From an optimization exercise on the open Yosys and OpenROAD flow, aimed at small area and a short achievable clock period; shortcuts taken in it are not production practice. RTL that was checked went through simulation tests only; none was proved equivalent to the original. The series may have gaps, and a smaller design here may also do less where the tests do not look. Function not checked in runs 2 to 6: the RTL went through the layout flow alone.

Figure 1. Layout detail (run 1).
Scale bar: 5 um. Window x 171 to 191, y 99 to 119 um. Cells in gray, sequential cells in the stronger gray; small squares are vias.
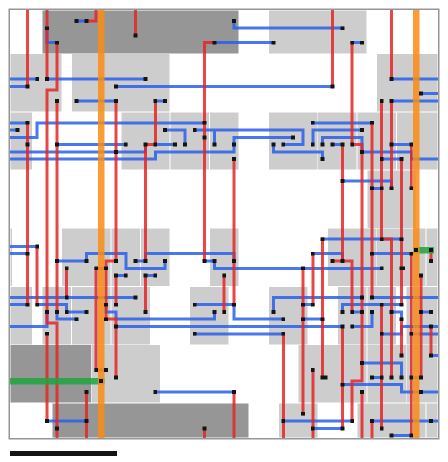
Figure 2. Critical path on the layout (run 1).
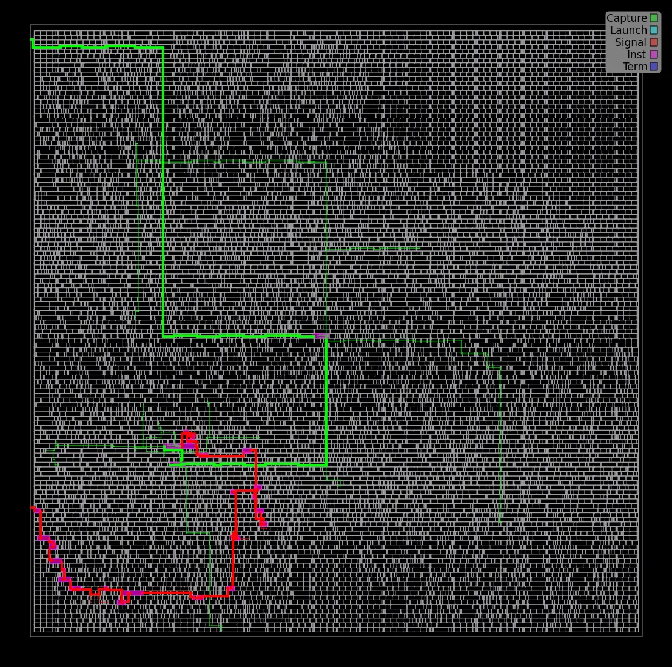
Figure 3. Signal wires by layer (run 1).
Scale bar: 100 um.
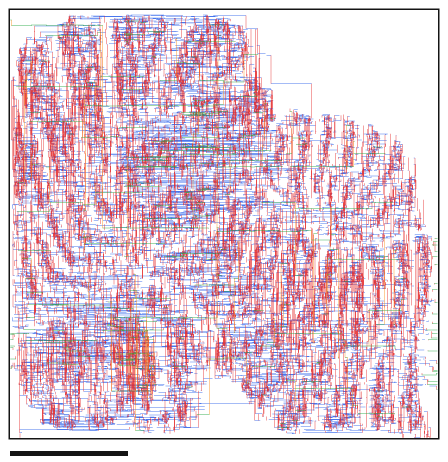
==> flow/design.v <==
module cordic_unit
    #(
        parameter WIDTH = 24
    )
    (
        input  logic                clk,
        input  logic                rst_n,
        input  signed [WIDTH - 1:0] x_i,
        input  signed [WIDTH - 1:0] y_i,
        input  signed [WIDTH - 1:0] z_i,
        input  logic  [4:0]         shift_i,
        input  signed [WIDTH - 1:0] tan_table_i,
        output signed [WIDTH - 1:0] x_o,
        output signed [WIDTH - 1:0] y_o,
        output signed [WIDTH - 1:0] z_o
    );
    logic signed [WIDTH - 1 : 0] x_ff;
    logic signed [WIDTH - 1 : 0] y_ff;
    logic signed [WIDTH - 1 : 0] z_ff;
    always_ff @(posedge clk, negedge rst_n) begin
        if (!rst_n) begin
            x_ff <= 0;
            y_ff <= 0;
            z_ff <= 0;
        end else begin
            x_ff <= x_i;
            y_ff <= y_i;
            z_ff <= z_i;
        end
    end
    assign x_o = z_ff[WIDTH - 1] ? x_ff + (y_ff >>> shift_i) : x_ff - (y_ff >>> shift_i);
    assign y_o = z_ff[WIDTH - 1] ? y_ff - (x_ff >>> shift_i) : y_ff + (x_ff >>> shift_i);
    assign z_o = z_ff[WIDTH - 1] ? z_ff + tan_table_i        : z_ff - tan_table_i;
endmodule
module cordic
    #(
        parameter ITERATIONS = 16,
        parameter WIDTH      = 16
    )
    (
        input  logic              clk,
        input  logic              rst_n,
        input  signed [WIDTH-1:0] angle_i,
        output signed [WIDTH-1:0] sine_o,
        output signed [WIDTH-1:0] cosine_o
    );
    function automatic logic [31:0] ANGLE_TAN_TABLE(input integer n);
      case (n)
         0: ANGLE_TAN_TABLE = 32'h2000_0000;  
         1: ANGLE_TAN_TABLE = 32'h12E4_051D;  
         2: ANGLE_TAN_TABLE = 32'h09FB_385B;  
         3: ANGLE_TAN_TABLE = 32'h0511_11D4;  
         4: ANGLE_TAN_TABLE = 32'h028B_0D43;  
         5: ANGLE_TAN_TABLE = 32'h0145_d7e1;  
         6: ANGLE_TAN_TABLE = 32'h00a2_f61e;  
         7: ANGLE_TAN_TABLE = 32'h0051_7c55;  
         8: ANGLE_TAN_TABLE = 32'h0028_be53;  
         9: ANGLE_TAN_TABLE = 32'h0014_5f2e;  
        10: ANGLE_TAN_TABLE = 32'h000a_2f98;  
        11: ANGLE_TAN_TABLE = 32'h0005_17cc;  
        12: ANGLE_TAN_TABLE = 32'h0002_8be6;  
        13: ANGLE_TAN_TABLE = 32'h0001_45f3;  
        14: ANGLE_TAN_TABLE = 32'h0000_a2f9;  
        15: ANGLE_TAN_TABLE = 32'h0000_517c;  
        16: ANGLE_TAN_TABLE = 32'h0000_28be;  
        17: ANGLE_TAN_TABLE = 32'h0000_145f;  
        18: ANGLE_TAN_TABLE = 32'h0000_0a2f;  
        19: ANGLE_TAN_TABLE = 32'h0000_0517;  
        20: ANGLE_TAN_TABLE = 32'h0000_028b;  
        21: ANGLE_TAN_TABLE = 32'h0000_0145;  
        22: ANGLE_TAN_TABLE = 32'h0000_00a2;  
        23: ANGLE_TAN_TABLE = 32'h0000_0051;  
        24: ANGLE_TAN_TABLE = 32'h0000_0028;  
        25: ANGLE_TAN_TABLE = 32'h0000_0014;  
        26: ANGLE_TAN_TABLE = 32'h0000_000a;  
        27: ANGLE_TAN_TABLE = 32'h0000_0005;  
        28: ANGLE_TAN_TABLE = 32'h0000_0002;  
        29: ANGLE_TAN_TABLE = 32'h0000_0001;  
        30: ANGLE_TAN_TABLE = 32'h0000_0000;  
        31: ANGLE_TAN_TABLE = 32'h0000_0000;  
        default: ANGLE_TAN_TABLE = 32'h0000_0000;
      endcase
    endfunction
    logic signed            [31:0] START_POINT_X;
    localparam logic signed [31:0] START_POINT_Y = 32'h0000_0000;
    generate
      case(WIDTH) 
        16: assign START_POINT_X = 32'h4db7_0000;
        17: assign START_POINT_X = 32'h4db7_8000;
        18: assign START_POINT_X = 32'h4db8_8000;
        19: assign START_POINT_X = 32'h4db9_8000;
        20: assign START_POINT_X = 32'h4dba_2000;
        21: assign START_POINT_X = 32'h4dba_4000;
        22: assign START_POINT_X = 32'h4dba_4800;
        23: assign START_POINT_X = 32'h4dba_5e00;
        24: assign START_POINT_X = 32'h4dba_6800;
        25: assign START_POINT_X = 32'h4dba_7300;
        26: assign START_POINT_X = 32'h4dba_7480;
        27: assign START_POINT_X = 32'h4dba_75c0;
        28: assign START_POINT_X = 32'h4dba_7650;
        29: assign START_POINT_X = 32'h4dba_7690;
        30: assign START_POINT_X = 32'h4dba_76b0;
        31: assign START_POINT_X = 32'h4dba_76c1;
        32: assign START_POINT_X = 32'h4dba_76c9;
      endcase
    endgenerate
    logic signed [WIDTH - 1 : 0] x_s, y_s;
    logic signed [WIDTH-1:0]      x_w [ITERATIONS-1:0];
    logic signed [WIDTH-1:0]      y_w [ITERATIONS-1:0];
    logic signed [WIDTH-1:0]      z_w [ITERATIONS-1:0];
    logic        [1:0]            quadrant;
    logic        [WIDTH - 1 : 0]  x_ff;
    logic        [WIDTH - 1 : 0]  y_ff;
    logic        [WIDTH - 1 : 0]  z_ff;
    assign x_s = START_POINT_X[31:31-WIDTH+1];
    assign y_s = START_POINT_Y[31:31-WIDTH+1];
    assign quadrant = angle_i[WIDTH - 1:WIDTH - 2];
    always_ff @(posedge clk, negedge rst_n) begin 
      if(!rst_n) begin
        x_ff <= 0;
        y_ff <= 0;
        z_ff <= 0;
      end
      else begin
        case(quadrant)
          2'b00, 2'b11:
          begin
            x_ff <= x_s;
            y_ff <= y_s;
            z_ff <= angle_i;
          end
          2'b01:
          begin
            x_ff <= -y_s;
            y_ff <= x_s;
            z_ff <= {2'b00,angle_i[WIDTH-3:0]};  
          end
          2'b10:
          begin
            x_ff <= y_s;
            y_ff <= -x_s;
            z_ff <= {2'b11,angle_i[WIDTH-3:0]};  
          end
          default: 
          begin
            x_ff <= 0;
            y_ff <= 0;
            z_ff <= 0;
          end
        endcase
      end
    end
    genvar i;
    generate
      for (i = 0; i < ITERATIONS; i++) begin
        if(i==0) begin
          cordic_unit #(.WIDTH(WIDTH))
          inst0(
              .clk(clk),
              .rst_n(rst_n),
              .x_i(x_ff),
              .y_i(y_ff),
              .z_i(z_ff),
              .shift_i(5'b00000),
              .tan_table_i(WIDTH'(ANGLE_TAN_TABLE(0) >> (32-WIDTH))),
              .x_o(x_w[0]),
              .y_o(y_w[0]),
              .z_o(z_w[0])
          );
        end
        else begin
          cordic_unit #(.WIDTH(WIDTH))
          inst_i(
              .clk(clk),
              .rst_n(rst_n),
              .x_i(x_w[i-1]),
              .y_i(y_w[i-1]),
              .z_i(z_w[i-1]),
              .shift_i(i[4:0]),
              .tan_table_i(WIDTH'(ANGLE_TAN_TABLE(i) >> (32-WIDTH))),
              .x_o(x_w[i]),
              .y_o(y_w[i]),
              .z_o(z_w[i])
          );
        end
      end
    endgenerate
    assign sine_o   = y_w[ITERATIONS-1] ;
    assign cosine_o = x_w[ITERATIONS-1] ;
endmodule
module cordic_angle_acc
    #(
        parameter FREQ_START  = 1000000,
        parameter CLK_FREQ    = 100000000,
        parameter ANGLE_WIDTH = 24,
        parameter PARAM_WIDTH = 32
    )
    (
        input  logic                     clk,
        input  logic                     rst_n,
        input  logic [7:0]               freq_i,
        output logic [ANGLE_WIDTH-1:0]   angle_o
    );
    localparam logic [2*PARAM_WIDTH-1:0] basic_inc  = ((2**PARAM_WIDTH - 1) << (PARAM_WIDTH));
    localparam logic [2*PARAM_WIDTH-1:0] basic_step = basic_inc / CLK_FREQ * FREQ_START;
    logic [7:0]               freq,  next_freq;
    logic [PARAM_WIDTH-1:0]   angle, next_angle;
    logic [2*PARAM_WIDTH-1:0] step;
    assign step = basic_step * freq_i;  
    assign angle_o = angle[PARAM_WIDTH-1:PARAM_WIDTH-ANGLE_WIDTH];
    always_ff @(posedge clk, negedge rst_n) begin
        if(!rst_n) begin
            angle <= 0;
        end else begin
            angle <= angle + step[2*PARAM_WIDTH-1:PARAM_WIDTH];
        end
    end
endmodule
module ddfs (
    input  logic        clk,
    input  logic        rst_n,
    input  logic [7:0]  freq_i,
    output logic [15:0] sine_o,
    output logic [15:0] cosine_o
);
    logic [15:0] angle;
    cordic_angle_acc #(.ANGLE_WIDTH(16), .PARAM_WIDTH(32), .CLK_FREQ(330000000), .FREQ_START(1000000))
    ANG_ACC (
        .clk     (clk),
        .rst_n   (rst_n),
        .freq_i  (freq_i),
        .angle_o (angle)
    );
    cordic #(.ITERATIONS(16), .WIDTH(16))
    CORDIC_CORE (
        .clk      (clk),
        .rst_n    (rst_n),
        .angle_i  (angle),
        .sine_o   (sine_o),
        .cosine_o (cosine_o)
    );
endmodule
==> flow/run.sh <==
#!/bin/bash
# synth_recipe.tcl (not shown) runs the flow's synth.tcl, then flattens the netlist and writes it again
# the make line also repeats each setting of config.mk as NAME=value (left out here)
make -C /OpenROAD-flow-scripts/flow DESIGN_CONFIG=/design/flow/config.mk WORK_HOME=/design/flow/orfs CLKGATE_MAP_FILE= SYNTH_SCRIPT=/design/flow/synth_recipe.tcl finish
==> flow/config.mk <==
export PLATFORM = sky130hd
export DESIGN_NAME = ddfs
export DESIGN_NICKNAME = ddfs
export VERILOG_FILES = /design/flow/design.v
export SDC_FILE = /design/flow/constraint.sdc
export NUM_CORES = 4
export LEC_CHECK = 0
export CAP_MARGIN = 20
export CORE_MARGIN = 2
export CORE_UTILIZATION = 45
export PLACE_DENSITY = 0.6
export SLEW_MARGIN = 20
==> flow/constraint.sdc <==
create_clock -name core_clock -period 8.0 [get_ports {clk}]
set_input_delay 1.6000 -clock core_clock [delete_from_list [all_inputs] [get_ports {clk}]]
set_output_delay 1.6000 -clock core_clock [all_outputs]
set_load 0.01 [all_outputs]
==> notes.md, run 1 <==
status=timing/DRC/antenna clean; Synth Warn #=6; placed cells=7958; launch point of the worst hold path=CORDIC_CORE.genblk2[12].genblk1.inst_i.z_ff[0]; Clock Pin Slew Worst Setup and Hold Paths=roughly 0.06 ns; worst setup slack before clock tree synthesis=-0.8168 ns; non-clock buffer instance count of the final layout=between 200 and 300; clock net sink count=761; upper clock frequency limit=131.4 MHz; first-pass GRT wire length=between 200 and 250 mm; vias in the first global route=approximately 44000; biggest cell delay along the critical path=0.54 ns; syn_nets=approximately 7000; top flip-flop cell by instance count after synthesis=sky130_fd_sc_hd__dfrtp_1; placed wire-length estimate after detailed placement=106.3 mm; antenna-violating nets left=0; number of buffers inserted by post-CTS setup repair=0; routed via count=44250; Fin Clk Skew=a little over 0.03 ns; total wire length after detailed routing=roughly 130 mm; startpoint kind of the worst setup timing path=primary input; share of the synthesized area in the top cell type=0.3293; diode count=0; Die Ht=around 360 um; WP data arrival=about 8.2 ns; post-layout net count=between 7000 and 8000; launching point of the worst reg2reg path=CORDIC_CORE.genblk2[11].genblk1.inst_i.z_ff[15]; leading cell type in the layout, fill and taps excluded=sky130_fd_sc_hd__ha_1; Tcrit/Tclk final=0.9516; max-slew violation count=0; sequential cell area fraction in the yosys report=0.3293; layout sequential cell count=761; layout inverter count without the clock tree=between 400 and 500; share of the final layout cell area in multi-input gates=0.5722; mapped cell area=57830 um^2; count of buffer and inverter cells on the critical path=5; Max-cap violations=0; WS Path Type=primary input to register; DP Area=between 60000 and 70000 um^2; startpoint of the most critical setup path=freq_i[5]; CP max-delay cell=sky130_fd_sc_hd__fa_1; Synth area leaders=sky130_fd_sc_hd__dfrtp_1, sky130_fd_sc_hd__ha_1, sky130_fd_sc_hd__xnor2_1; die boundary width=about 360 um; All-Layer GR Usage=0.2042; Hold Fails Final Rpt=0; buffer levels on the longest clock path=3; Filler cells=between 10000 and 15000; number of hold buffers added after cts=0; class of the most critical hold timing path=register to register; number of tap instances=roughly 1700; wire per inst=~16 um; count of clock-net buffers in the final layout=between 100 and 150; total DRC errors in the routed layout=0; setup violation total in the final timing report=0; total I/O pin count=42; number of CTS-inserted buffers=90; maximum number of pins on one net before global-route repair=between 150 and 200; number of flops mapped to enable cells by yosys=0; number of antenna violations at the first check in global routing=5; number of standard cells in the final layout excluding fillers=between 8000 and 9000; FFs w/ async S/R, synth=1.000; largest fanout on the critical path=5; Register-to-Register Setup Slack=approximately 3.9 ns; post-synthesis register bit count=761; Clk Latency, worst-skew pair=around 0.7 ns; clock tree from TritonCTS=yes; number of placement rows=around 130; Vias per Instance=about 5.5; GPL Wtd Cong=0.9151; dominant kind of cell by area=multi-input gates; total area of multi-input combinational cells=roughly 37000 um^2; # port buffers=41; detailed router's first-iteration violation count=between 2000 and 2500; commonest non-fill, non-tap cells in the layout=sky130_fd_sc_hd__ha_1, sky130_fd_sc_hd__dfrtp_1, sky130_fd_sc_hd__xnor2_1; initial standard-cell utilization of the core=0.4535; post-cts gate resize count=2; most numerous cell types in the synthesized netlist=sky130_fd_sc_hd__ha_1, sky130_fd_sc_hd__dfrtp_1, sky130_fd_sc_hd__xnor2_1; share of cell area taken by flip-flops and latches=0.2937; Worst-Margin Slew=between 1 and 1.5 ns; worst hold slack=~0.34 ns; layout multi-input combinational cell count=between 4000 and 5000; Post-Layout Inst Area=64830 um^2; level count of the clock H-tree=3; Clock Tree Root=sky130_fd_sc_hd__clkbuf_16; fraction of final layout cells with drive strength greater than 1=0.07776; most numerous cell on the critical path=sky130_fd_sc_hd__fa_1; Required @ worst endpoint=between 8 and 9 ns; Slew HR=0.2841; count leader, synth=sky130_fd_sc_hd__ha_1; area overhead of the layout relative to synthesis=12.10%; cell type with the highest aggregate area in the netlist=sky130_fd_sc_hd__dfrtp_1; number of distinct library cells after synthesis=85; Top Family by Delay on Critical Path=adder cells; core area=about 130000 um^2; post-synthesis area per instance=9.493 um^2; share of final layout cell area taken by clock buffers and inverters=0.04435; total gr overflow=0; die footprint=about 130000 um^2; cells after synthesis=~6000; TritonRoute pass-1 iters=5; Worst Setup End Kind=register; area share of buffers outside the clock network=0.03345; register area=about 19000 um^2
Back to the opening pictures, Figure 1:
M3 -> green
M2 -> red
M4 -> orange
M1 -> blue
netlist names of flops here include = CORDIC_CORE.genblk2.genblk1.inst_i.y_ff (2)
cells with their middle in the window = 33
most frequent = a21oi_1 (4), nor2_1 (4), ha_1 (4)
sequential cells in the window = 2

Back to the opening pictures, Figure 2:
post-layout minimum cycle time: 7.613 ns
final standard cell utilization of the core: 0.5084
Worst Slack Setup Final: 0.3871 ns
total negative slack: 0 ns

Back to the opening pictures, Figure 3:
M2 -> red  # wire length 64.8 mm
M4 -> orange  # wire length 2850 um
M1 -> blue  # wire length 61.6 mm
M3 -> green  # wire length 4000 um

run 1: worst reg2reg max path: stages (launching register included):
cell	delay, ns
sky130_fd_sc_hd__dfrtp_1	0.37
sky130_fd_sc_hd__buf_4	0.22
sky130_fd_sc_hd__inv_1	0.64
sky130_fd_sc_hd__nor2_1	0.19
sky130_fd_sc_hd__a21oi_1	0.35
sky130_fd_sc_hd__ha_1	0.37
sky130_fd_sc_hd__and3_1	0.18
sky130_fd_sc_hd__a21oi_1	0.12
sky130_fd_sc_hd__o31ai_1	0.15
sky130_fd_sc_hd__o41ai_1	0.60
sky130_fd_sc_hd__o21ai_1	0.21
sky130_fd_sc_hd__o41ai_1	0.42
sky130_fd_sc_hd__xnor2_1	0.15
run 1: path summary, 6_finish.rpt:
check / end / depth (start not counted)
max: ANG_ACC.angle[29] / 30
min: CORDIC_CORE.genblk2[13].genblk1.inst_i.z_ff[0] / 0
max reg2reg: CORDIC_CORE.genblk2[12].genblk1.inst_i.x_ff[15] / 12
min reg2reg: CORDIC_CORE.genblk2[13].genblk1.inst_i.z_ff[0] / 0
max in group asynchronous: CORDIC_CORE.genblk2[5].genblk1.inst_i.y_ff[13] / 2
min in group asynchronous: CORDIC_CORE.z_ff[9] / 1
run 1: sequential cells by signal, summed over array words and instances, names as in the netlist:
name	count
CORDIC_CORE.genblk2.genblk1.inst0.z_ff	16
CORDIC_CORE.genblk2.genblk1.inst0.x_ff	1
CORDIC_CORE.genblk2.genblk1.inst0.y_ff	3
CORDIC_CORE.x_ff	1
CORDIC_CORE.genblk2.genblk1.inst_i.x_ff	239
CORDIC_CORE.genblk2.genblk1.inst_i.z_ff	210
ANG_ACC.angle	32
CORDIC_CORE.y_ff	3
CORDIC_CORE.genblk2.genblk1.inst_i.y_ff	240
CORDIC_CORE.z_ff	16
run 1: cells by family after synthesis:
group / Yosys count / synth area share
adders and majority gates: 934 / 0.2143
buffers and inverters: 476 / 0.03107
AOI/OAI and AO/OA: 1421 / 0.1595
xor gates and xnor gates: 759 / 0.1154
muxes: 52 / 0.009433
and+or+nand+nor: 1689 / 0.1410
DFF: 761 / 0.3293
run 1: per-layer routing:
metal / track usage / part of all wire / vias to the layer above
met4: 0.05288 / 0.021 / 0
met5: 0 / 0 / -
li1: - / - / 22300
met1: 0.2666 / 0.46 / 21190
met2: 0.3578 / 0.49 / 589
met3: 0.02367 / 0.030 / 166
Figure 4. Register map, names as in the netlist (run 1).
Other sequential cells in the stronger gray, the rest of the logic in the fainter gray.
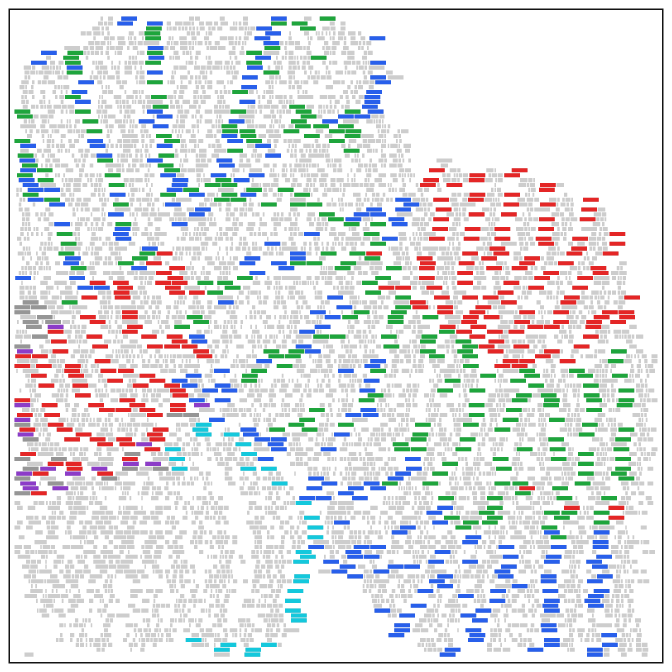

## Run 2: files that changed since run 1, shown whole
==> flow/design.v <==
module cordic_unit #(
    parameter int          SHIFT = 0,
    parameter logic [15:0] TAN   = 16'h0,
    parameter int          ZWI   = 16,
    parameter int          ZWO   = 16
) (
    input  logic                   clk,
    input  logic signed [15:0]     x_i,
    input  logic signed [15:0]     y_i,
    input  logic        [15:0]     z_i,
    output logic signed [15:0]     x_o,
    output logic signed [15:0]     y_o,
    output logic        [15:0]     z_o
);
    logic [ZWO-1:0] z_r;
    assign z_o = 16'(z_r);
    logic        neg;
    logic [15:0] ys, xs;
    assign neg = z_i[ZWI-1];
    assign ys  = 16'(y_i >>> SHIFT) ^ {16{~neg}};
    assign xs  = 16'(x_i >>> SHIFT) ^ {16{neg}};
    always_ff @(posedge clk) begin
        x_o <= x_i + ys + {15'd0, ~neg};
        y_o <= y_i + xs + {15'd0, neg};
        z_r <= neg ? ZWO'(z_i) + ZWO'(TAN) : ZWO'(z_i) - ZWO'(TAN);
    end
endmodule
module cordic (
    input  logic        clk,
    input  logic        rst_n,
    input  logic [15:0] angle_i,
    output logic [15:0] sine_o,
    output logic [15:0] cosine_o
);
    localparam int K = 5;
    function automatic int ZW(input int i);
        case (i)
            0: ZW = 16;  1: ZW = 14;  2: ZW = 14;  3: ZW = 13;  4: ZW = 12;
            5: ZW = 11;  6: ZW = 10;  7: ZW = 9;   8: ZW = 8;   9: ZW = 7;
            10: ZW = 6;  11: ZW = 5;  default: ZW = 4;
        endcase
    endfunction
    function automatic logic [15:0] TAN(input int i);
        case (i)
            0: TAN = 16'h2000;  1: TAN = 16'h12E4;  2: TAN = 16'h09FB;  3: TAN = 16'h0511;
            4: TAN = 16'h028B;  5: TAN = 16'h0145;  6: TAN = 16'h00a2;  7: TAN = 16'h0051;
            8: TAN = 16'h0028;  9: TAN = 16'h0014; 10: TAN = 16'h000a; 11: TAN = 16'h0005;
            12: TAN = 16'h0002; 13: TAN = 16'h0001; default: TAN = 16'h0000;
        endcase
    endfunction
    function automatic logic [31:0] START(input logic [K:0] idx);
        logic [31:0] xy;
        case (idx)
            6'd0: xy = 32'hf1f7_7f1e;
            6'd1: xy = 32'h01e7_7fe2;
            6'd2: xy = 32'h11b0_7eaa;
            6'd3: xy = 32'h2152_7b7a;
            6'd4: xy = 32'h2f70_76c5;
            6'd5: xy = 32'h3dda_6ff1;
            6'd6: xy = 32'h4b36_6770;
            6'd7: xy = 32'h5780_5d46;
            6'd8: xy = 32'h5d46_5780;
            6'd9: xy = 32'h6770_4b36;
            6'd10: xy = 32'h6ff1_3dda;
            6'd11: xy = 32'h76c5_2f70;
            6'd12: xy = 32'h7b7a_2152;
            6'd13: xy = 32'h7eaa_11b0;
            6'd14: xy = 32'h7fe2_01e7;
            6'd15: xy = 32'h7f1e_f1f7;
            6'd16: xy = 32'h80e4_f1f5;
            6'd17: xy = 32'h8020_01e5;
            6'd18: xy = 32'h8157_11ad;
            6'd19: xy = 32'h8485_2151;
            6'd20: xy = 32'h893a_2f6e;
            6'd21: xy = 32'h900e_3dda;
            6'd22: xy = 32'h988f_4b36;
            6'd23: xy = 32'ha2b9_5782;
            6'd24: xy = 32'ha880_5d46;
            6'd25: xy = 32'hb4ca_6772;
            6'd26: xy = 32'hc226_6ff1;
            6'd27: xy = 32'hd090_76c7;
            6'd28: xy = 32'hdeae_7b7a;
            6'd29: xy = 32'hee50_7eac;
            6'd30: xy = 32'hfe19_7fe2;
            6'd31: xy = 32'h0e09_7f20;
            6'd32: xy = 32'h0e0d_80e0;
            6'd33: xy = 32'hfe1b_801e;
            6'd34: xy = 32'hee52_8155;
            6'd35: xy = 32'hdeae_8485;
            6'd36: xy = 32'hd092_8939;
            6'd37: xy = 32'hc226_900f;
            6'd38: xy = 32'hb4ca_988e;
            6'd39: xy = 32'ha87e_a2ba;
            6'd40: xy = 32'ha2ba_a87e;
            6'd41: xy = 32'h988e_b4ca;
            6'd42: xy = 32'h900f_c226;
            6'd43: xy = 32'h8939_d092;
            6'd44: xy = 32'h8485_deae;
            6'd45: xy = 32'h8155_ee52;
            6'd46: xy = 32'h801e_fe1b;
            6'd47: xy = 32'h80e0_0e0d;
            6'd48: xy = 32'h7f20_0e09;
            6'd49: xy = 32'h7fe2_fe19;
            6'd50: xy = 32'h7eac_ee50;
            6'd51: xy = 32'h7b7a_deae;
            6'd52: xy = 32'h76c7_d090;
            6'd53: xy = 32'h6ff1_c226;
            6'd54: xy = 32'h6772_b4ca;
            6'd55: xy = 32'h5d46_a880;
            6'd56: xy = 32'h5782_a2b9;
            6'd57: xy = 32'h4b36_988f;
            6'd58: xy = 32'h3dda_900e;
            6'd59: xy = 32'h2f6e_893a;
            6'd60: xy = 32'h2151_8485;
            6'd61: xy = 32'h11ad_8157;
            6'd62: xy = 32'h01e5_8020;
            6'd63: xy = 32'hf1f5_80e4;
            default: xy = 32'h0;
        endcase
        START = xy;
    endfunction
    logic signed [15:0] z0;
    logic signed [13:0] z1, z2;
    logic signed [12:0] z3;
    assign z0 = {angle_i[15], angle_i[15], angle_i[13:0]};
    assign z1 = z0[15] ? z0[13:0] + 14'sh2000 : z0[13:0] - 14'sh2000;
    assign z2 = z1[13] ? z1 + 14'(TAN(1)) : z1 - 14'(TAN(1));
    assign z3 = z2[13] ? z2[12:0] + 13'(TAN(2)) : z2[12:0] - 13'(TAN(2));
    logic [1:0]  q_r;
    logic        d1_r, d2_r;
    logic [12:0] z3_r;
    always_ff @(posedge clk) begin
        q_r  <= angle_i[15:14];
        d1_r <= z1[13];
        d2_r <= z2[13];
        z3_r <= z3;
    end
    logic signed [11:0] z4;
    logic signed [10:0] z5;
    logic        [31:0] xy5;
    assign z4  = z3_r[12] ? z3_r[11:0] + 12'(TAN(3)) : z3_r[11:0] - 12'(TAN(3));
    assign z5  = z4[11]   ? z4[10:0] + 11'(TAN(4))   : z4[10:0] - 11'(TAN(4));
    assign xy5 = START({q_r, d1_r, d2_r, z3_r[12], z4[11]});
    logic [15:0] x5_r, y5_r;
    logic [10:0] z5_r;
    always_ff @(posedge clk) begin
        x5_r <= xy5[31:16];
        y5_r <= xy5[15:0];
        z5_r <= z5;
    end
    wire [15:0] x_w [K:16];
    wire [15:0] y_w [K:16];
    wire [15:0] z_w [K:16];
    assign x_w[K] = x5_r;
    assign y_w[K] = y5_r;
    assign z_w[K] = {5'd0, z5_r};
    genvar i;
    generate
        for (i = K; i < 16; i++) begin : g_it
            cordic_unit #(.SHIFT(i), .TAN(TAN(i)), .ZWI(ZW(i)), .ZWO(ZW(i+1)))
            u (
                .clk (clk),
                .x_i (x_w[i]),
                .y_i (y_w[i]),
                .z_i (z_w[i]),
                .x_o (x_w[i+1]),
                .y_o (y_w[i+1]),
                .z_o (z_w[i+1])
            );
        end
    endgenerate
    assign sine_o   = y_w[16];
    assign cosine_o = x_w[16];
endmodule
module cordic_angle_acc (
    input  logic        clk,
    input  logic        rst_n,
    input  logic [7:0]  freq_i,
    output logic [15:0] angle_o
);
    logic [7:0]  f1, f2, f3;
    logic [31:0] inc;
    logic [31:0] acc;
    logic [43:0] prod;
    assign prod    = {36'd0, f3} * 44'hC6980C68B;
    assign angle_o = acc[31:16];
    always_ff @(posedge clk, negedge rst_n) begin
        if (!rst_n) begin
            f1  <= 0;
            f2  <= 0;
            f3  <= 0;
            inc <= 0;
            acc <= 0;
        end else begin
            f1  <= freq_i;
            f2  <= f1;
            f3  <= f2;
            inc <= prod[43:12];
            acc <= acc + inc;
        end
    end
endmodule
module ddfs (
    input  logic        clk,
    input  logic        rst_n,
    input  logic [7:0]  freq_i,
    output logic [15:0] sine_o,
    output logic [15:0] cosine_o
);
    logic [15:0] angle;
    cordic_angle_acc ANG_ACC (
        .clk     (clk),
        .rst_n   (rst_n),
        .freq_i  (freq_i),
        .angle_o (angle)
    );
    cordic CORDIC_CORE (
        .clk      (clk),
        .rst_n    (rst_n),
        .angle_i  (angle),
        .sine_o   (sine_o),
        .cosine_o (cosine_o)
    );
endmodule
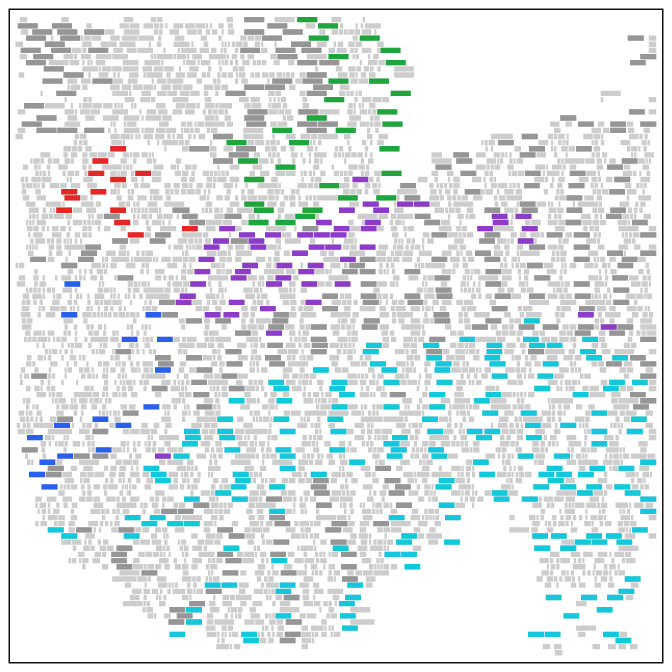
Figure 5: run 2, register map, names as in the netlist.
Other sequential cells in the stronger gray, the rest of the logic in the fainter gray.
ANG_ACC.acc -> green  # sequential cells 32, where top center
CORDIC_CORE.g_it.u.z_r -> purple  # sequential cells 55
CORDIC_CORE.g_it.u.y_o -> cyan  # sequential cells 176
CORDIC_CORE.y5_r -> blue  # sequential cells 16
CORDIC_CORE.z3_r -> red  # sequential cells 13, where upper left
not colored = 263
final standard cell utilization of the core: 0.5025
register area: 11550 um^2

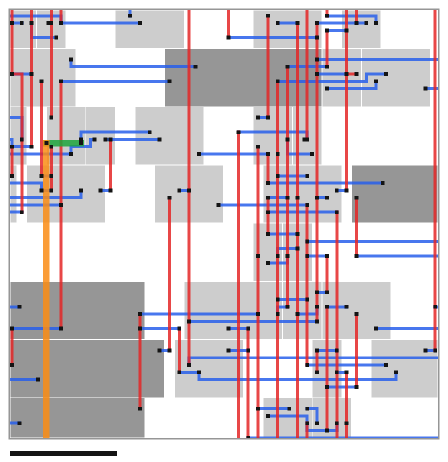
Figure 6: run 2, layout detail.
Scale bar: 5 um. Window x 134 to 154, y 77 to 97 um. Cells in gray, sequential cells in the stronger gray; small squares are vias.
M1 -> blue
M2 -> red
M4 -> orange
M3 -> green
netlist names of flops here include = CORDIC_CORE.g_it.u.y_o (3), CORDIC_CORE.g_it.u.x_o (2)
most frequent = xnor2_1 (8), a21oi_1 (6), dfxtp_1 (5)
cells with their middle in the window = 31
sequential cells in the window = 5

==> run 2 against run 1 <==
  * First-iteration DRC count down 42%
  * Die area down 37%
  * Register-to-register slack worse by 1.0 ns
  * Routed wire length down 43%
  * Flip-flop and latch count down 206
  * Critical path depth down 11
==> notes.md, run 2 <==
number of antenna violations at the first check in global routing=0 (-5); cells after synthesis=3909 (-36%); Synth Warn #=13 (+7); upper clock frequency limit=195.2 MHz (+49%); Max-cap violations=0 (unchanged); number of buffers inserted by post-CTS setup repair=0 (unchanged); share of the synthesized area in the top cell type=0.2566 (-0.07264); mapped cell area=36430 um^2 (-37%); routed via count=26770 (-40%); post-synthesis register bit count=555 (-27%); Worst-Margin Slew=1.014 ns (-0.05953 ns); detailed router's first-iteration violation count=1448 (-42%); count leader, synth=sky130_fd_sc_hd__ha_1; first-pass GRT wire length=124.4 mm (-44%); reg2reg path depth=19 (+7); total negative slack=0 ns (unchanged); Fin Clk Skew=0.02706 ns (-0.003589 ns); leading cell type in the layout, fill and taps excluded=sky130_fd_sc_hd__ha_1; launching point of the worst reg2reg path=CORDIC_CORE.z3_r[12]; Worst Setup End Kind=register; worst hold slack=0.3250 ns (-0.01693 ns); clock net sink count=555 (-27%); GPL Wtd Cong=0.8667 (-5.3%); worst setup slack before clock tree synthesis=2.959 ns (+3.776 ns); core area=80290 um^2 (-37%); placed cells=4953 (-38%); total gr overflow=0 (unchanged); number of flops mapped to enable cells by yosys=0 (unchanged); All-Layer GR Usage=0.1811 (-0.02304); vias in the first global route=25600 (-42%); post-layout net count=4548 (-38%); die boundary width=288.5 um (-20%); leading registers by flop count=CORDIC_CORE.g_it.u.x_o (176), CORDIC_CORE.g_it.u.y_o (176), CORDIC_CORE.g_it.u.z_r (55); Vias per Instance=5.271 (-3.3%); largest fanout on the critical path=24 (+19); initial standard-cell utilization of the core=0.4537 (about the same); # port buffers=41 (unchanged); Hold Crit Depth=0 (unchanged); area overhead of the layout relative to synthesis=10.75%; total DRC errors in the routed layout=0 (unchanged); maximum number of pins on one net before global-route repair=91 (-48%); CP max-delay cell=sky130_fd_sc_hd__ha_1; status=timing/DRC/antenna clean; number of placement rows=104 (-21%); biggest cell delay along the critical path=0.50 ns (-0.04 ns); Clock Tree Root=sky130_fd_sc_hd__clkbuf_16; Clock Pin Slew Worst Setup and Hold Paths=0.06 ns (about the same); Top Family by Delay on Critical Path=compound AO/OA/AOI/OAI gates; commonest non-fill, non-tap cells in the layout=sky130_fd_sc_hd__ha_1, sky130_fd_sc_hd__dfxtp_1, sky130_fd_sc_hd__xnor2_1; startpoint kind of the worst setup timing path=register; die footprint=83240 um^2 (-37%); placed wire-length estimate after detailed placement=58.82 mm (-45%); number of standard cells in the final layout excluding fillers=5078 (-37%); capture instance of the worst register-to-register path=CORDIC_CORE.z5_r[9]; Tcrit/Tclk final=0.6403 (-0.3113); post-cts gate resize count=0 (-2); class of the most critical hold timing path=register to register; Die Ht=288.5 um (-20%); count of buffer and inverter cells on the critical path=4 (-1); Hold Fails Final Rpt=0 (unchanged); number of CTS-inserted buffers=69 (-23%); level count of the clock H-tree=3 (unchanged); launch point of the worst hold path=CORDIC_CORE.g_it[7].u.z_r[1]; Synth area leaders=sky130_fd_sc_hd__dfxtp_1, sky130_fd_sc_hd__ha_1, sky130_fd_sc_hd__xnor2_1; Clk Latency, worst-skew pair=0.61 ns (-0.10 ns); WS Path Type=register to register; max-slew violation count=0 (unchanged); WP data arrival=5.67 ns (-2.53 ns); most numerous cell types in the synthesized netlist=sky130_fd_sc_hd__ha_1, sky130_fd_sc_hd__dfxtp_1, sky130_fd_sc_hd__xnor2_1; FFs w/ async S/R, synth=0.1586 (-0.8414); antenna-violating nets left=0 (unchanged); diode count=0 (unchanged); buffer levels on the longest clock path=3 (unchanged); wire per inst=14.95 um (-8.9%); syn_nets=4493 (-36%); number of hold buffers added after cts=0 (unchanged); clock tree from TritonCTS=yes; cell type with the highest aggregate area in the netlist=sky130_fd_sc_hd__dfxtp_1; fraction of final layout cells with drive strength greater than 1=0.05998 (-0.01778); setup violation total in the final timing report=0 (unchanged)
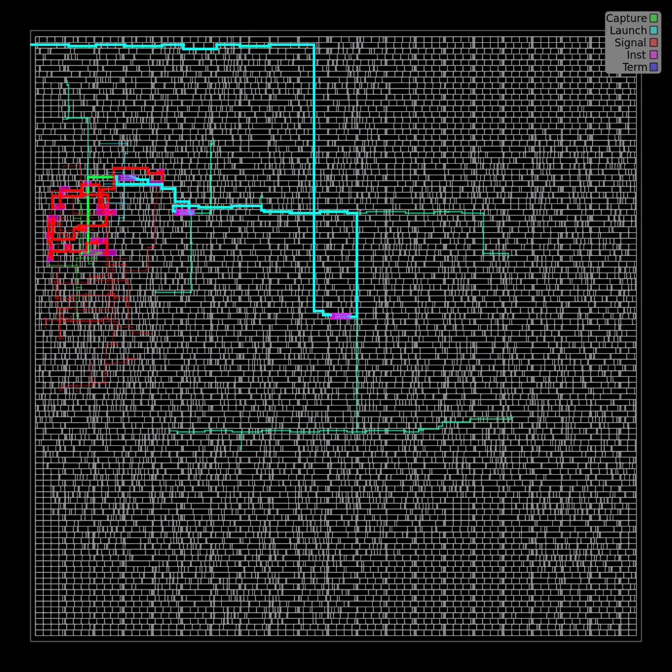
Figure 7: run 2, critical path on the layout.
post-layout minimum cycle time: 5.122 ns
Worst Slack Setup Final: 2.878 ns

-- run 2: metrics by stage --
stage / utilization / cell area [um^2]
2_1_floorplan: - / 36430
3_3_place_gp: 0.4730 / 37980
3_5_place_dp: 0.4730 / 37980
4_1_cts: 0.5024 / 40340
5_1_grt: 0.5025 / 40340
6_report: 0.5025 / 40340
-- run 2: layout make-up --
class	instances	area (um^2)
clock inverter	21	239.0
tap	1060	1326
multi-input combinational	3061	23740
fill	7474	39940
timing repair buffer	60	550.5
inverter	217	814.5
clock buffer	104	2123
sequential	555	11550
-- run 2: cell families (layout without fill, tap and decap cells) --
kind of cell	count (synthesis)	count (layout)	synth area share
xor+xnor	560	560	0.1348
buf+inv	293	402	0.03153
mux	31	31	0.01048
flops	555	555	0.3171
fa+ha+maj	574	574	0.2095
compound gates	949	949	0.1759
simple gates	947	947	0.1207
-- run 2: worst reg2reg max path, delay by kind of cell (launching register included) --
| kind | cells | cell delay (ns) |
|---|---|---|
| adders and majority gates | 2 | 0.89 |
| DFF | 1 | 0.31 |
| xor gates and xnor gates | 1 | 0.14 |
| buffers and inverters | 4 | 1.39 |
| and+or+nand+nor | 2 | 0.50 |
| AOI/OAI and AO/OA | 10 | 1.85 |
-- run 2: worst max path at each step --
stage / startpoint / endpoint / depth (start not counted)
2_1_floorplan: ANG_ACC.f3[6] / ANG_ACC.inc[30] / 19
3_3_place_gp: CORDIC_CORE.z3_r[12] / CORDIC_CORE.z5_r[9] / 19
3_5_place_dp: CORDIC_CORE.z3_r[12] / CORDIC_CORE.z5_r[9] / 19
4_1_cts: CORDIC_CORE.z3_r[12] / CORDIC_CORE.z5_r[9] / 19
5_1_grt: CORDIC_CORE.z3_r[12] / CORDIC_CORE.y5_r[7] / 19
6_report: CORDIC_CORE.z3_r[12] / CORDIC_CORE.z5_r[9] / 19
-- run 2: layer usage --
layer,vias to the layer above,global-route usage,wire [um]
met4,0,0.06425,2534
li1,13950,-,-
met2,427,0.3249,37100
met1,12240,0.2193,33820
met3,151,0.02717,2469
met5,-,0,0
Figure 8. Logic cells by family (run 2).
Scale bar: 100 um.
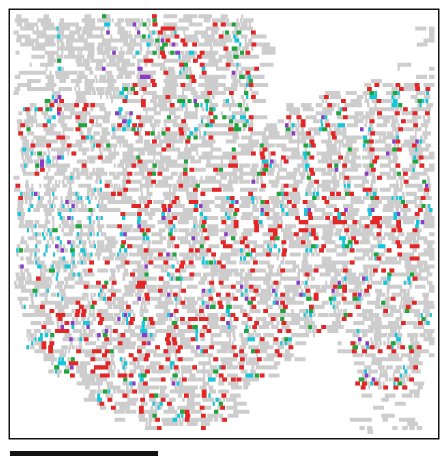

==> run 3: changes to the inputs <==
--- a/flow/config.mk
+++ b/flow/config.mk
@@ -9,4 +9,5 @@
 export CORE_MARGIN = 2
 export CORE_UTILIZATION = 45
 export PLACE_DENSITY = 0.6
+export SETUP_SLACK_MARGIN = 5
 export SLEW_MARGIN = 20
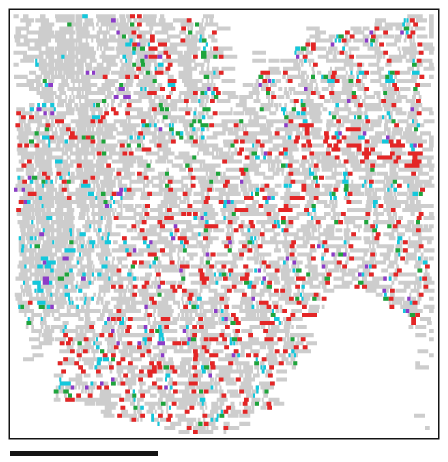
Figure 9: run 3, logic cells by family.
Scale bar: 100 um.
nand cells -> cyan  # cells 374, most used nand2_1, where spread over the die
and/or cells -> purple  # cells 93, most used and3_1, where spread over the die
non-inverting ao/oa cells -> green  # cells 160, most used a21o_1, where spread over the die
xor and xnor cells -> red  # cells 560, most used xnor2_1, where spread over the die

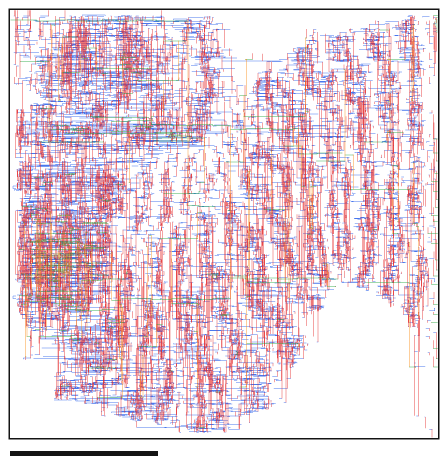
Figure 10: run 3, signal wires by layer.
Scale bar: 100 um.
M4 -> orange  # wire length 3140 um
M3 -> green  # wire length 2660 um
M1 -> blue  # wire length 34.8 mm
M2 -> red  # wire length 42.5 mm

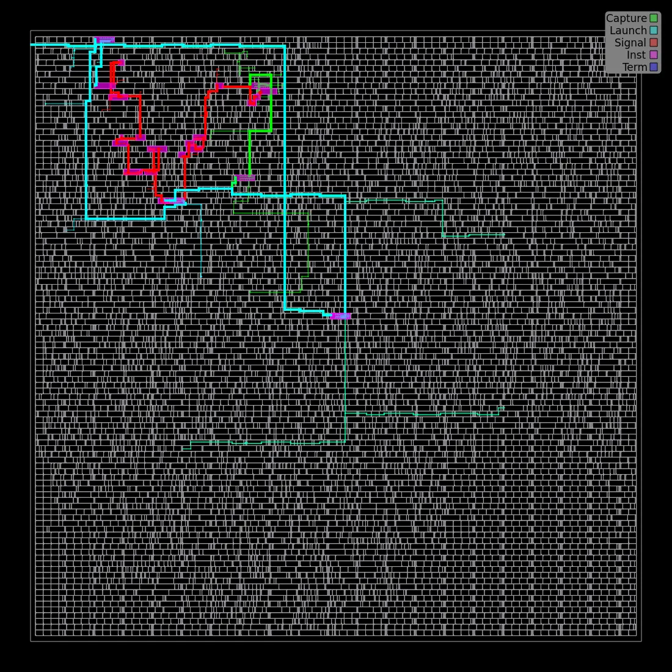
Figure 11: run 3, critical path on the layout.
number of standard cells in the final layout excluding fillers: 5304
Worst Slack Setup Final: 3.776 ns

==> run 3 against run 2 <==
  * Critical endpoint is now ANG_ACC.inc[30]
  * Clock-buffer cell count down 9
  * Critical path depth down 2
  * First-iteration DRC count down 7.3%
  * Maximum frequency up 21%
  * Area after synthesis unchanged
  * Non-clock buffer count up 227
  * Setup slack better by 0.90 ns
  * Utilization up 6.0 points
==> notes.md, run 3 <==
max-slew violation count=0 (unchanged); final standard cell utilization of the core=0.5621 (+0.05959); die boundary width=288.5 um (unchanged); vias in the first global route=27000 (+5.5%); share of cell area taken by flip-flops and latches=0.2576 (-0.02876); Clock Tree Root=sky130_fd_sc_hd__clkbuf_16; die footprint=83240 um^2 (unchanged); reg2reg path depth=17 (-2); mapped cell area=36430 um^2 (unchanged); global-route met3 utilization=0.02701 (-0.0001580); cells after synthesis=3909 (unchanged); total area of multi-input combinational cells=26300 um^2 (+11%); total DRC errors in the routed layout=0 (unchanged); number of distinct library cells after synthesis=86; post-cts gate resize count=313 (+313); non-clock buffer instance count of the final layout=287 (+380%); startpoint kind of the worst setup timing path=register; number of tap instances=1060 (unchanged); number of antenna violations at the first check in global routing=0 (unchanged); dominant kind of cell by area=multi-input gates; # port buffers=41 (unchanged); post-layout minimum cycle time=4.224 ns (-0.8981 ns); maximum number of pins on one net before global-route repair=101 (+11%); total gr overflow=0 (unchanged); All-Layer GR Usage=0.1919 (+0.01076); share of final layout cell area taken by clock buffers and inverters=0.05212 (-0.006430); number of buffers inserted by post-CTS setup repair=122 (+122); status=timing/DRC/antenna clean; layer with the highest usage=met2; cell type with the highest aggregate area in the netlist=sky130_fd_sc_hd__dfxtp_1; area share of buffers outside the clock network=0.05911 (+0.04546); Synth Warn #=13 (unchanged); clock tree from TritonCTS=yes; fraction of final layout cells with drive strength greater than 1=0.2010 (+0.1410); register area=11630 um^2 (+0.63%); area overhead of the layout relative to synthesis=23.88%; initial standard-cell utilization of the core=0.4537 (unchanged); Fin Clk Skew=0.02954 ns (+0.002479 ns); total negative slack=0 ns (unchanged); sequential cell area fraction in the yosys report=0.3171; wire per inst=15.67 um (+4.8%); leading cell type in the layout, fill and taps excluded=sky130_fd_sc_hd__ha_1; Hold Fails Final Rpt=0 (unchanged); Worst-Margin Slew=1.200 ns (+0.1860 ns); class of the most critical hold timing path=register to register; Die Ht=288.5 um (unchanged); count of clock-net buffers in the final layout=95 (-8.7%); GPL Wtd Cong=0.8812 (+1.7%); core area=80290 um^2 (unchanged); number of placement rows=104 (unchanged); syn_nets=4493 (unchanged); buffer levels on the longest clock path=3 (unchanged); Worst Setup End Kind=register; share of the synthesized area in the top cell type=0.2566 (unchanged); WS Path Type=register to register; number of hold buffers added after cts=0 (unchanged); Hold Crit Depth=0 (unchanged); Filler cells=6930 (-7.3%); total I/O pin count=42; clock net sink count=555 (unchanged); Tcrit/Tclk final=0.5280 (-0.1123); post-synthesis register bit count=555 (unchanged); Clock Pin Slew Worst Setup and Hold Paths=0.06 ns (about the same); number of CTS-inserted buffers=68 (-1.4%); leading registers by flop count=CORDIC_CORE.g_it.u.x_o (176), CORDIC_CORE.g_it.u.y_o (176), CORDIC_CORE.g_it.u.z_r (55); setup violation total in the final timing report=0 (unchanged); number of flops mapped to enable cells by yosys=0 (unchanged); most numerous cell types in the synthesized netlist=sky130_fd_sc_hd__ha_1, sky130_fd_sc_hd__dfxtp_1, sky130_fd_sc_hd__xnor2_1; diode count=0 (unchanged); layout sequential cell count=555 (unchanged); share of the final layout cell area in multi-input gates=0.5827 (-0.005679); routed via count=28220 (+5.4%); post-layout net count=4774 (+5.0%); top flip-flop cell by instance count after synthesis=sky130_fd_sc_hd__dfxtp_1; level count of the clock H-tree=3 (unchanged); count leader, synth=sky130_fd_sc_hd__ha_1; Required @ worst endpoint=8.53 ns; first-pass GRT wire length=132.0 mm (+6.1%); commonest non-fill, non-tap cells in the layout=sky130_fd_sc_hd__ha_1, sky130_fd_sc_hd__dfxtp_1, sky130_fd_sc_hd__xnor2_1; layout multi-input combinational cell count=3061 (unchanged); met1 Resource Use GR=0.2269 (+0.007654); detailed router's first-iteration violation count=1342 (-7.3%); worst hold slack=0.3242 ns (-0.0007490 ns); Clk Latency, worst-skew pair=0.62 ns (about the same); WP data arrival=4.75 ns (-0.92 ns); largest fanout on the critical path=6 (-75%); routing usage on met2=0.3490 (+0.02410); total wire length after detailed routing=a little over 80 mm; FFs w/ async S/R, synth=0.1586 (unchanged); Vias per Instance=5.321 (+0.93%); Max-cap violations=0 (unchanged); layout inverter count without the clock tree=217 (unchanged); antenna-violating nets left=0 (unchanged); upper clock frequency limit=236.7 MHz (+21%); Synth area leaders=sky130_fd_sc_hd__dfxtp_1, sky130_fd_sc_hd__ha_1, sky130_fd_sc_hd__xnor2_1; placed wire-length estimate after detailed placement=58.98 mm (+0.28%)
==> run 3: cell counts after synthesis <==
Identical to the previous run, type by type.
==> run 3: worst max-delay path: stages (launching register included) <==
cell and delay (ns):
sky130_fd_sc_hd__dfrtp_2 0.42, sky130_fd_sc_hd__buf_4 0.15, sky130_fd_sc_hd__ha_4 0.23, sky130_fd_sc_hd__ha_1 0.28, sky130_fd_sc_hd__inv_1 0.05, sky130_fd_sc_hd__fa_1 0.49, sky130_fd_sc_hd__fa_1 0.43, sky130_fd_sc_hd__inv_1 0.12
sky130_fd_sc_hd__ha_4 0.23, sky130_fd_sc_hd__a21oi_4 0.17, sky130_fd_sc_hd__o211ai_1 0.15, sky130_fd_sc_hd__or3b_1 0.38, sky130_fd_sc_hd__and3_4 0.20, sky130_fd_sc_hd__o31ai_4 0.07, sky130_fd_sc_hd__a21oi_4 0.12, sky130_fd_sc_hd__a221o_1 0.39
sky130_fd_sc_hd__a21boi_2 0.15, sky130_fd_sc_hd__xnor2_1 0.12
==> run 3: final timing paths <==
path,from,endpoint,slack (ns)
min in group asynchronous,rst_n,ANG_ACC.inc[24],0.90
worst min register to register,CORDIC_CORE.g_it[7].u.z_r[2],CORDIC_CORE.g_it[8].u.z_r[2],0.32
worst max-delay path,ANG_ACC.f3[6],ANG_ACC.inc[30],3.78
worst max register to register,ANG_ACC.f3[6],ANG_ACC.inc[30],3.78
worst min-delay path,CORDIC_CORE.g_it[7].u.z_r[2],CORDIC_CORE.g_it[8].u.z_r[2],0.32
max in group asynchronous,rst_n,ANG_ACC.acc[29],5.95
==> run 3: metrics by stage <==
step	setup slack (ns)	instances	instance area (um^2)
after global routing	3.625	5304	45130
after detailed placement	3.202	4948	38560
after floorplan	3.737	3909	37150
after global placement	3.219	4948	38560
final	3.776	5304	45130
after CTS	3.778	5196	43180
==> run 3: metal layers <==
metal,vias up,share of wire
li1,14410,-
met1,13120,0.42
met2,510,0.51
met3,181,0.032
met4,0,0.038
met5,-,0
==> run 3: cell families after synthesis <==
kind of cell	Yosys count	share of synthesized area
buf+inv	293	0.03153
flops	555	0.3171
mux	31	0.01048
xor+xnor	560	0.1348
simple gates	947	0.1207
compound gates	949	0.1759
fa+ha+maj	574	0.2095
Figure 12. Layout detail (run 3).
Scale bar: 5 um. Window x 134 to 154, y 77 to 97 um. Cells in gray, sequential cells in the stronger gray; small squares are vias.
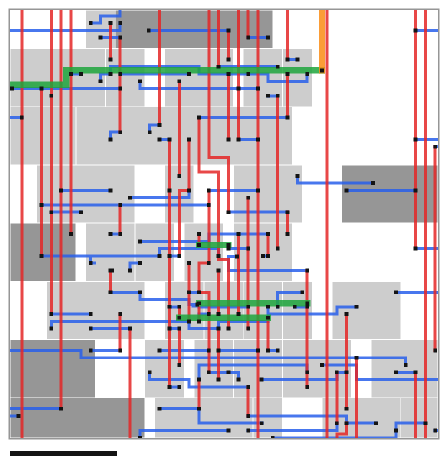

==> run 4: changes to the inputs <==
--- a/flow/design.v
+++ b/flow/design.v
@@ -119,28 +119,64 @@
         endcase
         START = xy;
     endfunction
-    logic signed [15:0] z0;
-    logic signed [13:0] z1, z2;
-    logic signed [12:0] z3;
-    assign z0 = {angle_i[15], angle_i[15], angle_i[13:0]};
-    assign z1 = z0[15] ? z0[13:0] + 14'sh2000 : z0[13:0] - 14'sh2000;
-    assign z2 = z1[13] ? z1 + 14'(TAN(1)) : z1 - 14'(TAN(1));
-    assign z3 = z2[13] ? z2[12:0] + 13'(TAN(2)) : z2[12:0] - 13'(TAN(2));
+    logic signed [13:0] z1;
+    assign z1 = {~angle_i[13], angle_i[12:0]};
+    logic d1, d2, d3, d4;
+    logic [1:0] s2;
+    logic [3:0] s3;
+    logic [7:0] s4;
+    assign d1 = z1[13];
+    assign s2[0] = z1 < 15'sd4836;
+    assign s2[1] = z1 < -15'sd4836;
+    assign s3[0] = z1 < 15'sd7391;
+    assign s3[1] = z1 < 15'sd2281;
+    assign s3[2] = z1 < -15'sd2281;
+    assign s3[3] = z1 < -15'sd7391;
+    assign s4[0] = z1 < 15'sd8688;
+    assign s4[1] = z1 < 15'sd6094;
+    assign s4[2] = z1 < 15'sd3578;
+    assign s4[3] = z1 < 15'sd984;
+    assign s4[4] = z1 < -15'sd984;
+    assign s4[5] = z1 < -15'sd3578;
+    assign s4[6] = z1 < -15'sd6094;
+    assign s4[7] = z1 < -15'sd8688;
+    assign d2 = s2[d1];
+    assign d3 = s3[{d1, d2}];
+    assign d4 = s4[{d1, d2, d3}];
     logic [1:0]  q_r;
-    logic        d1_r, d2_r;
-    logic [12:0] z3_r;
+    logic        d1_r, d2_r, d3_r, d4_r;
+    logic [13:0] z1_r;
     always_ff @(posedge clk) begin
         q_r  <= angle_i[15:14];
-        d1_r <= z1[13];
-        d2_r <= z2[13];
-        z3_r <= z3;
-    end
-    logic signed [11:0] z4;
-    logic signed [10:0] z5;
-    logic        [31:0] xy5;
-    assign z4  = z3_r[12] ? z3_r[11:0] + 12'(TAN(3)) : z3_r[11:0] - 12'(TAN(3));
-    assign z5  = z4[11]   ? z4[10:0] + 11'(TAN(4))   : z4[10:0] - 11'(TAN(4));
-    assign xy5 = START({q_r, d1_r, d2_r, z3_r[12], z4[11]});
+        d1_r <= d1;
+        d2_r <= d2;
+        d3_r <= d3;
+        d4_r <= d4;
+        z1_r <= z1;
+    end
+    logic [10:0] z5;
+    logic [31:0] xy5;
+    always_comb begin
+        case ({d1_r, d2_r, d3_r, d4_r})
+            4'd0: z5 = 11'(z1_r - 14'sd9339);
+            4'd1: z5 = 11'(z1_r - 14'sd8037);
+            4'd2: z5 = 11'(z1_r - 14'sd6745);
+            4'd3: z5 = 11'(z1_r - 14'sd5443);
+            4'd4: z5 = 11'(z1_r - 14'sd4229);
+            4'd5: z5 = 11'(z1_r - 14'sd2927);
+            4'd6: z5 = 11'(z1_r - 14'sd1635);
+            4'd7: z5 = 11'(z1_r - 14'sd333);
+            4'd8: z5 = 11'(z1_r + 14'sd333);
+            4'd9: z5 = 11'(z1_r + 14'sd1635);
+            4'd10: z5 = 11'(z1_r + 14'sd2927);
+            4'd11: z5 = 11'(z1_r + 14'sd4229);
+            4'd12: z5 = 11'(z1_r + 14'sd5443);
+            4'd13: z5 = 11'(z1_r + 14'sd6745);
+            4'd14: z5 = 11'(z1_r + 14'sd8037);
+            4'd15: z5 = 11'(z1_r + 14'sd9339);
+        endcase
+    end
+    assign xy5 = START({q_r, d1_r, d2_r, d3_r, d4_r});
     logic [15:0] x5_r, y5_r;
     logic [10:0] z5_r;
     always_ff @(posedge clk) begin
@@ -178,25 +214,82 @@
     input  logic [7:0]  freq_i,
     output logic [15:0] angle_o
 );
-    logic [7:0]  f1, f2, f3;
-    logic [31:0] inc;
-    logic [31:0] acc;
-    logic [43:0] prod;
-    assign prod    = {36'd0, f3} * 44'hC6980C68B;
-    assign angle_o = acc[31:16];
+    localparam logic [35:0] C = 36'hC6980C68B;
+    function automatic logic [43:0] TL(input logic [3:0] n);   
+        case (n)
+            4'd0: TL = 44'h00000000000;
+            4'd1: TL = 44'h00c6980c68b;
+            4'd2: TL = 44'h018d3018d16;
+            4'd3: TL = 44'h0253c8253a1;
+            4'd4: TL = 44'h031a6031a2c;
+            4'd5: TL = 44'h03e0f83e0b7;
+            4'd6: TL = 44'h04a7904a742;
+            4'd7: TL = 44'h056e2856dcd;
+            4'd8: TL = 44'h0634c063458;
+            4'd9: TL = 44'h06fb586fae3;
+            4'd10: TL = 44'h07c1f07c16e;
+            4'd11: TL = 44'h088888887f9;
+            4'd12: TL = 44'h094f2094e84;
+            4'd13: TL = 44'h0a15b8a150f;
+            4'd14: TL = 44'h0adc50adb9a;
+            4'd15: TL = 44'h0ba2e8ba225;
+        endcase
+    endfunction
+    function automatic logic [43:0] TH(input logic [3:0] n);   
+        case (n)
+            4'd0: TH = 44'h00000000000;
+            4'd1: TH = 44'h0c6980c68b0;
+            4'd2: TH = 44'h18d3018d160;
+            4'd3: TH = 44'h253c8253a10;
+            4'd4: TH = 44'h31a6031a2c0;
+            4'd5: TH = 44'h3e0f83e0b70;
+            4'd6: TH = 44'h4a7904a7420;
+            4'd7: TH = 44'h56e2856dcd0;
+            4'd8: TH = 44'h634c0634580;
+            4'd9: TH = 44'h6fb586fae30;
+            4'd10: TH = 44'h7c1f07c16e0;
+            4'd11: TH = 44'h88888887f90;
+            4'd12: TH = 44'h94f2094e840;
+            4'd13: TH = 44'ha15b8a150f0;
+            4'd14: TH = 44'hadc50adb9a0;
+            4'd15: TH = 44'hba2e8ba2250;
+        endcase
+    endfunction
+    logic [7:0]  f0, f1, f2;
+    logic [15:0] inc_lo, inc_hi;
+    logic        c_a, c_lo;
+    logic [15:0] acc_lo, acc_hi;
+    logic [43:0] u1h, u1l, u2h, u2l;
+    logic [28:0] s_lo;
+    logic [16:0] a_lo;
+    assign u1h  = TH(f1[7:4]);
+    assign u1l  = TL(f1[3:0]);
+    assign u2h  = TH(f2[7:4]);
+    assign u2l  = TL(f2[3:0]);
+    assign s_lo = {1'b0, u1h[27:0]} + {1'b0, u1l[27:0]};
+    assign a_lo = {1'b0, acc_lo} + {1'b0, inc_lo};
+    assign angle_o = acc_hi;
     always_ff @(posedge clk, negedge rst_n) begin
         if (!rst_n) begin
-            f1  <= 0;
-            f2  <= 0;
-            f3  <= 0;
-            inc <= 0;
-            acc <= 0;
+            f0     <= 0;
+            f1     <= 0;
+            f2     <= 0;
+            inc_lo <= 0;
+            c_a    <= 0;
+            inc_hi <= 0;
+            acc_lo <= 0;
+            c_lo   <= 0;
+            acc_hi <= 0;
         end else begin
-            f1  <= freq_i;
-            f2  <= f1;
-            f3  <= f2;
-            inc <= prod[43:12];
-            acc <= acc + inc;
+            f0     <= freq_i;
+            f1     <= f0;
+            f2     <= f1;
+            inc_lo <= s_lo[27:12];
+            c_a    <= s_lo[28];
+            inc_hi <= u2h[43:28] + u2l[43:28] + {15'd0, c_a};
+            acc_lo <= a_lo[15:0];
+            c_lo   <= a_lo[16];
+            acc_hi <= acc_hi + inc_hi + {15'd0, c_lo};
         end
     end
 endmodule
--- a/flow/config.mk
+++ b/flow/config.mk
@@ -9,5 +9,4 @@
 export CORE_MARGIN = 2
 export CORE_UTILIZATION = 45
 export PLACE_DENSITY = 0.6
-export SETUP_SLACK_MARGIN = 5
 export SLEW_MARGIN = 20
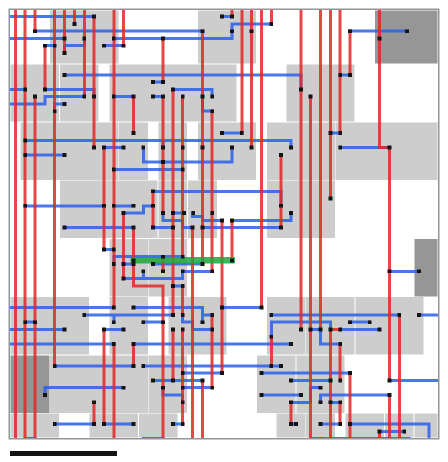
Figure 13: run 4, layout detail.
Scale bar: 5 um. Window x 132 to 152, y 75 to 95 um. Cells in gray, sequential cells in the stronger gray; small squares are vias.
M2 -> red
M1 -> blue
M3 -> green
cells with their middle in the window = 28
most frequent = ha_1 (5), nor2_1 (4), xnor2_1 (4)
sequential cells in the window = 0

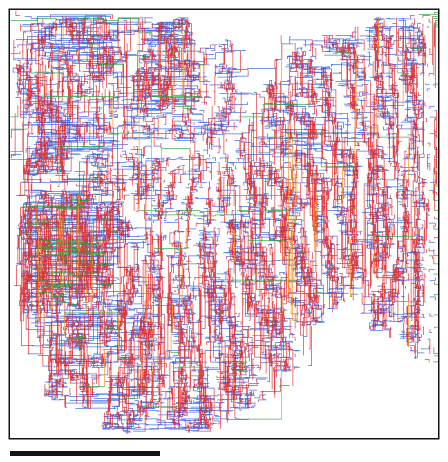
Figure 14: run 4, signal wires by layer.
Scale bar: 100 um.
M3 -> green  # wire length 2580 um
M1 -> blue  # wire length 32.3 mm
M2 -> red  # wire length 38.1 mm
M4 -> orange  # wire length 2730 um
routed via count: 27140
total wire length after detailed routing: 75.78 mm
All-Layer GR Usage: 0.1849

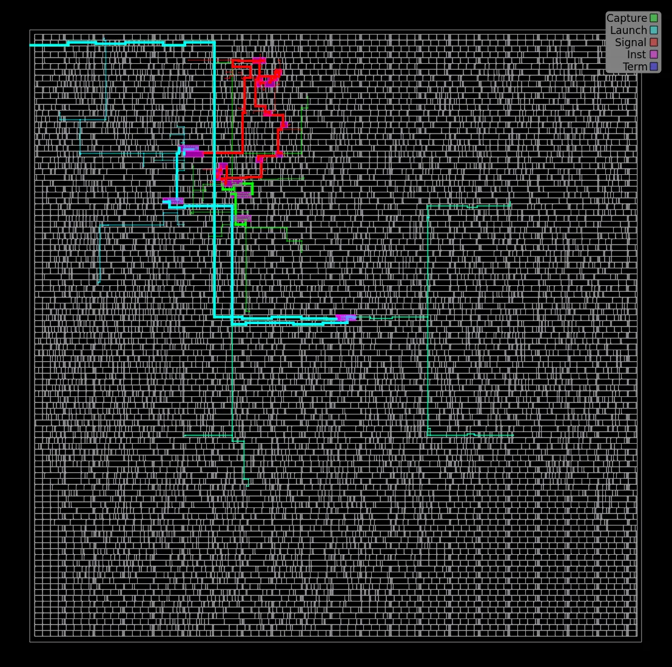
Figure 15: run 4, critical path on the layout.
number of standard cells in the final layout excluding fillers: 5073
Worst Slack Setup Final: 3.892 ns
final standard cell utilization of the core: 0.5000

==> run 4 against run 3 <==
  * Still clean
  * First-iteration DRC count increased by 13%
  * Clock-buffer cell count increased by 7
  * Die area decreased by 2.5%
  * Area after synthesis decreased by 2.5%
  * Cell count decreased by 4.4%
  * Non-clock buffer count decreased by 225
  * Design area decreased by 13%
  * Maximum frequency increased by 2.8%
  * Synthesized cell count increased by 0.82%
  * Critical endpoint is now ANG_ACC.inc_lo[14]
==> notes.md, run 4 <==
biggest cell delay along the critical path=0.67 ns (+0.18 ns); diode count=0 (unchanged); die boundary width=284.9 um (-1.2%); Die Ht=284.9 um (-1.2%); Clock Pin Slew Worst Setup and Hold Paths=0.06 ns (about the same); detailed router's first-iteration violation count=1521 (+13%); Filler cells=7442 (+7.4%); setup violation total in the final timing report=0 (unchanged); area overhead of the layout relative to synthesis=10.67%; number of CTS-inserted buffers=69 (+1.5%); total DRC errors in the routed layout=0 (unchanged); # port buffers=41 (unchanged); startpoint kind of the worst setup timing path=register; launching point of the worst reg2reg path=ANG_ACC.f1[4]; GPL Wtd Cong=0.9232 (+4.8%); post-synthesis area per instance=9.011 um^2; most numerous cell types in the synthesized netlist=sky130_fd_sc_hd__dfxtp_1, sky130_fd_sc_hd__ha_1, sky130_fd_sc_hd__xnor2_1; number of antenna violations at the first check in global routing=0 (unchanged); number of buffers inserted by post-CTS setup repair=0 (-100%); count leader, synth=sky130_fd_sc_hd__dfxtp_1; post-cts gate resize count=0 (-100%); total negative slack=0 ns (unchanged); first-pass GRT wire length=125.6 mm (-4.8%); TritonRoute pass-1 iters=6; maximum number of pins on one net before global-route repair=95 (-5.9%); die footprint=81180 um^2 (-2.5%); vias in the first global route=26050 (-3.5%); top flip-flop cell by instance count after synthesis=sky130_fd_sc_hd__dfxtp_1; Worst Setup End Kind=register; leading cell type in the layout, fill and taps excluded=sky130_fd_sc_hd__dfxtp_1; post-layout minimum cycle time=4.108 ns (-0.1163 ns); total gr overflow=0 (unchanged); Top Family by Delay on Critical Path=compound AO/OA/AOI/OAI gates; wire per inst=14.94 um (-4.7%); WS Path Type=register to register; upper clock frequency limit=243.4 MHz (+2.8%); count of buffer and inverter cells on the critical path=1 (-2); sequential cell area fraction in the yosys report=0.3267 (+0.009575); WP data arrival=4.57 ns (-0.18 ns); number of placement rows=103 (-0.96%); worst setup slack before clock tree synthesis=3.944 ns (+0.7415 ns); Clk Latency, worst-skew pair=0.60 ns (-0.02 ns); Synth Warn #=13 (unchanged); antenna-violating nets left=0 (unchanged); fraction of final layout cells with drive strength greater than 1=0.05195 (-0.1490); startpoint of the most critical setup path=ANG_ACC.f1[4]; clock net sink count=557 (+0.36%); Max-cap violations=0 (unchanged); cells after synthesis=3941 (+0.82%); syn_nets=4438 (-1.2%); clock tree from TritonCTS=yes; placed wire-length estimate after detailed placement=57.74 mm (-2.1%); number of hold buffers added after cts=0 (unchanged); Clock Tree Root=sky130_fd_sc_hd__clkbuf_16; placed cells=4949 (+0.020%); Vias per Instance=5.349 (+0.54%); post-layout net count=4467 (-6.4%); critical-path cell list=inv_1 -> ha_1 -> nand2b_1 -> nand3_1 -> o21ai_0 -> ha_1 -> o21ai_0 -> a211oi_1 -> o311a_1 -> o31a_1 -> o2111ai_1 -> a21oi_2 -> mux2i_1 -> o311ai_1 -> xnor2_1; Synth area leaders=sky130_fd_sc_hd__dfxtp_1, sky130_fd_sc_hd__ha_1, sky130_fd_sc_hd__xnor2_1; max-slew violation count=0 (unchanged); buffer levels on the longest clock path=3 (unchanged); initial standard-cell utilization of the core=0.4518 (-0.001972); share of the synthesized area in the top cell type=0.2632 (+0.006609); level count of the clock H-tree=3 (unchanged); number of flops mapped to enable cells by yosys=0 (unchanged); Worst-Margin Slew=0.9713 ns (-0.2290 ns); Required @ worst endpoint=8.46 ns (-0.07 ns); launch point of the worst hold path=CORDIC_CORE.g_it[7].u.z_r[0]; mapped cell area=35510 um^2 (-2.5%); core area=78610 um^2 (-2.1%); total I/O pin count=42 (unchanged); FFs w/ async S/R, synth=0.1616 (+0.003021); Fin Clk Skew=0.03458 ns (+0.005044 ns); worst hold slack=0.3199 ns (-0.004303 ns); CP max-delay cell=sky130_fd_sc_hd__dfrtp_1; Tcrit/Tclk final=0.5135 (-0.01454); number of distinct library cells after synthesis=81 (-5.8%); Slew HR=0.3516; class of the most critical hold timing path=register to register; Hold Fails Final Rpt=0 (unchanged); post-synthesis register bit count=557 (+0.36%); largest fanout on the critical path=14 (+8); setup repair after global routing missed its margin=no; leading registers by flop count=CORDIC_CORE.g_it.u.x_o (176), CORDIC_CORE.g_it.u.y_o (176), CORDIC_CORE.g_it.u.z_r (55); commonest non-fill, non-tap cells in the layout=sky130_fd_sc_hd__dfxtp_1, sky130_fd_sc_hd__ha_1, sky130_fd_sc_hd__xnor2_1; status=timing/DRC/antenna clean; cell type with the highest aggregate area in the netlist=sky130_fd_sc_hd__dfxtp_1
==> run 4: metrics by stage <==
step                instance area [um^2]
floorplan                          35510
global placement                   36990
detailed placement                 36990
CTS                                39300
global route                       39300
finish                             39300
==> run 4: kinds of logic (layout without fill, tap and decap cells) <==
family / Yosys count / after routing / synth area share
AOI/OAI and AO/OA: 1010 / 1010 / 0.1852
xor gates and xnor gates: 511 / 511 / 0.1260
adders and majority gates: 487 / 487 / 0.1792
buffers and inverters: 321 / 403 / 0.03435
DFF: 557 / 557 / 0.3267
muxes: 42 / 42 / 0.01487
and+or+nand+nor: 1013 / 1013 / 0.1337
==> run 4: metal layers <==
layer	up-vias	routed length, um	share of wire	track usage
li1	14050	-	-	-
met4	0	2728	0.036	0.07304
met3	172	2577	0.034	0.02544
met2	514	38150	0.50	0.3413
met1	12400	32330	0.43	0.2147
met5	-	0	0	0
==> run 4: worst paths after layout <==
check / end / slack, ns / depth (start not counted)
max in group asynchronous: ANG_ACC.acc_lo[8] / 5.94 / 2
worst min register to register: CORDIC_CORE.g_it[8].u.z_r[0] / 0.32 / 0
min in group asynchronous: ANG_ACC.inc_hi[11] / 0.91 / 1
worst max register to register: ANG_ACC.inc_lo[14] / 3.89 / 15
worst max-delay path: ANG_ACC.inc_lo[14] / 3.89 / 15
worst min-delay path: CORDIC_CORE.g_it[8].u.z_r[0] / 0.32 / 0
==> run 4: layout make-up <==
| type | count | area [um^2] | share of cell area |
|---|---|---|---|
| tap | 1050 | 1314 | 0.03343 |
| clock inverter | 22 | 231.5 | 0.005889 |
| clock buffer | 102 | 2073 | 0.05275 |
| inverter | 217 | 814.5 | 0.02072 |
| multi-input combinational | 3063 | 22700 | 0.5776 |
| sequential | 557 | 11600 | 0.2953 |
| timing repair buffer | 62 | 565.5 | 0.01439 |
==> run 4: worst reg2reg max path, delay by kind of cell (launching register included) <==
kind	cells	cell delay, ns
fa+ha+maj	2	0.78
mux	1	0.22
buf+inv	1	0.20
simple gates	2	0.33
compound gates	8	1.63
xor+xnor	1	0.16
flops	1	0.67
Figure 16. Register map, names as in the netlist (run 4).
Other sequential cells in the stronger gray, the rest of the logic in the fainter gray.
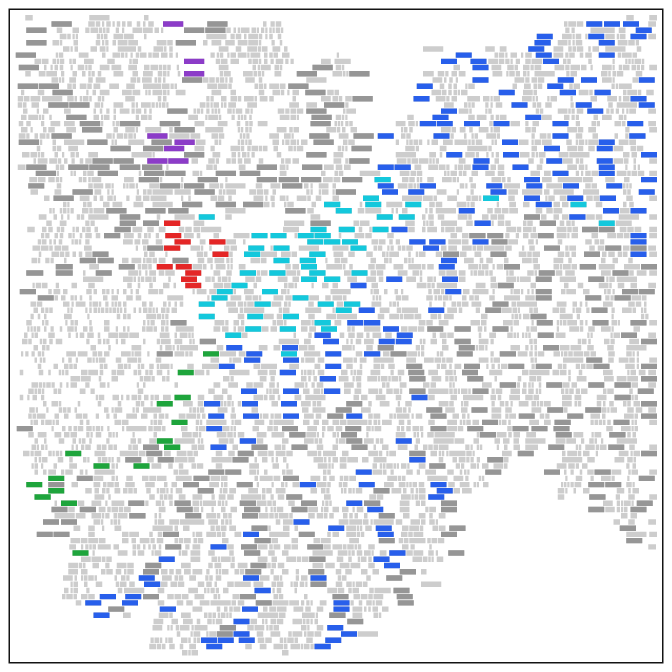

==> run 5: changes to the inputs <==
--- a/flow/config.mk
+++ b/flow/config.mk
@@ -9,4 +9,5 @@
 export CORE_MARGIN = 2
 export CORE_UTILIZATION = 45
 export PLACE_DENSITY = 0.6
+export SETUP_SLACK_MARGIN = 5
 export SLEW_MARGIN = 20
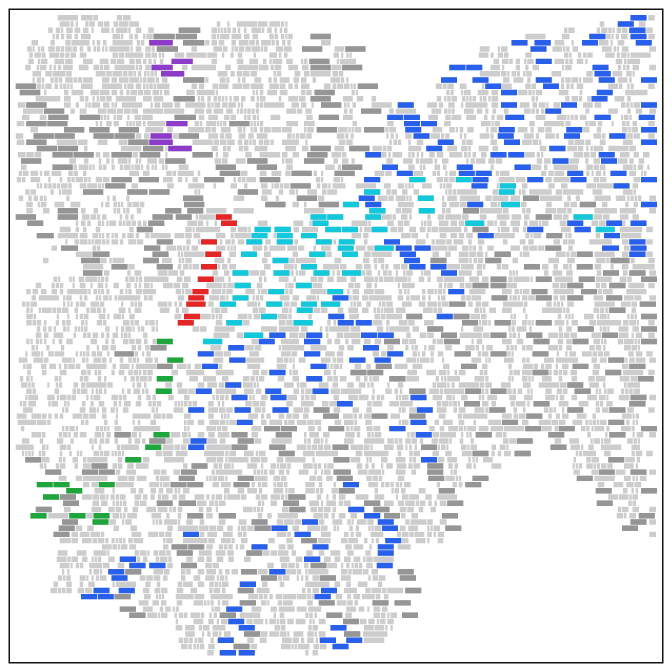
Figure 17: run 5, register map, names as in the netlist.
Other sequential cells in the stronger gray, the rest of the logic in the fainter gray.
CORDIC_CORE.g_it.u.z_r -> cyan  # sequential cells 55
CORDIC_CORE.z5_r -> red  # sequential cells 11
CORDIC_CORE.g_it.u.y_o -> blue  # sequential cells 176
CORDIC_CORE.y5_r -> green  # sequential cells 16, where lower left
ANG_ACC.f1 -> purple  # sequential cells 8, where upper left

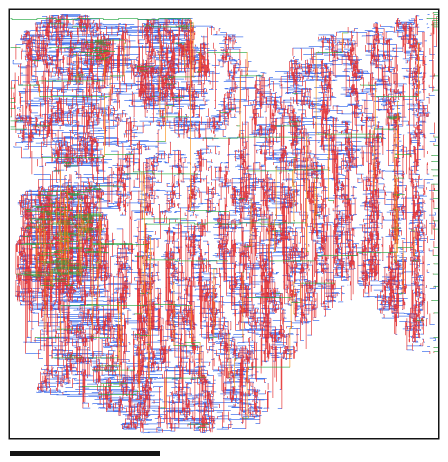
Figure 18: run 5, signal wires by layer.
Scale bar: 100 um.
M3 -> green  # wire length 3150 um
M4 -> orange  # wire length 2830 um
M2 -> red  # wire length 40.7 mm
M1 -> blue  # wire length 32.7 mm

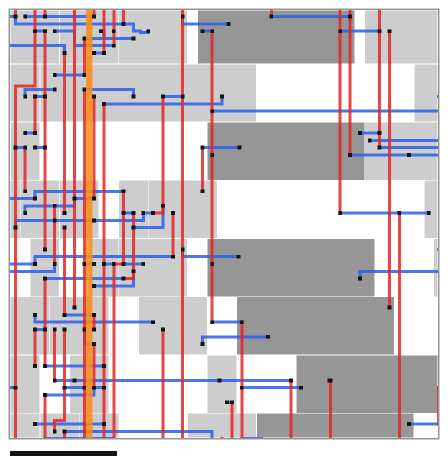
Figure 19: run 5, layout detail.
Scale bar: 5 um. Window x 132 to 152, y 75 to 95 um. Cells in gray, sequential cells in the stronger gray; small squares are vias.
M4 -> orange
M1 -> blue
M2 -> red
most frequent = dfxtp_1 (4), nor2_1 (4), xnor2_1 (4)
netlist names of flops here include = CORDIC_CORE.g_it.u.x_o (4), CORDIC_CORE.g_it.u.y_o (1)
sequential cells in the window = 5
cells with their middle in the window = 24

==> run 5 against run 4 <==
  * Still clean on timing, DRC and antenna
  * Die area is the same
  * Worst hold slack gained 0.0063 ns
  * Largest cell class unchanged
  * Highest routed layer unchanged
==> notes.md, run 5 <==
Synth area leaders=sky130_fd_sc_hd__dfxtp_1, sky130_fd_sc_hd__ha_1, sky130_fd_sc_hd__xnor2_1; All-Layer GR Usage=0.1850 (about the same); startpoint kind of the worst setup timing path=register; logic depth of the worst setup path including buffers=13 (-2); total I/O pin count=42 (unchanged); count of buffer and inverter cells on the critical path=1 (unchanged); class of the most critical hold timing path=register to register; Register-to-Register Setup Slack=4.68 ns (+0.78 ns); wire per inst=15.22 um (+1.9%); number of flops mapped to enable cells by yosys=0 (unchanged); maximum number of pins on one net before global-route repair=91 (-4.2%); level count of the clock H-tree=2 (-1); worst setup slack before clock tree synthesis=4.129 ns (+0.1855 ns); Critical Path Sink=ANG_ACC.inc_lo[14]; # port buffers=41 (unchanged); worst hold slack=0.3262 ns (+0.006303 ns); leading cell type in the layout, fill and taps excluded=sky130_fd_sc_hd__dfxtp_1; clock tree from TritonCTS=yes; number of placement rows=103 (unchanged); vias in the first global route=26160 (+0.40%); syn_nets=4438 (unchanged); setup violation total in the final timing report=0 (unchanged); total gr overflow=0 (unchanged); core area=78610 um^2 (unchanged); total wire length after detailed routing=79.38 mm (+4.8%); simple-gate share of the synthesized area=0.1337 (unchanged); number of distinct library cells after synthesis=81 (unchanged); Worst Slack Setup Final=4.677 ns (+0.7850 ns); post-layout net count=4611 (+3.2%); post-layout minimum cycle time=3.323 ns (-0.7850 ns); status=timing/DRC/antenna clean; sequential cell area fraction in the yosys report=0.3267 (unchanged); number of standard cells in the final layout excluding fillers=5217 (+2.8%); number of hold buffers added after cts=0 (unchanged); Tcrit/Tclk final=0.4153 (-0.09812); GPL Wtd Cong=0.8882 (-3.8%); number of antenna violations at the first check in global routing=0 (unchanged); XOR/XNOR share of the synthesized area=0.1260 (unchanged); area overhead of the layout relative to synthesis=18.15%; Post-Layout Inst Area=41960 um^2 (+6.8%); Vias per Instance=5.385 (+0.66%); Slew HR=0.3906 (+0.03896); capture instance of the worst register-to-register path=ANG_ACC.inc_lo[14]; TritonRoute pass-1 iters=5 (-1); cells after synthesis=3941 (unchanged); Die Ht=284.9 um (unchanged); mapped cell area=35510 um^2 (unchanged); Hold Fails Final Rpt=0 (unchanged); routed via count=28090 (+3.5%); cell type with the highest aggregate area in the netlist=sky130_fd_sc_hd__dfxtp_1; most numerous cell types in the synthesized netlist=sky130_fd_sc_hd__dfxtp_1, sky130_fd_sc_hd__ha_1, sky130_fd_sc_hd__xnor2_1; post-synthesis share of cell area spent on full adders, half adders and majority gates=0.1792 (unchanged); critical-path cell list=buf_4 -> ha_4 -> mux4_2 -> ha_4 -> nand4_1 -> a211oi_2 -> o311a_1 -> o31a_1 -> o2111ai_2 -> a21oi_4 -> mux2i_1 -> o311ai_1 -> xnor2_1; CP max-delay cell=sky130_fd_sc_hd__mux4_2; FFs w/ async S/R, synth=0.1616 (unchanged); buffer levels on the longest clock path=3 (unchanged); Clock Pin Slew Worst Setup and Hold Paths=0.06 ns (about the same); total negative slack=0 ns (unchanged); compound-cell area share of the yosys netlist=0.1852 (unchanged); WP data arrival=3.84 ns (-0.73 ns); antenna-violating nets left=0 (unchanged); Clock Tree Root=sky130_fd_sc_hd__clkbuf_16; post-synthesis area per instance=9.011 um^2 (unchanged); total DRC errors in the routed layout=0 (unchanged); clock net sink count=557 (unchanged); Max-cap violations=0 (unchanged); first-pass GRT wire length=126.1 mm (+0.40%); Worst Setup End Kind=register; launching point of the worst reg2reg path=ANG_ACC.f1[0]
-- run 5: layer usage --
metal  routed length (um)  vias up  global-route usage
met1                32670    12980              0.2136
met2                40730      566              0.3481
met5                    0        -                   0
met4                 2832        0             0.06702
li1                     -    14350                   -
met3                 3149      198             0.02256
-- run 5: repair_timing --
action                     CTS  global route
setup buffers               87            68
setup endpoints to repair  155            90
pin swaps                   47            88
cloned                       2             3
resized for setup          172           140
-- run 5: logic make-up (layout without fill, tap and decap cells) --
| logic type | count (synthesis) | after routing |
|---|---|---|
| compound gates | 1010 | 1010 |
| xor+xnor | 511 | 511 |
| fa+ha+maj | 487 | 487 |
| buf+inv | 321 | 547 |
| flops | 557 | 557 |
| mux | 42 | 42 |
| simple gates | 1013 | 1013 |
-- run 5: worst min-delay path by stage --
stage / slack [ns] / startpoint / endpoint / depth (start not counted)
floorplan: 0.31 / CORDIC_CORE.g_it[9].u.z_r[0] / CORDIC_CORE.g_it[10].u.z_r[0] / 0
global placement: 0.31 / CORDIC_CORE.g_it[9].u.z_r[0] / CORDIC_CORE.g_it[10].u.z_r[0] / 0
detailed placement: 0.31 / CORDIC_CORE.g_it[7].u.z_r[0] / CORDIC_CORE.g_it[8].u.z_r[0] / 0
CTS: 0.33 / CORDIC_CORE.g_it[7].u.z_r[0] / CORDIC_CORE.g_it[8].u.z_r[0] / 0
global route: 0.33 / CORDIC_CORE.g_it[7].u.z_r[2] / CORDIC_CORE.g_it[8].u.z_r[2] / 0
finish: 0.33 / CORDIC_CORE.g_it[7].u.z_r[1] / CORDIC_CORE.g_it[8].u.z_r[1] / 0
-- run 5: area by class of cell --
class | count | area, um^2
Clock buffer | 86 | 1730
Clock inverter | 30 | 489.2
Fill cell | 7136 | 36650
Inverter | 217 | 837.1
Multi-Input combinational cell | 3063 | 23980
Sequential cell | 557 | 11700
Tap cell | 1050 | 1314
Timing Repair Buffer | 214 | 1909
Figure 20. Logic cells by family (run 5).
Scale bar: 100 um.
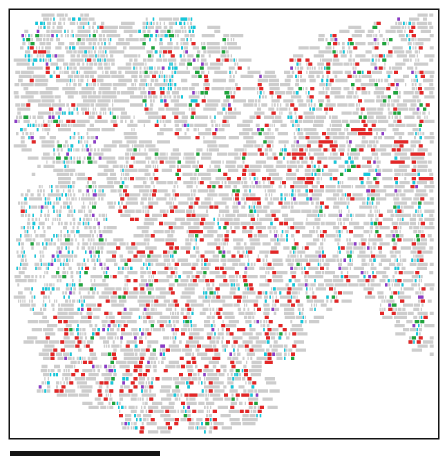

==> run 6: changes to the inputs <==
--- a/flow/config.mk
+++ b/flow/config.mk
@@ -5,9 +5,9 @@
 export SDC_FILE = /design/flow/constraint.sdc
 export NUM_CORES = 4
 export LEC_CHECK = 0
+export ABC_AREA = 1
 export CAP_MARGIN = 20
 export CORE_MARGIN = 2
 export CORE_UTILIZATION = 45
 export PLACE_DENSITY = 0.6
-export SETUP_SLACK_MARGIN = 5
 export SLEW_MARGIN = 20
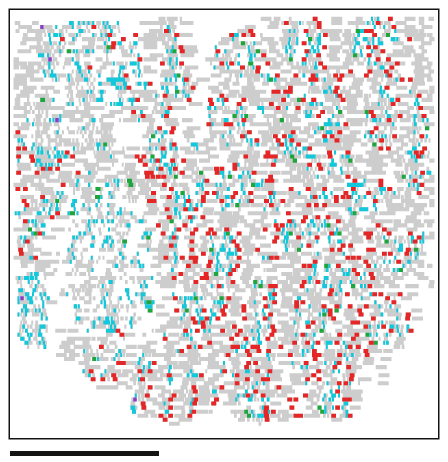
Figure 21: run 6, logic cells by family.
Scale bar: 100 um.
non-inverting ao/oa cells -> green  # cells 78, most used a21o_1, where spread over the die
xor and xnor cells -> red  # cells 543, most used xor2_1
nand cells -> cyan  # cells 1113, most used nand2_1, where spread over the die
and/or cells -> purple  # cells 5, most used or2_2

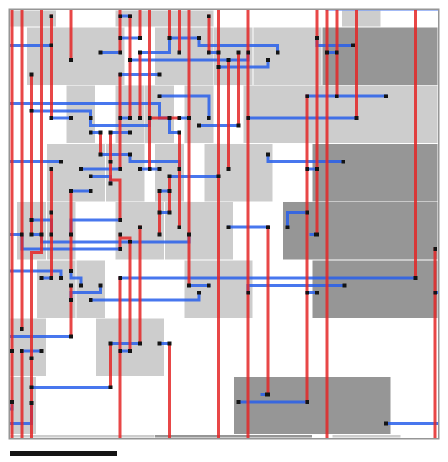
Figure 22: run 6, layout detail.
Scale bar: 5 um. Window x 134 to 154, y 76 to 96 um. Cells in gray, sequential cells in the stronger gray; small squares are vias.
M2 -> red
M1 -> blue
most frequent = nand2_1 (8), dfxtp_1 (5), xor2_1 (3)
sequential cells in the window = 5
cells with their middle in the window = 28
netlist names of flops here include = CORDIC_CORE.g_it.u.x_o (4), CORDIC_CORE.g_it.u.y_o (1)

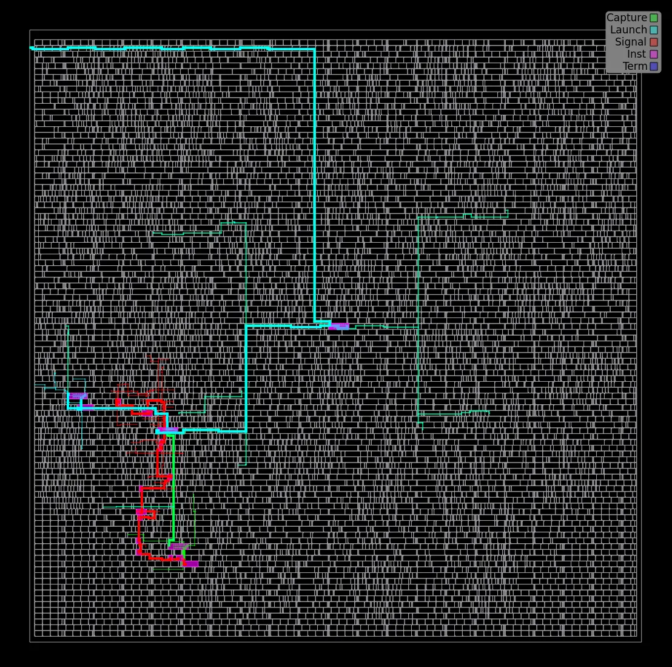
Figure 23: run 6, critical path on the layout.
Worst Slack Setup Final: 4.336 ns
post-layout minimum cycle time: 3.664 ns

==> run 6 against run 5 <==
  * Critical path type unchanged
  * Critical path depth unchanged
  * Global-route usage grew 3.2 points
  * Die area is 1.8% higher
  * Via count rose by 5.4%
  * Register-to-register slack got worse by 0.34 ns
  * Clock-buffer cell count grew 1
  * Setup slack worse by 0.34 ns
  * Flip-flop and latch count stayed put
  * Sequential share of layout area rose by 1.1 points
==> notes.md, run 6 <==
Max-cap violations=0 (unchanged); Tcrit/Tclk final=0.4580 (+0.04271); area overhead of the layout relative to synthesis=10.65%; level count of the clock H-tree=3 (+1); simple-gate share of the synthesized area=0.1667 (+0.03304); post-cts gate resize count=0 (-100%); placed wire-length estimate after detailed placement=71.24 mm; Hold Crit Depth=0 (unchanged); Vias per Instance=5.245 (-2.6%); leading cell type in the layout, fill and taps excluded=sky130_fd_sc_hd__nand2_1; upper clock frequency limit=between 200 and 300 MHz; Required @ worst endpoint=8.49 ns; clock net sink count=557 (unchanged); number of buffers inserted by post-CTS setup repair=0 (-100%); largest fanout on the critical path=12; post-synthesis share of cell area spent on full adders, half adders and majority gates=0.1760 (-0.003205); WP data arrival=4.15 ns (+0.31 ns); Register-to-Register Setup Slack=4.34 ns (-0.34 ns); sink of the worst hold path=CORDIC_CORE.g_it[8].u.z_r[0]; status=timing/DRC/antenna clean; Clock Tree Root=sky130_fd_sc_hd__clkbuf_16; share of the synthesized area in the top cell type=0.2585; worst hold slack=0.3261 ns (-0.0001500 ns); class of the most critical hold timing path=register to register; number of flops mapped to enable cells by yosys=0 (unchanged); GPL Wtd Cong=0.9534 (+7.3%); diode count=0; # port buffers=41 (unchanged); XOR/XNOR share of the synthesized area=0.1315 (+0.005496); fraction of final layout cells with drive strength greater than 1=0.04222; core area=79260 um^2 (+0.82%); first-pass GRT wire length=146.4 mm (+16%); total gr overflow=0 (unchanged); Clock Pin Slew Worst Setup and Hold Paths=0.05 ns (about the same); launching point of the worst reg2reg path=CORDIC_CORE.d4_r; Post-Layout Inst Area=40010 um^2 (-4.6%); Worst-Margin Slew=0.9992 ns; biggest cell delay along the critical path=approximately 0.60 ns; antenna-violating nets left=0 (unchanged); setup violation total in the final timing report=0 (unchanged); TritonRoute pass-1 iters=6 (+1); sequential cell area fraction in the yosys report=0.3208 (-0.005844); routed via count=29610 (+5.4%); Synth Warn #=13; share of synthesized area spent on multiplexers=0; critical-path cell list=inv_1 -> ha_1 -> nor2_1 -> inv_1 -> nand2_1 -> nand4_1 -> nand2_1 -> ha_1 -> a21oi_1 -> o21ai_0 -> a31oi_1 -> o21ai_0 -> xor2_1; FFs w/ async S/R, synth=0.1616 (unchanged); number of standard cells in the final layout excluding fillers=5645 (+8.2%); number of placement rows=103 (unchanged); All-Layer GR Usage=0.2174 (+0.03235); Die Ht=287.5 um (+0.89%); Worst Setup End Kind=register; number of distinct library cells after synthesis=63 (-22%); Hold Fails Final Rpt=0 (unchanged); initial standard-cell utilization of the core=0.4562; Top Family by Delay on Critical Path=simple AND/OR/NAND/NOR gates; total I/O pin count=42 (unchanged); vias in the first global route=28570 (+9.2%); capture instance of the worst register-to-register path=CORDIC_CORE.z5_r[7]; DP Area=37720 um^2; mapped cell area=36160 um^2 (+1.8%); leading registers by flop count=CORDIC_CORE.g_it.u.x_o (176), CORDIC_CORE.g_it.u.y_o (176), CORDIC_CORE.g_it.u.z_r (55); syn_nets=4970 (+12%); Fin Clk Skew=between 0.01 and 0.015 ns; total wire length after detailed routing=89.62 mm (+13%); compound-cell area share of the yosys netlist=0.1590 (-0.02625); placed cells=5519; startpoint kind of the worst setup timing path=register; CP max-delay cell=sky130_fd_sc_hd__dfxtp_1; maximum number of pins on one net before global-route repair=81 (-11%); launch point of the worst hold path=CORDIC_CORE.g_it[7].u.z_r[0]; main combinational cell family by area after synthesis=adder cells; total DRC errors in the routed layout=0 (unchanged); setup repair after global routing missed its margin=no; cell type with the highest aggregate area in the netlist=sky130_fd_sc_hd__dfxtp_1; number of hold buffers added after cts=0 (unchanged); commonest non-fill, non-tap cells in the layout=sky130_fd_sc_hd__nand2_1, sky130_fd_sc_hd__dfxtp_1, sky130_fd_sc_hd__ha_1; die boundary width=287.5 um; buffer levels on the longest clock path=3 (unchanged); total negative slack=0 ns (unchanged); post-synthesis area per instance=8.084 um^2 (-10%); cells after synthesis=4473 (+13%); max-slew violation count=0; wire per inst=15.88 um (+4.3%); post-layout net count=5037 (+9.2%); number of antenna violations at the first check in global routing=0 (unchanged); Slew HR=0.3316 (-0.05892); count of buffer and inverter cells on the critical path=2 (+1); post-synthesis register bit count=557; logic depth of the worst setup path including buffers=13 (unchanged); most numerous cell types in the synthesized netlist=sky130_fd_sc_hd__nand2_1, sky130_fd_sc_hd__dfxtp_1, sky130_fd_sc_hd__ha_1; clock tree from TritonCTS=yes; worst setup slack before clock tree synthesis=4.379 ns (+0.2493 ns); Synth area leaders=sky130_fd_sc_hd__dfxtp_1, sky130_fd_sc_hd__ha_1, sky130_fd_sc_hd__xor2_1
==> run 6: cell types whose count changed in the layout (fill, tap and decap cells not counted), moves of 38 or more <==
cell / previous run / this run
sky130_fd_sc_hd__nand2_1: 246 / 828
sky130_fd_sc_hd__xor2_1: 145 / 397
sky130_fd_sc_hd__a21oi_1: 236 / 437
sky130_fd_sc_hd__xnor2_1: 340 / 145
sky130_fd_sc_hd__inv_1: 200 / 348
sky130_fd_sc_hd__nand3_1: 101 / 245
sky130_fd_sc_hd__buf_4: 154 / 18
sky130_fd_sc_hd__nand2b_1: 67 / 0
sky130_fd_sc_hd__a21oi_2: 53 / 1
sky130_fd_sc_hd__nor3_1: 88 / 41
sky130_fd_sc_hd__o21ai_0: 185 / 231
sky130_fd_sc_hd__nor2b_1: 41 / 0
sky130_fd_sc_hd__o21bai_1: 59 / 21
==> run 6: cells by family (layout without fill, tap and decap cells) <==
family	after synthesis	after routing
AO/OA/AOI/OAI	993	993
XOR/XNOR	543	543
adder cells (fa/ha/maj)	487	487
buffers and inverters	427	549
flip-flops	557	557
AND/OR/NAND/NOR	1466	1466
==> run 6: cell type report <==
type | count | area, um^2
Clock inverter | 38 | 417.9
Sequential cell | 557 | 11600
Tap cell | 1050 | 1314
Timing Repair Buffer | 59 | 546.8
Fill cell | 7624 | 39250
Inverter | 365 | 1370
Multi-Input combinational cell | 3489 | 22910
Clock buffer | 87 | 1853
==> run 6: per-layer routing <==
metal | global-route usage | vias up | wire (um)
met5 | 0 | - | 0
met4 | 0.08542 | 0 | 3496
met3 | 0.02425 | 190 | 3344
met2 | 0.3715 | 656 | 42330
met1 | 0.2799 | 13410 | 40450
li1 | - | 15350 | -
==> run 6: worst max-delay path by stage <==
stage | start | endpoint
after floorplan | CORDIC_CORE.d4_r | CORDIC_CORE.z5_r[7]
after global placement | CORDIC_CORE.d4_r | CORDIC_CORE.z5_r[7]
after detailed placement | CORDIC_CORE.d4_r | CORDIC_CORE.z5_r[7]
after CTS | CORDIC_CORE.d4_r | CORDIC_CORE.z5_r[7]
after global routing | CORDIC_CORE.d4_r | CORDIC_CORE.z5_r[7]
final | CORDIC_CORE.d4_r | CORDIC_CORE.z5_r[7]
Figure 24. Signal wires by layer (run 6).
Scale bar: 100 um.
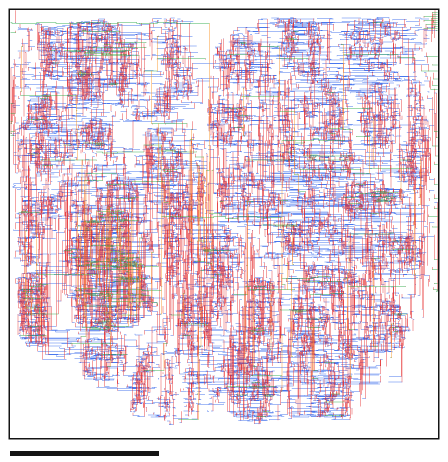

==> run 7: changes to the inputs <==
--- a/flow/design.v
+++ b/flow/design.v
@@ -256,17 +256,22 @@
         endcase
     endfunction
     logic [7:0]  f0, f1, f2;
+    logic [1:0]  s_a;
+    logic        c_a, c_b, c_lo;
     logic [15:0] inc_lo, inc_hi;
-    logic        c_a, c_lo;
     logic [15:0] acc_lo, acc_hi;
-    logic [43:0] u1h, u1l, u2h, u2l;
-    logic [28:0] s_lo;
+    logic [43:0] u0h, u0l, u1h, u1l, u2h, u2l;
+    logic [14:0] s0;
+    logic [14:0] s1;
     logic [16:0] a_lo;
+    assign u0h  = TH(f0[7:4]);
+    assign u0l  = TL(f0[3:0]);
     assign u1h  = TH(f1[7:4]);
     assign u1l  = TL(f1[3:0]);
     assign u2h  = TH(f2[7:4]);
     assign u2l  = TL(f2[3:0]);
-    assign s_lo = {1'b0, u1h[27:0]} + {1'b0, u1l[27:0]};
+    assign s0   = {1'b0, u0h[13:0]} + {1'b0, u0l[13:0]};
+    assign s1   = {1'b0, u1h[27:14]} + {1'b0, u1l[27:14]} + {14'd0, c_a};
     assign a_lo = {1'b0, acc_lo} + {1'b0, inc_lo};
     assign angle_o = acc_hi;
     always_ff @(posedge clk, negedge rst_n) begin
@@ -274,8 +279,10 @@
             f0     <= 0;
             f1     <= 0;
             f2     <= 0;
-            inc_lo <= 0;
+            s_a    <= 0;
             c_a    <= 0;
+            inc_lo <= 0;
+            c_b    <= 0;
             inc_hi <= 0;
             acc_lo <= 0;
             c_lo   <= 0;
@@ -283,10 +290,12 @@
         end else begin
             f0     <= freq_i;
             f1     <= f0;
+            s_a    <= s0[13:12];
+            c_a    <= s0[14];
             f2     <= f1;
-            inc_lo <= s_lo[27:12];
-            c_a    <= s_lo[28];
-            inc_hi <= u2h[43:28] + u2l[43:28] + {15'd0, c_a};
+            inc_lo <= {s1[13:0], s_a};
+            c_b    <= s1[14];
+            inc_hi <= u2h[43:28] + u2l[43:28] + {15'd0, c_b};
             acc_lo <= a_lo[15:0];
             c_lo   <= a_lo[16];
             acc_hi <= acc_hi + inc_hi + {15'd0, c_lo};
--- a/flow/config.mk
+++ b/flow/config.mk
@@ -9,5 +9,7 @@
 export CAP_MARGIN = 20
 export CORE_MARGIN = 2
 export CORE_UTILIZATION = 45
+export CTS_BUF_LIST = sky130_fd_sc_hd__clkbuf_8
 export PLACE_DENSITY = 0.6
+export SETUP_SLACK_MARGIN = 5
 export SLEW_MARGIN = 20
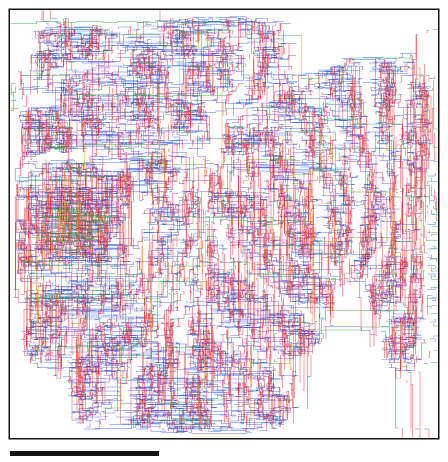
Figure 25: run 7, signal wires by layer.
Scale bar: 100 um.
M1 -> blue  # wire length 38.6 mm
M2 -> red  # wire length 40.2 mm
M4 -> orange  # wire length 2000 um
M3 -> green  # wire length 3430 um
All-Layer GR Usage: 0.2029
total wire length after detailed routing: 84.28 mm

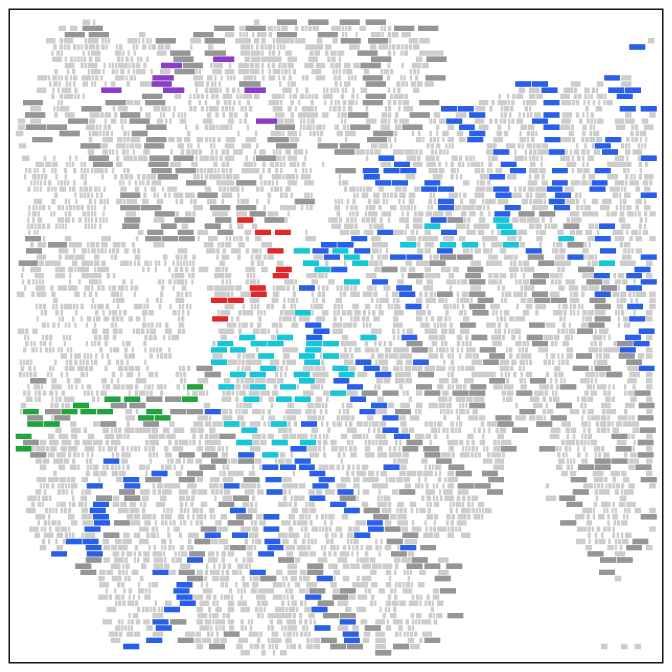
Figure 26: run 7, register map, names as in the netlist.
Other sequential cells in the stronger gray, the rest of the logic in the fainter gray.
CORDIC_CORE.y5_r -> green  # sequential cells 16, where middle left
CORDIC_CORE.z5_r -> red  # sequential cells 11
CORDIC_CORE.g_it.u.z_r -> cyan  # sequential cells 55
ANG_ACC.f1 -> purple  # sequential cells 8, where upper left
CORDIC_CORE.g_it.u.y_o -> blue  # sequential cells 176, where spread over the die
share of cell area taken by flip-flops and latches: 0.2923
final standard cell utilization of the core: 0.5058
register area: 11700 um^2

==> run 7 against run 6 <==
  * Synthesized cell count fell by 1.8%
  * Still clean on timing, DRC and antenna
  * Cell count fell by 0.18%
  * Global-route usage fell by 1.4 points
  * Design area barely moved
  * Largest cell class unchanged
==> notes.md, run 7 <==
Synth Warn #=13 (unchanged); die footprint=82310 um^2; DP Area=37530 um^2 (-0.51%); Slew HR=0.3562 (+0.02455); vias in the first global route=28160 (-1.4%); number of distinct library cells after synthesis=60 (-4.8%); critical-path cell list=clkinvlp_4 -> ha_2 -> inv_2 -> nor2_4 -> inv_1 -> nand3_1 -> nor4_2 -> inv_1 -> ha_1 -> nand2_1 -> o21ai_1 -> a31oi_2 -> o21ai_0 -> xor2_1; status=timing/DRC/antenna clean; CP max-delay cell=sky130_fd_sc_hd__dfxtp_4; total gr overflow=0 (unchanged); global-route met3 utilization=0.02746 (+0.003213); Max-cap violations=0 (unchanged); wire per inst=14.96 um (-5.8%); worst setup slack before clock tree synthesis=4.421 ns (+0.04227 ns); placed cells=5438 (-1.5%); total I/O pin count=42 (unchanged); FFs w/ async S/R, synth=0.1661 (+0.004492); cells after synthesis=4393 (-1.8%); Filler cells=7769 (+1.9%); Clock Tree Root=sky130_fd_sc_hd__clkbuf_8; die boundary width=286.9 um (-0.20%); Vias per Instance=5.184 (-1.2%); most numerous cell types in the synthesized netlist=sky130_fd_sc_hd__nand2_1, sky130_fd_sc_hd__dfxtp_1, sky130_fd_sc_hd__ha_1; antenna-violating nets left=0 (unchanged); number of antenna violations at the first check in global routing=1 (+1); number of CTS-inserted buffers=98; Post-Layout Inst Area=40020 um^2 (about the same); initial standard-cell utilization of the core=0.4551 (-0.001123); setup repair after global routing missed its margin=yes; share of the synthesized area in the top cell type=0.2596 (+0.001060); count of buffer and inverter cells on the critical path=4 (+2); post-layout net count=5012 (-0.50%); post-synthesis area per instance=8.198 um^2 (+1.4%); clock net sink count=560 (+0.54%); startpoint kind of the worst setup timing path=register; # port buffers=41 (unchanged); layer with the highest usage=met2; syn_nets=4900 (-1.4%); number of standard cells in the final layout excluding fillers=5635 (-0.18%); Synth area leaders=sky130_fd_sc_hd__dfxtp_1, sky130_fd_sc_hd__ha_1, sky130_fd_sc_hd__xor2_1; capture instance of the worst register-to-register path=CORDIC_CORE.z5_r[7]; WS Path Type=register to register; first-pass GRT wire length=138.6 mm (-5.4%); reg2reg path depth=14; Clk Latency, worst-skew pair=0.71 ns; total area of multi-input combinational cells=23000 um^2 (+0.40%); largest fanout on the critical path=12 (unchanged); sequential cell area fraction in the yosys report=0.3242 (+0.003400); area overhead of the layout relative to synthesis=11.12%; cell type with the highest aggregate area in the netlist=sky130_fd_sc_hd__dfxtp_1; buffer levels on the longest clock path=3 (unchanged); Critical Path Sink=CORDIC_CORE.z5_r[7]; mapped cell area=36010 um^2 (-0.41%); worst hold slack=0.3175 ns (-0.008596 ns); upper clock frequency limit=341.4 MHz (+25%); leading cell type in the layout, fill and taps excluded=sky130_fd_sc_hd__nand2_1; Worst Slack Setup Final=5.071 ns (+0.7354 ns); detailed router's first-iteration violation count=~1700; core area=79130 um^2 (-0.16%); post-synthesis register bit count=560 (+0.54%); Worst Setup End Kind=register; launching point of the worst reg2reg path=CORDIC_CORE.d4_r; Die Ht=286.9 um (-0.20%); total negative slack=0 ns (unchanged); most numerous cell on the critical path=sky130_fd_sc_hd__inv_1; logic depth of the worst setup path including buffers=14 (+1); routing usage on met2=0.3536 (-0.01784); leading registers by flop count=CORDIC_CORE.g_it.u.x_o (176), CORDIC_CORE.g_it.u.y_o (176), CORDIC_CORE.g_it.u.z_r (55); GPL Wtd Cong=0.9582 (+0.50%); Tcrit/Tclk final=0.3661 (-0.09192); met1 Resource Use GR=0.2604 (-0.01951); total DRC errors in the routed layout=0 (unchanged); WP data arrival=3.52 ns (-0.63 ns); post-layout minimum cycle time=2.929 ns (-0.7354 ns); count leader, synth=sky130_fd_sc_hd__nand2_1; max-slew violation count=0 (unchanged); fraction of final layout cells with drive strength greater than 1=0.07179 (+0.02957); commonest non-fill, non-tap cells in the layout=sky130_fd_sc_hd__nand2_1, sky130_fd_sc_hd__dfxtp_1, sky130_fd_sc_hd__ha_1; number of placement rows=103 (unchanged); setup violation total in the final timing report=0 (unchanged); top flip-flop cell by instance count after synthesis=sky130_fd_sc_hd__dfxtp_1; clock tree from TritonCTS=yes; TritonRoute pass-1 iters=5 (-1); number of flops mapped to enable cells by yosys=0 (unchanged); placed wire-length estimate after detailed placement=65.96 mm (-7.4%); Required @ worst endpoint=8.59 ns (+0.10 ns); Clock Pin Slew Worst Setup and Hold Paths=0.06 ns (about the same); level count of the clock H-tree=3 (unchanged); startpoint of the most critical setup path=CORDIC_CORE.d4_r; routed via count=29210 (-1.3%); Fin Clk Skew=0.05048 ns (+0.03866 ns); maximum number of pins on one net before global-route repair=66 (-19%); biggest cell delay along the critical path=0.43 ns (-0.17 ns); Worst-Margin Slew=0.9588 ns (-0.04032 ns); Top Family by Delay on Critical Path=simple AND/OR/NAND/NOR gates; Register-to-Register Setup Slack=5.07 ns (+0.74 ns); class of the most critical hold timing path=register to register; Hold Fails Final Rpt=0 (unchanged)
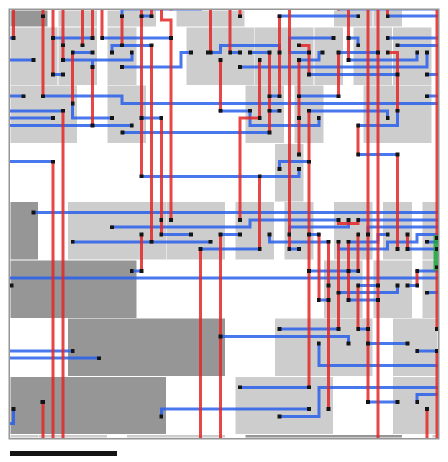
Figure 27: run 7, layout detail.
Scale bar: 5 um. Window x 133 to 153, y 76 to 96 um. Cells in gray, sequential cells in the stronger gray; small squares are vias.
M1 -> blue
M2 -> red
M3 -> green
most frequent = a21oi_1 (5), nand2_1 (4), ha_1 (4)
cells with their middle in the window = 28
netlist names of flops here include = CORDIC_CORE.g_it.u.y_o (3)
sequential cells in the window = 3

==> run 7: layer usage <==
layer / wire [um] / vias to the layer above / share of wire
met3: 3434 / 158 / 0.041
met1: 38650 / 13320 / 0.46
met2: 40190 / 568 / 0.48
met4: 2001 / 0 / 0.024
li1: - / 15160 / -
met5: 0 / - / 0
==> run 7: how the worst min path moves through the flow <==
| stage | cells after the start | startpoint | slack, ns | end |
|---|---|---|---|---|
| global route | 0 | CORDIC_CORE.g_it[9].u.z_r[0] | 0.33 | CORDIC_CORE.g_it[10].u.z_r[0] |
| CTS | 0 | CORDIC_CORE.g_it[9].u.z_r[0] | 0.31 | CORDIC_CORE.g_it[10].u.z_r[0] |
| floorplan | 0 | CORDIC_CORE.g_it[9].u.z_r[0] | 0.31 | CORDIC_CORE.g_it[10].u.z_r[0] |
| global placement | 0 | CORDIC_CORE.g_it[7].u.z_r[1] | 0.31 | CORDIC_CORE.g_it[8].u.z_r[1] |
| finish | 0 | CORDIC_CORE.g_it[9].u.z_r[0] | 0.32 | CORDIC_CORE.g_it[10].u.z_r[0] |
| detailed placement | 0 | CORDIC_CORE.g_it[8].u.z_r[1] | 0.31 | CORDIC_CORE.g_it[9].u.z_r[1] |
==> run 7: cell families after synthesis <==
family	after synthesis	synth area share
buffers and inverters	387	0.04315
and+or+nand+nor	1469	0.1665
xor gates and xnor gates	544	0.1323
AOI/OAI and AO/OA	936	0.1532
DFF	560	0.3242
adders and majority gates	497	0.1806
==> run 7: area by class of cell <==
class                   instances  area share
clock inverters                48    0.008348
multi-input cells            3446      0.5747
well taps                    1050     0.03283
diodes                          2   0.0001251
flip-flops and latches        560      0.2923
inverters                     324     0.03101
repair buffers                 75     0.01598
clock buffers                 130     0.04471
==> run 7: timing repair <==
action	4_1_cts	5_1_grt
resized for setup	69	50
hold buffers	0	0
buffers inserted	8	9
pin swaps	1	5
setup endpoints to repair	56	35
Figure 28. Logic cells by family (run 7).
Scale bar: 100 um.
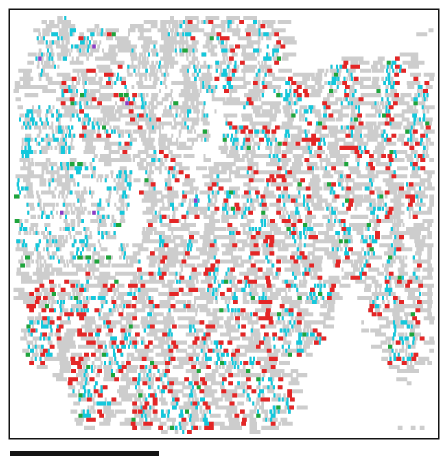

==> run 8: changes to the inputs <==
--- a/flow/config.mk
+++ b/flow/config.mk
@@ -9,7 +9,6 @@
 export CAP_MARGIN = 20
 export CORE_MARGIN = 2
 export CORE_UTILIZATION = 45
-export CTS_BUF_LIST = sky130_fd_sc_hd__clkbuf_8
 export PLACE_DENSITY = 0.6
 export SETUP_SLACK_MARGIN = 5
 export SLEW_MARGIN = 20
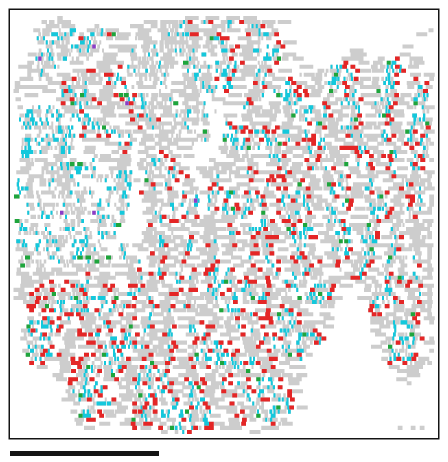
Figure 29: run 8, logic cells by family.
Scale bar: 100 um.
nand cells -> cyan  # cells 1136, most used nand2_1, where spread over the die
and/or cells -> purple  # cells 6, most used or2_2
xor and xnor cells -> red  # cells 544, most used xor2_1, where spread over the die
non-inverting ao/oa cells -> green  # cells 90, most used a21o_1, where spread over the die

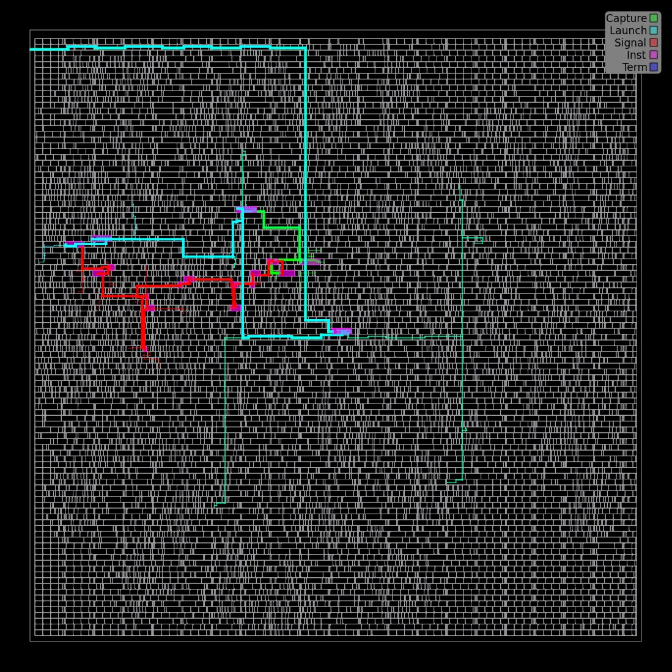
Figure 30: run 8, critical path on the layout.
number of standard cells in the final layout excluding fillers: 5573
Worst Slack Setup Final: 5.103 ns
final standard cell utilization of the core: 0.5077
post-layout minimum cycle time: 2.897 ns

==> run 8 against run 7 <==
  * Sequential share of layout area fell by 0.11 points
  * Still clean on timing, DRC and antenna
  * Critical endpoint unchanged
  * Setup slack improved by 0.032 ns
  * Non-clock buffer count increased by 1
  * Largest cell class unchanged
==> notes.md, run 8 <==
status=timing/DRC/antenna clean; class of the most critical hold timing path=register to register; Hold Crit Depth=0 (unchanged); number of distinct library cells after synthesis=60 (unchanged); count leader, synth=sky130_fd_sc_hd__nand2_1; first-pass GRT wire length=138.3 mm (-0.23%); mapped cell area=36010 um^2 (unchanged); setup repair after global routing missed its margin=yes; area overhead of the layout relative to synthesis=11.54%; CP max-delay cell=sky130_fd_sc_hd__dfxtp_4; WP data arrival=3.39 ns (-0.13 ns); Clock Tree Root=sky130_fd_sc_hd__clkbuf_16; cell type with the highest aggregate area in the netlist=sky130_fd_sc_hd__dfxtp_1; upper clock frequency limit=345.2 MHz (+1.1%); Worst Setup End Kind=register; die boundary width=286.9 um (unchanged); fraction of final layout cells with drive strength greater than 1=0.06279 (-0.008997); total gr overflow=0 (unchanged); capture instance of the worst register-to-register path=CORDIC_CORE.z5_r[7]; number of antenna violations at the first check in global routing=0 (-1); Fin Clk Skew=0.03564 ns (-0.01484 ns); startpoint kind of the worst setup timing path=register; setup violation total in the final timing report=0 (unchanged); M1 WL=38.49 mm (-0.40%); Hold Fails Final Rpt=0 (unchanged); Synth area leaders=sky130_fd_sc_hd__dfxtp_1, sky130_fd_sc_hd__ha_1, sky130_fd_sc_hd__xor2_1; leading registers by flop count=CORDIC_CORE.g_it.u.x_o (176), CORDIC_CORE.g_it.u.y_o (176), CORDIC_CORE.g_it.u.z_r (55); layer with the highest usage=met2; reg2reg path depth=14 (unchanged); Clock Pin Slew Worst Setup and Hold Paths=0.06 ns (about the same); WS Path Type=register to register; critical-path cell list=clkinvlp_4 -> ha_2 -> inv_1 -> nor2_4 -> inv_2 -> nand3_1 -> nor4_2 -> inv_1 -> ha_1 -> nand2_1 -> o21ai_1 -> a31oi_2 -> o21ai_0 -> xor2_1; routed wire length on met2=40.36 mm (+0.42%); leading cell type in the layout, fill and taps excluded=sky130_fd_sc_hd__nand2_1; vias in the first global route=27880 (-1.0%); launch point of the worst hold path=CORDIC_CORE.g_it[9].u.z_r[0]; biggest cell delay along the critical path=0.42 ns (about the same); worst setup slack before clock tree synthesis=4.421 ns (unchanged); total I/O pin count=42 (unchanged); All-Layer GR Usage=0.2026 (-0.0002929); buffer levels on the longest clock path=3 (unchanged); max-slew violation count=0 (unchanged); total DRC errors in the routed layout=0 (unchanged); Worst-Margin Slew=0.9596 ns (+0.0007222 ns); wire per inst=15.06 um (+0.66%); sequential cell area fraction in the yosys report=0.3242 (unchanged); Register-to-Register Setup Slack=5.10 ns (+0.03 ns); level count of the clock H-tree=3 (unchanged); number of placement rows=103 (unchanged); Required @ worst endpoint=8.49 ns (-0.10 ns); GPL Wtd Cong=0.9582 (unchanged); Tcrit/Tclk final=0.3621 (-0.004062); startpoint of the most critical setup path=CORDIC_CORE.d3_r; maximum number of pins on one net before global-route repair=66 (unchanged); syn_nets=4900 (unchanged); number of CTS-inserted buffers=68 (-31%); Clk Latency, worst-skew pair=0.60 ns (-0.11 ns); met1 Resource Use GR=0.2619 (+0.001478); most numerous cell on the critical path=sky130_fd_sc_hd__inv_1; routing usage on met2=0.3538 (about the same); detailed router's first-iteration violation count=1766 (+4.5%); post-synthesis area per instance=8.198 um^2 (unchanged); post-synthesis register bit count=560 (unchanged); Critical Path Sink=CORDIC_CORE.z5_r[7]; launching point of the worst reg2reg path=CORDIC_CORE.d3_r; Max-cap violations=0 (unchanged); initial standard-cell utilization of the core=0.4551 (unchanged); clock tree from TritonCTS=yes; total negative slack=0 ns (unchanged); highest metal layer used by the detailed router=met4; post-layout net count=4983 (-0.58%); share of the synthesized area in the top cell type=0.2596 (unchanged); top flip-flop cell by instance count after synthesis=sky130_fd_sc_hd__dfxtp_1; antenna-violating nets left=0 (unchanged); Synth Warn #=13 (unchanged); global-route met3 utilization=0.02421 (-0.003254); core area=79130 um^2 (unchanged); TritonRoute pass-1 iters=5 (unchanged); routed via count=29000 (-0.71%); most numerous cell types in the synthesized netlist=sky130_fd_sc_hd__nand2_1, sky130_fd_sc_hd__dfxtp_1, sky130_fd_sc_hd__ha_1; die footprint=82310 um^2 (unchanged); placed wire-length estimate after detailed placement=65.96 mm (unchanged); commonest non-fill, non-tap cells in the layout=sky130_fd_sc_hd__nand2_1, sky130_fd_sc_hd__dfxtp_1, sky130_fd_sc_hd__ha_1; total wire length after detailed routing=83.90 mm (-0.44%)
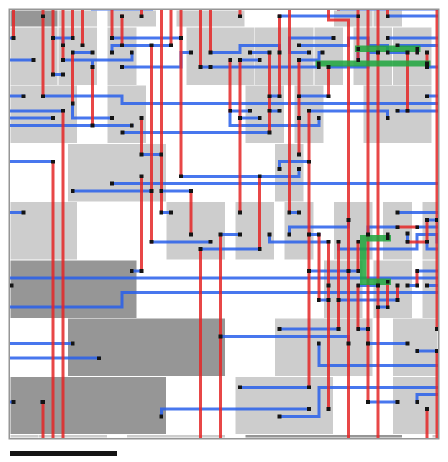
Figure 31: run 8, layout detail.
Scale bar: 5 um. Window x 133 to 153, y 76 to 96 um. Cells in gray, sequential cells in the stronger gray; small squares are vias.
M2 -> red
M1 -> blue
M3 -> green
sequential cells in the window = 3
most frequent = a21oi_1 (5), nand2_1 (4), ha_1 (4)
netlist names of flops here include = CORDIC_CORE.g_it.u.y_o (3)
cells with their middle in the window = 28

==> run 8: cell types whose count changed in the layout (fill, tap and decap cells not counted), moves of 2 or more <==
| cell | previous run | this run |
|---|---|---|
| sky130_fd_sc_hd__inv_6 | 2 | 5 |
| sky130_fd_sc_hd__inv_1 | 321 | 297 |
| sky130_fd_sc_hd__o21ai_1 | 21 | 19 |
| sky130_fd_sc_hd__clkbuf_8 | 130 | 17 |
| sky130_fd_sc_hd__clkbuf_16 | 0 | 69 |
| sky130_fd_sc_hd__clkbuf_1 | 0 | 12 |
| sky130_fd_sc_hd__dfxtp_1 | 464 | 462 |
| sky130_fd_sc_hd__dfxtp_2 | 1 | 3 |
| sky130_fd_sc_hd__diode_2 | 2 | 0 |
| sky130_fd_sc_hd__clkinv_2 | 15 | 7 |
| sky130_fd_sc_hd__inv_8 | 3 | 0 |
==> run 8: stage by stage <==
step                      instance area (um^2)  hold slack (ns)  instances    util
after floorplan                          36010           0.3096       4393       -
after detailed placement                 37530           0.3121       5438  0.4742
after global routing                     40170           0.3245       5573  0.5077
after global placement                   37530           0.3105       5438  0.4742
after CTS                                39880           0.3101       5561  0.5040
final                                    40170           0.3077       5573  0.5077
==> run 8: logic make-up after synthesis <==
logic type,count (synthesis),synth area share
compound gates,936,0.1532
xor+xnor,544,0.1323
fa+ha+maj,497,0.1806
buf+inv,387,0.04315
flops,560,0.3242
simple gates,1469,0.1665
==> run 8: layout make-up <==
type,instances,area [um^2]
well taps,1050,1314
inverters,324,1239
repair buffers,76,650.6
flip-flops and latches,560,11700
clock buffers,98,2006
multi-input cells,3446,23020
fillers,7704,38960
clock inverters,19,242.7
==> run 8: timing repair <==
item	CTS	global route
buffers inserted	6	12
hold buffers	0	0
resized for setup	72	50
pin swaps	2	6
endpoints found under the setup margin	54	44
==> run 8: worst max-delay path: cells and delay by family, from the launching register on <==
kind            cells  cell delay [ns]
xor+xnor            1             0.16
simple gates        4             0.64
compound gates      3             0.55
fa+ha+maj           2             0.52
flops               1             0.42
buf+inv             4             0.51

==> screenshots <==
Register map, names as in the netlist.
Other sequential cells in the stronger gray, the rest of the logic in the fainter gray.
(a)
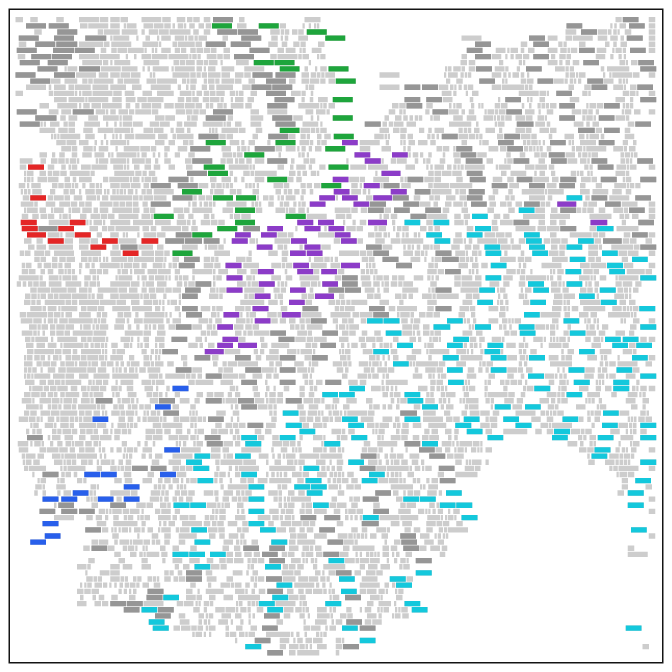
(b)
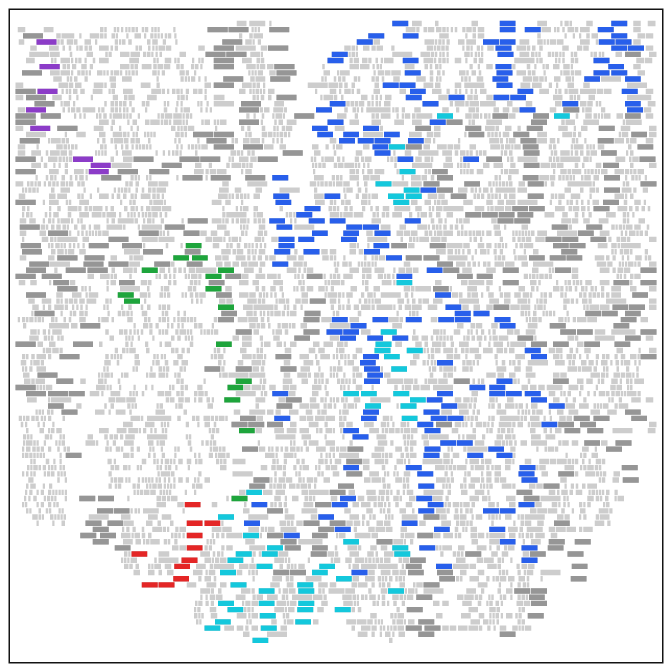
(c)
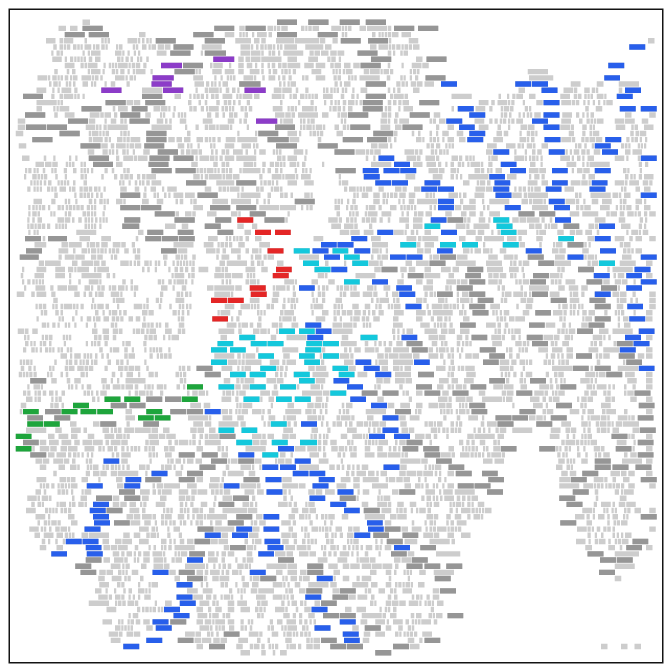
- (c) = run 8
- (a) = run 3
- (b) = run 6

Key to (c):
CORDIC_CORE.z5_r -> red  # sequential cells 11
CORDIC_CORE.g_it.u.y_o -> blue  # sequential cells 176, where spread over the die
ANG_ACC.f1 -> purple  # sequential cells 8, where upper left
CORDIC_CORE.g_it.u.z_r -> cyan  # sequential cells 55
CORDIC_CORE.y5_r -> green  # sequential cells 16, where middle left
not colored = 294

[afterwards: timing with drivers on the ports]
No port has a modelled driver above. Below, the same layouts with a new extraction and two added sets of constraints.
Step 1 sets driving cells, clkbuf_16 on the clock port and buf_2 on the other inputs (assumed; they add their load-dependent delay and slew).
Step 2 times the ports against the registers' clock, not the clock port: input delays grow and output delays shrink by t, the midpoint of the rising clock arrivals with the driver on.
a / b / c = ideal / step 1 / step 2; a / b = the first two.
run	t, ns	setup WS [ns]	worst setup path after step 2	worst register clock-pin slew, ns	worst slew at a driven data input, ns
run 1	0.772	0.387 / 0.444 / -0.328	input to register	0.06 / 0.06	0.05
run 2	0.661	2.878 / 2.878 / 2.878	register to register	0.07 / 0.07	0.04
run 3	0.667	3.776 / 3.776 / 3.776	register to register	0.06 / 0.06	0.05
run 4	0.657	3.892 / 3.892 / 3.892	register to register	0.07 / 0.07	0.04
run 5	0.712	4.677 / 4.677 / 4.677	register to register	0.07 / 0.07	0.05
run 6	0.669	4.336 / 4.336 / 4.336	register to register	0.06 / 0.06	0.05
run 7	0.750	5.071 / 5.064 / 5.071	register to register	0.07 / 0.07	0.03
run 8	0.647	5.103 / 5.103 / 5.103	register to register	0.06 / 0.06	0.03
With both steps, setup timing fails in run 1, where it was met with ideal ports. For run 1, which loses most, drivers alone change the setup slack by +0.057 ns; drivers and shift together by -0.715 ns.
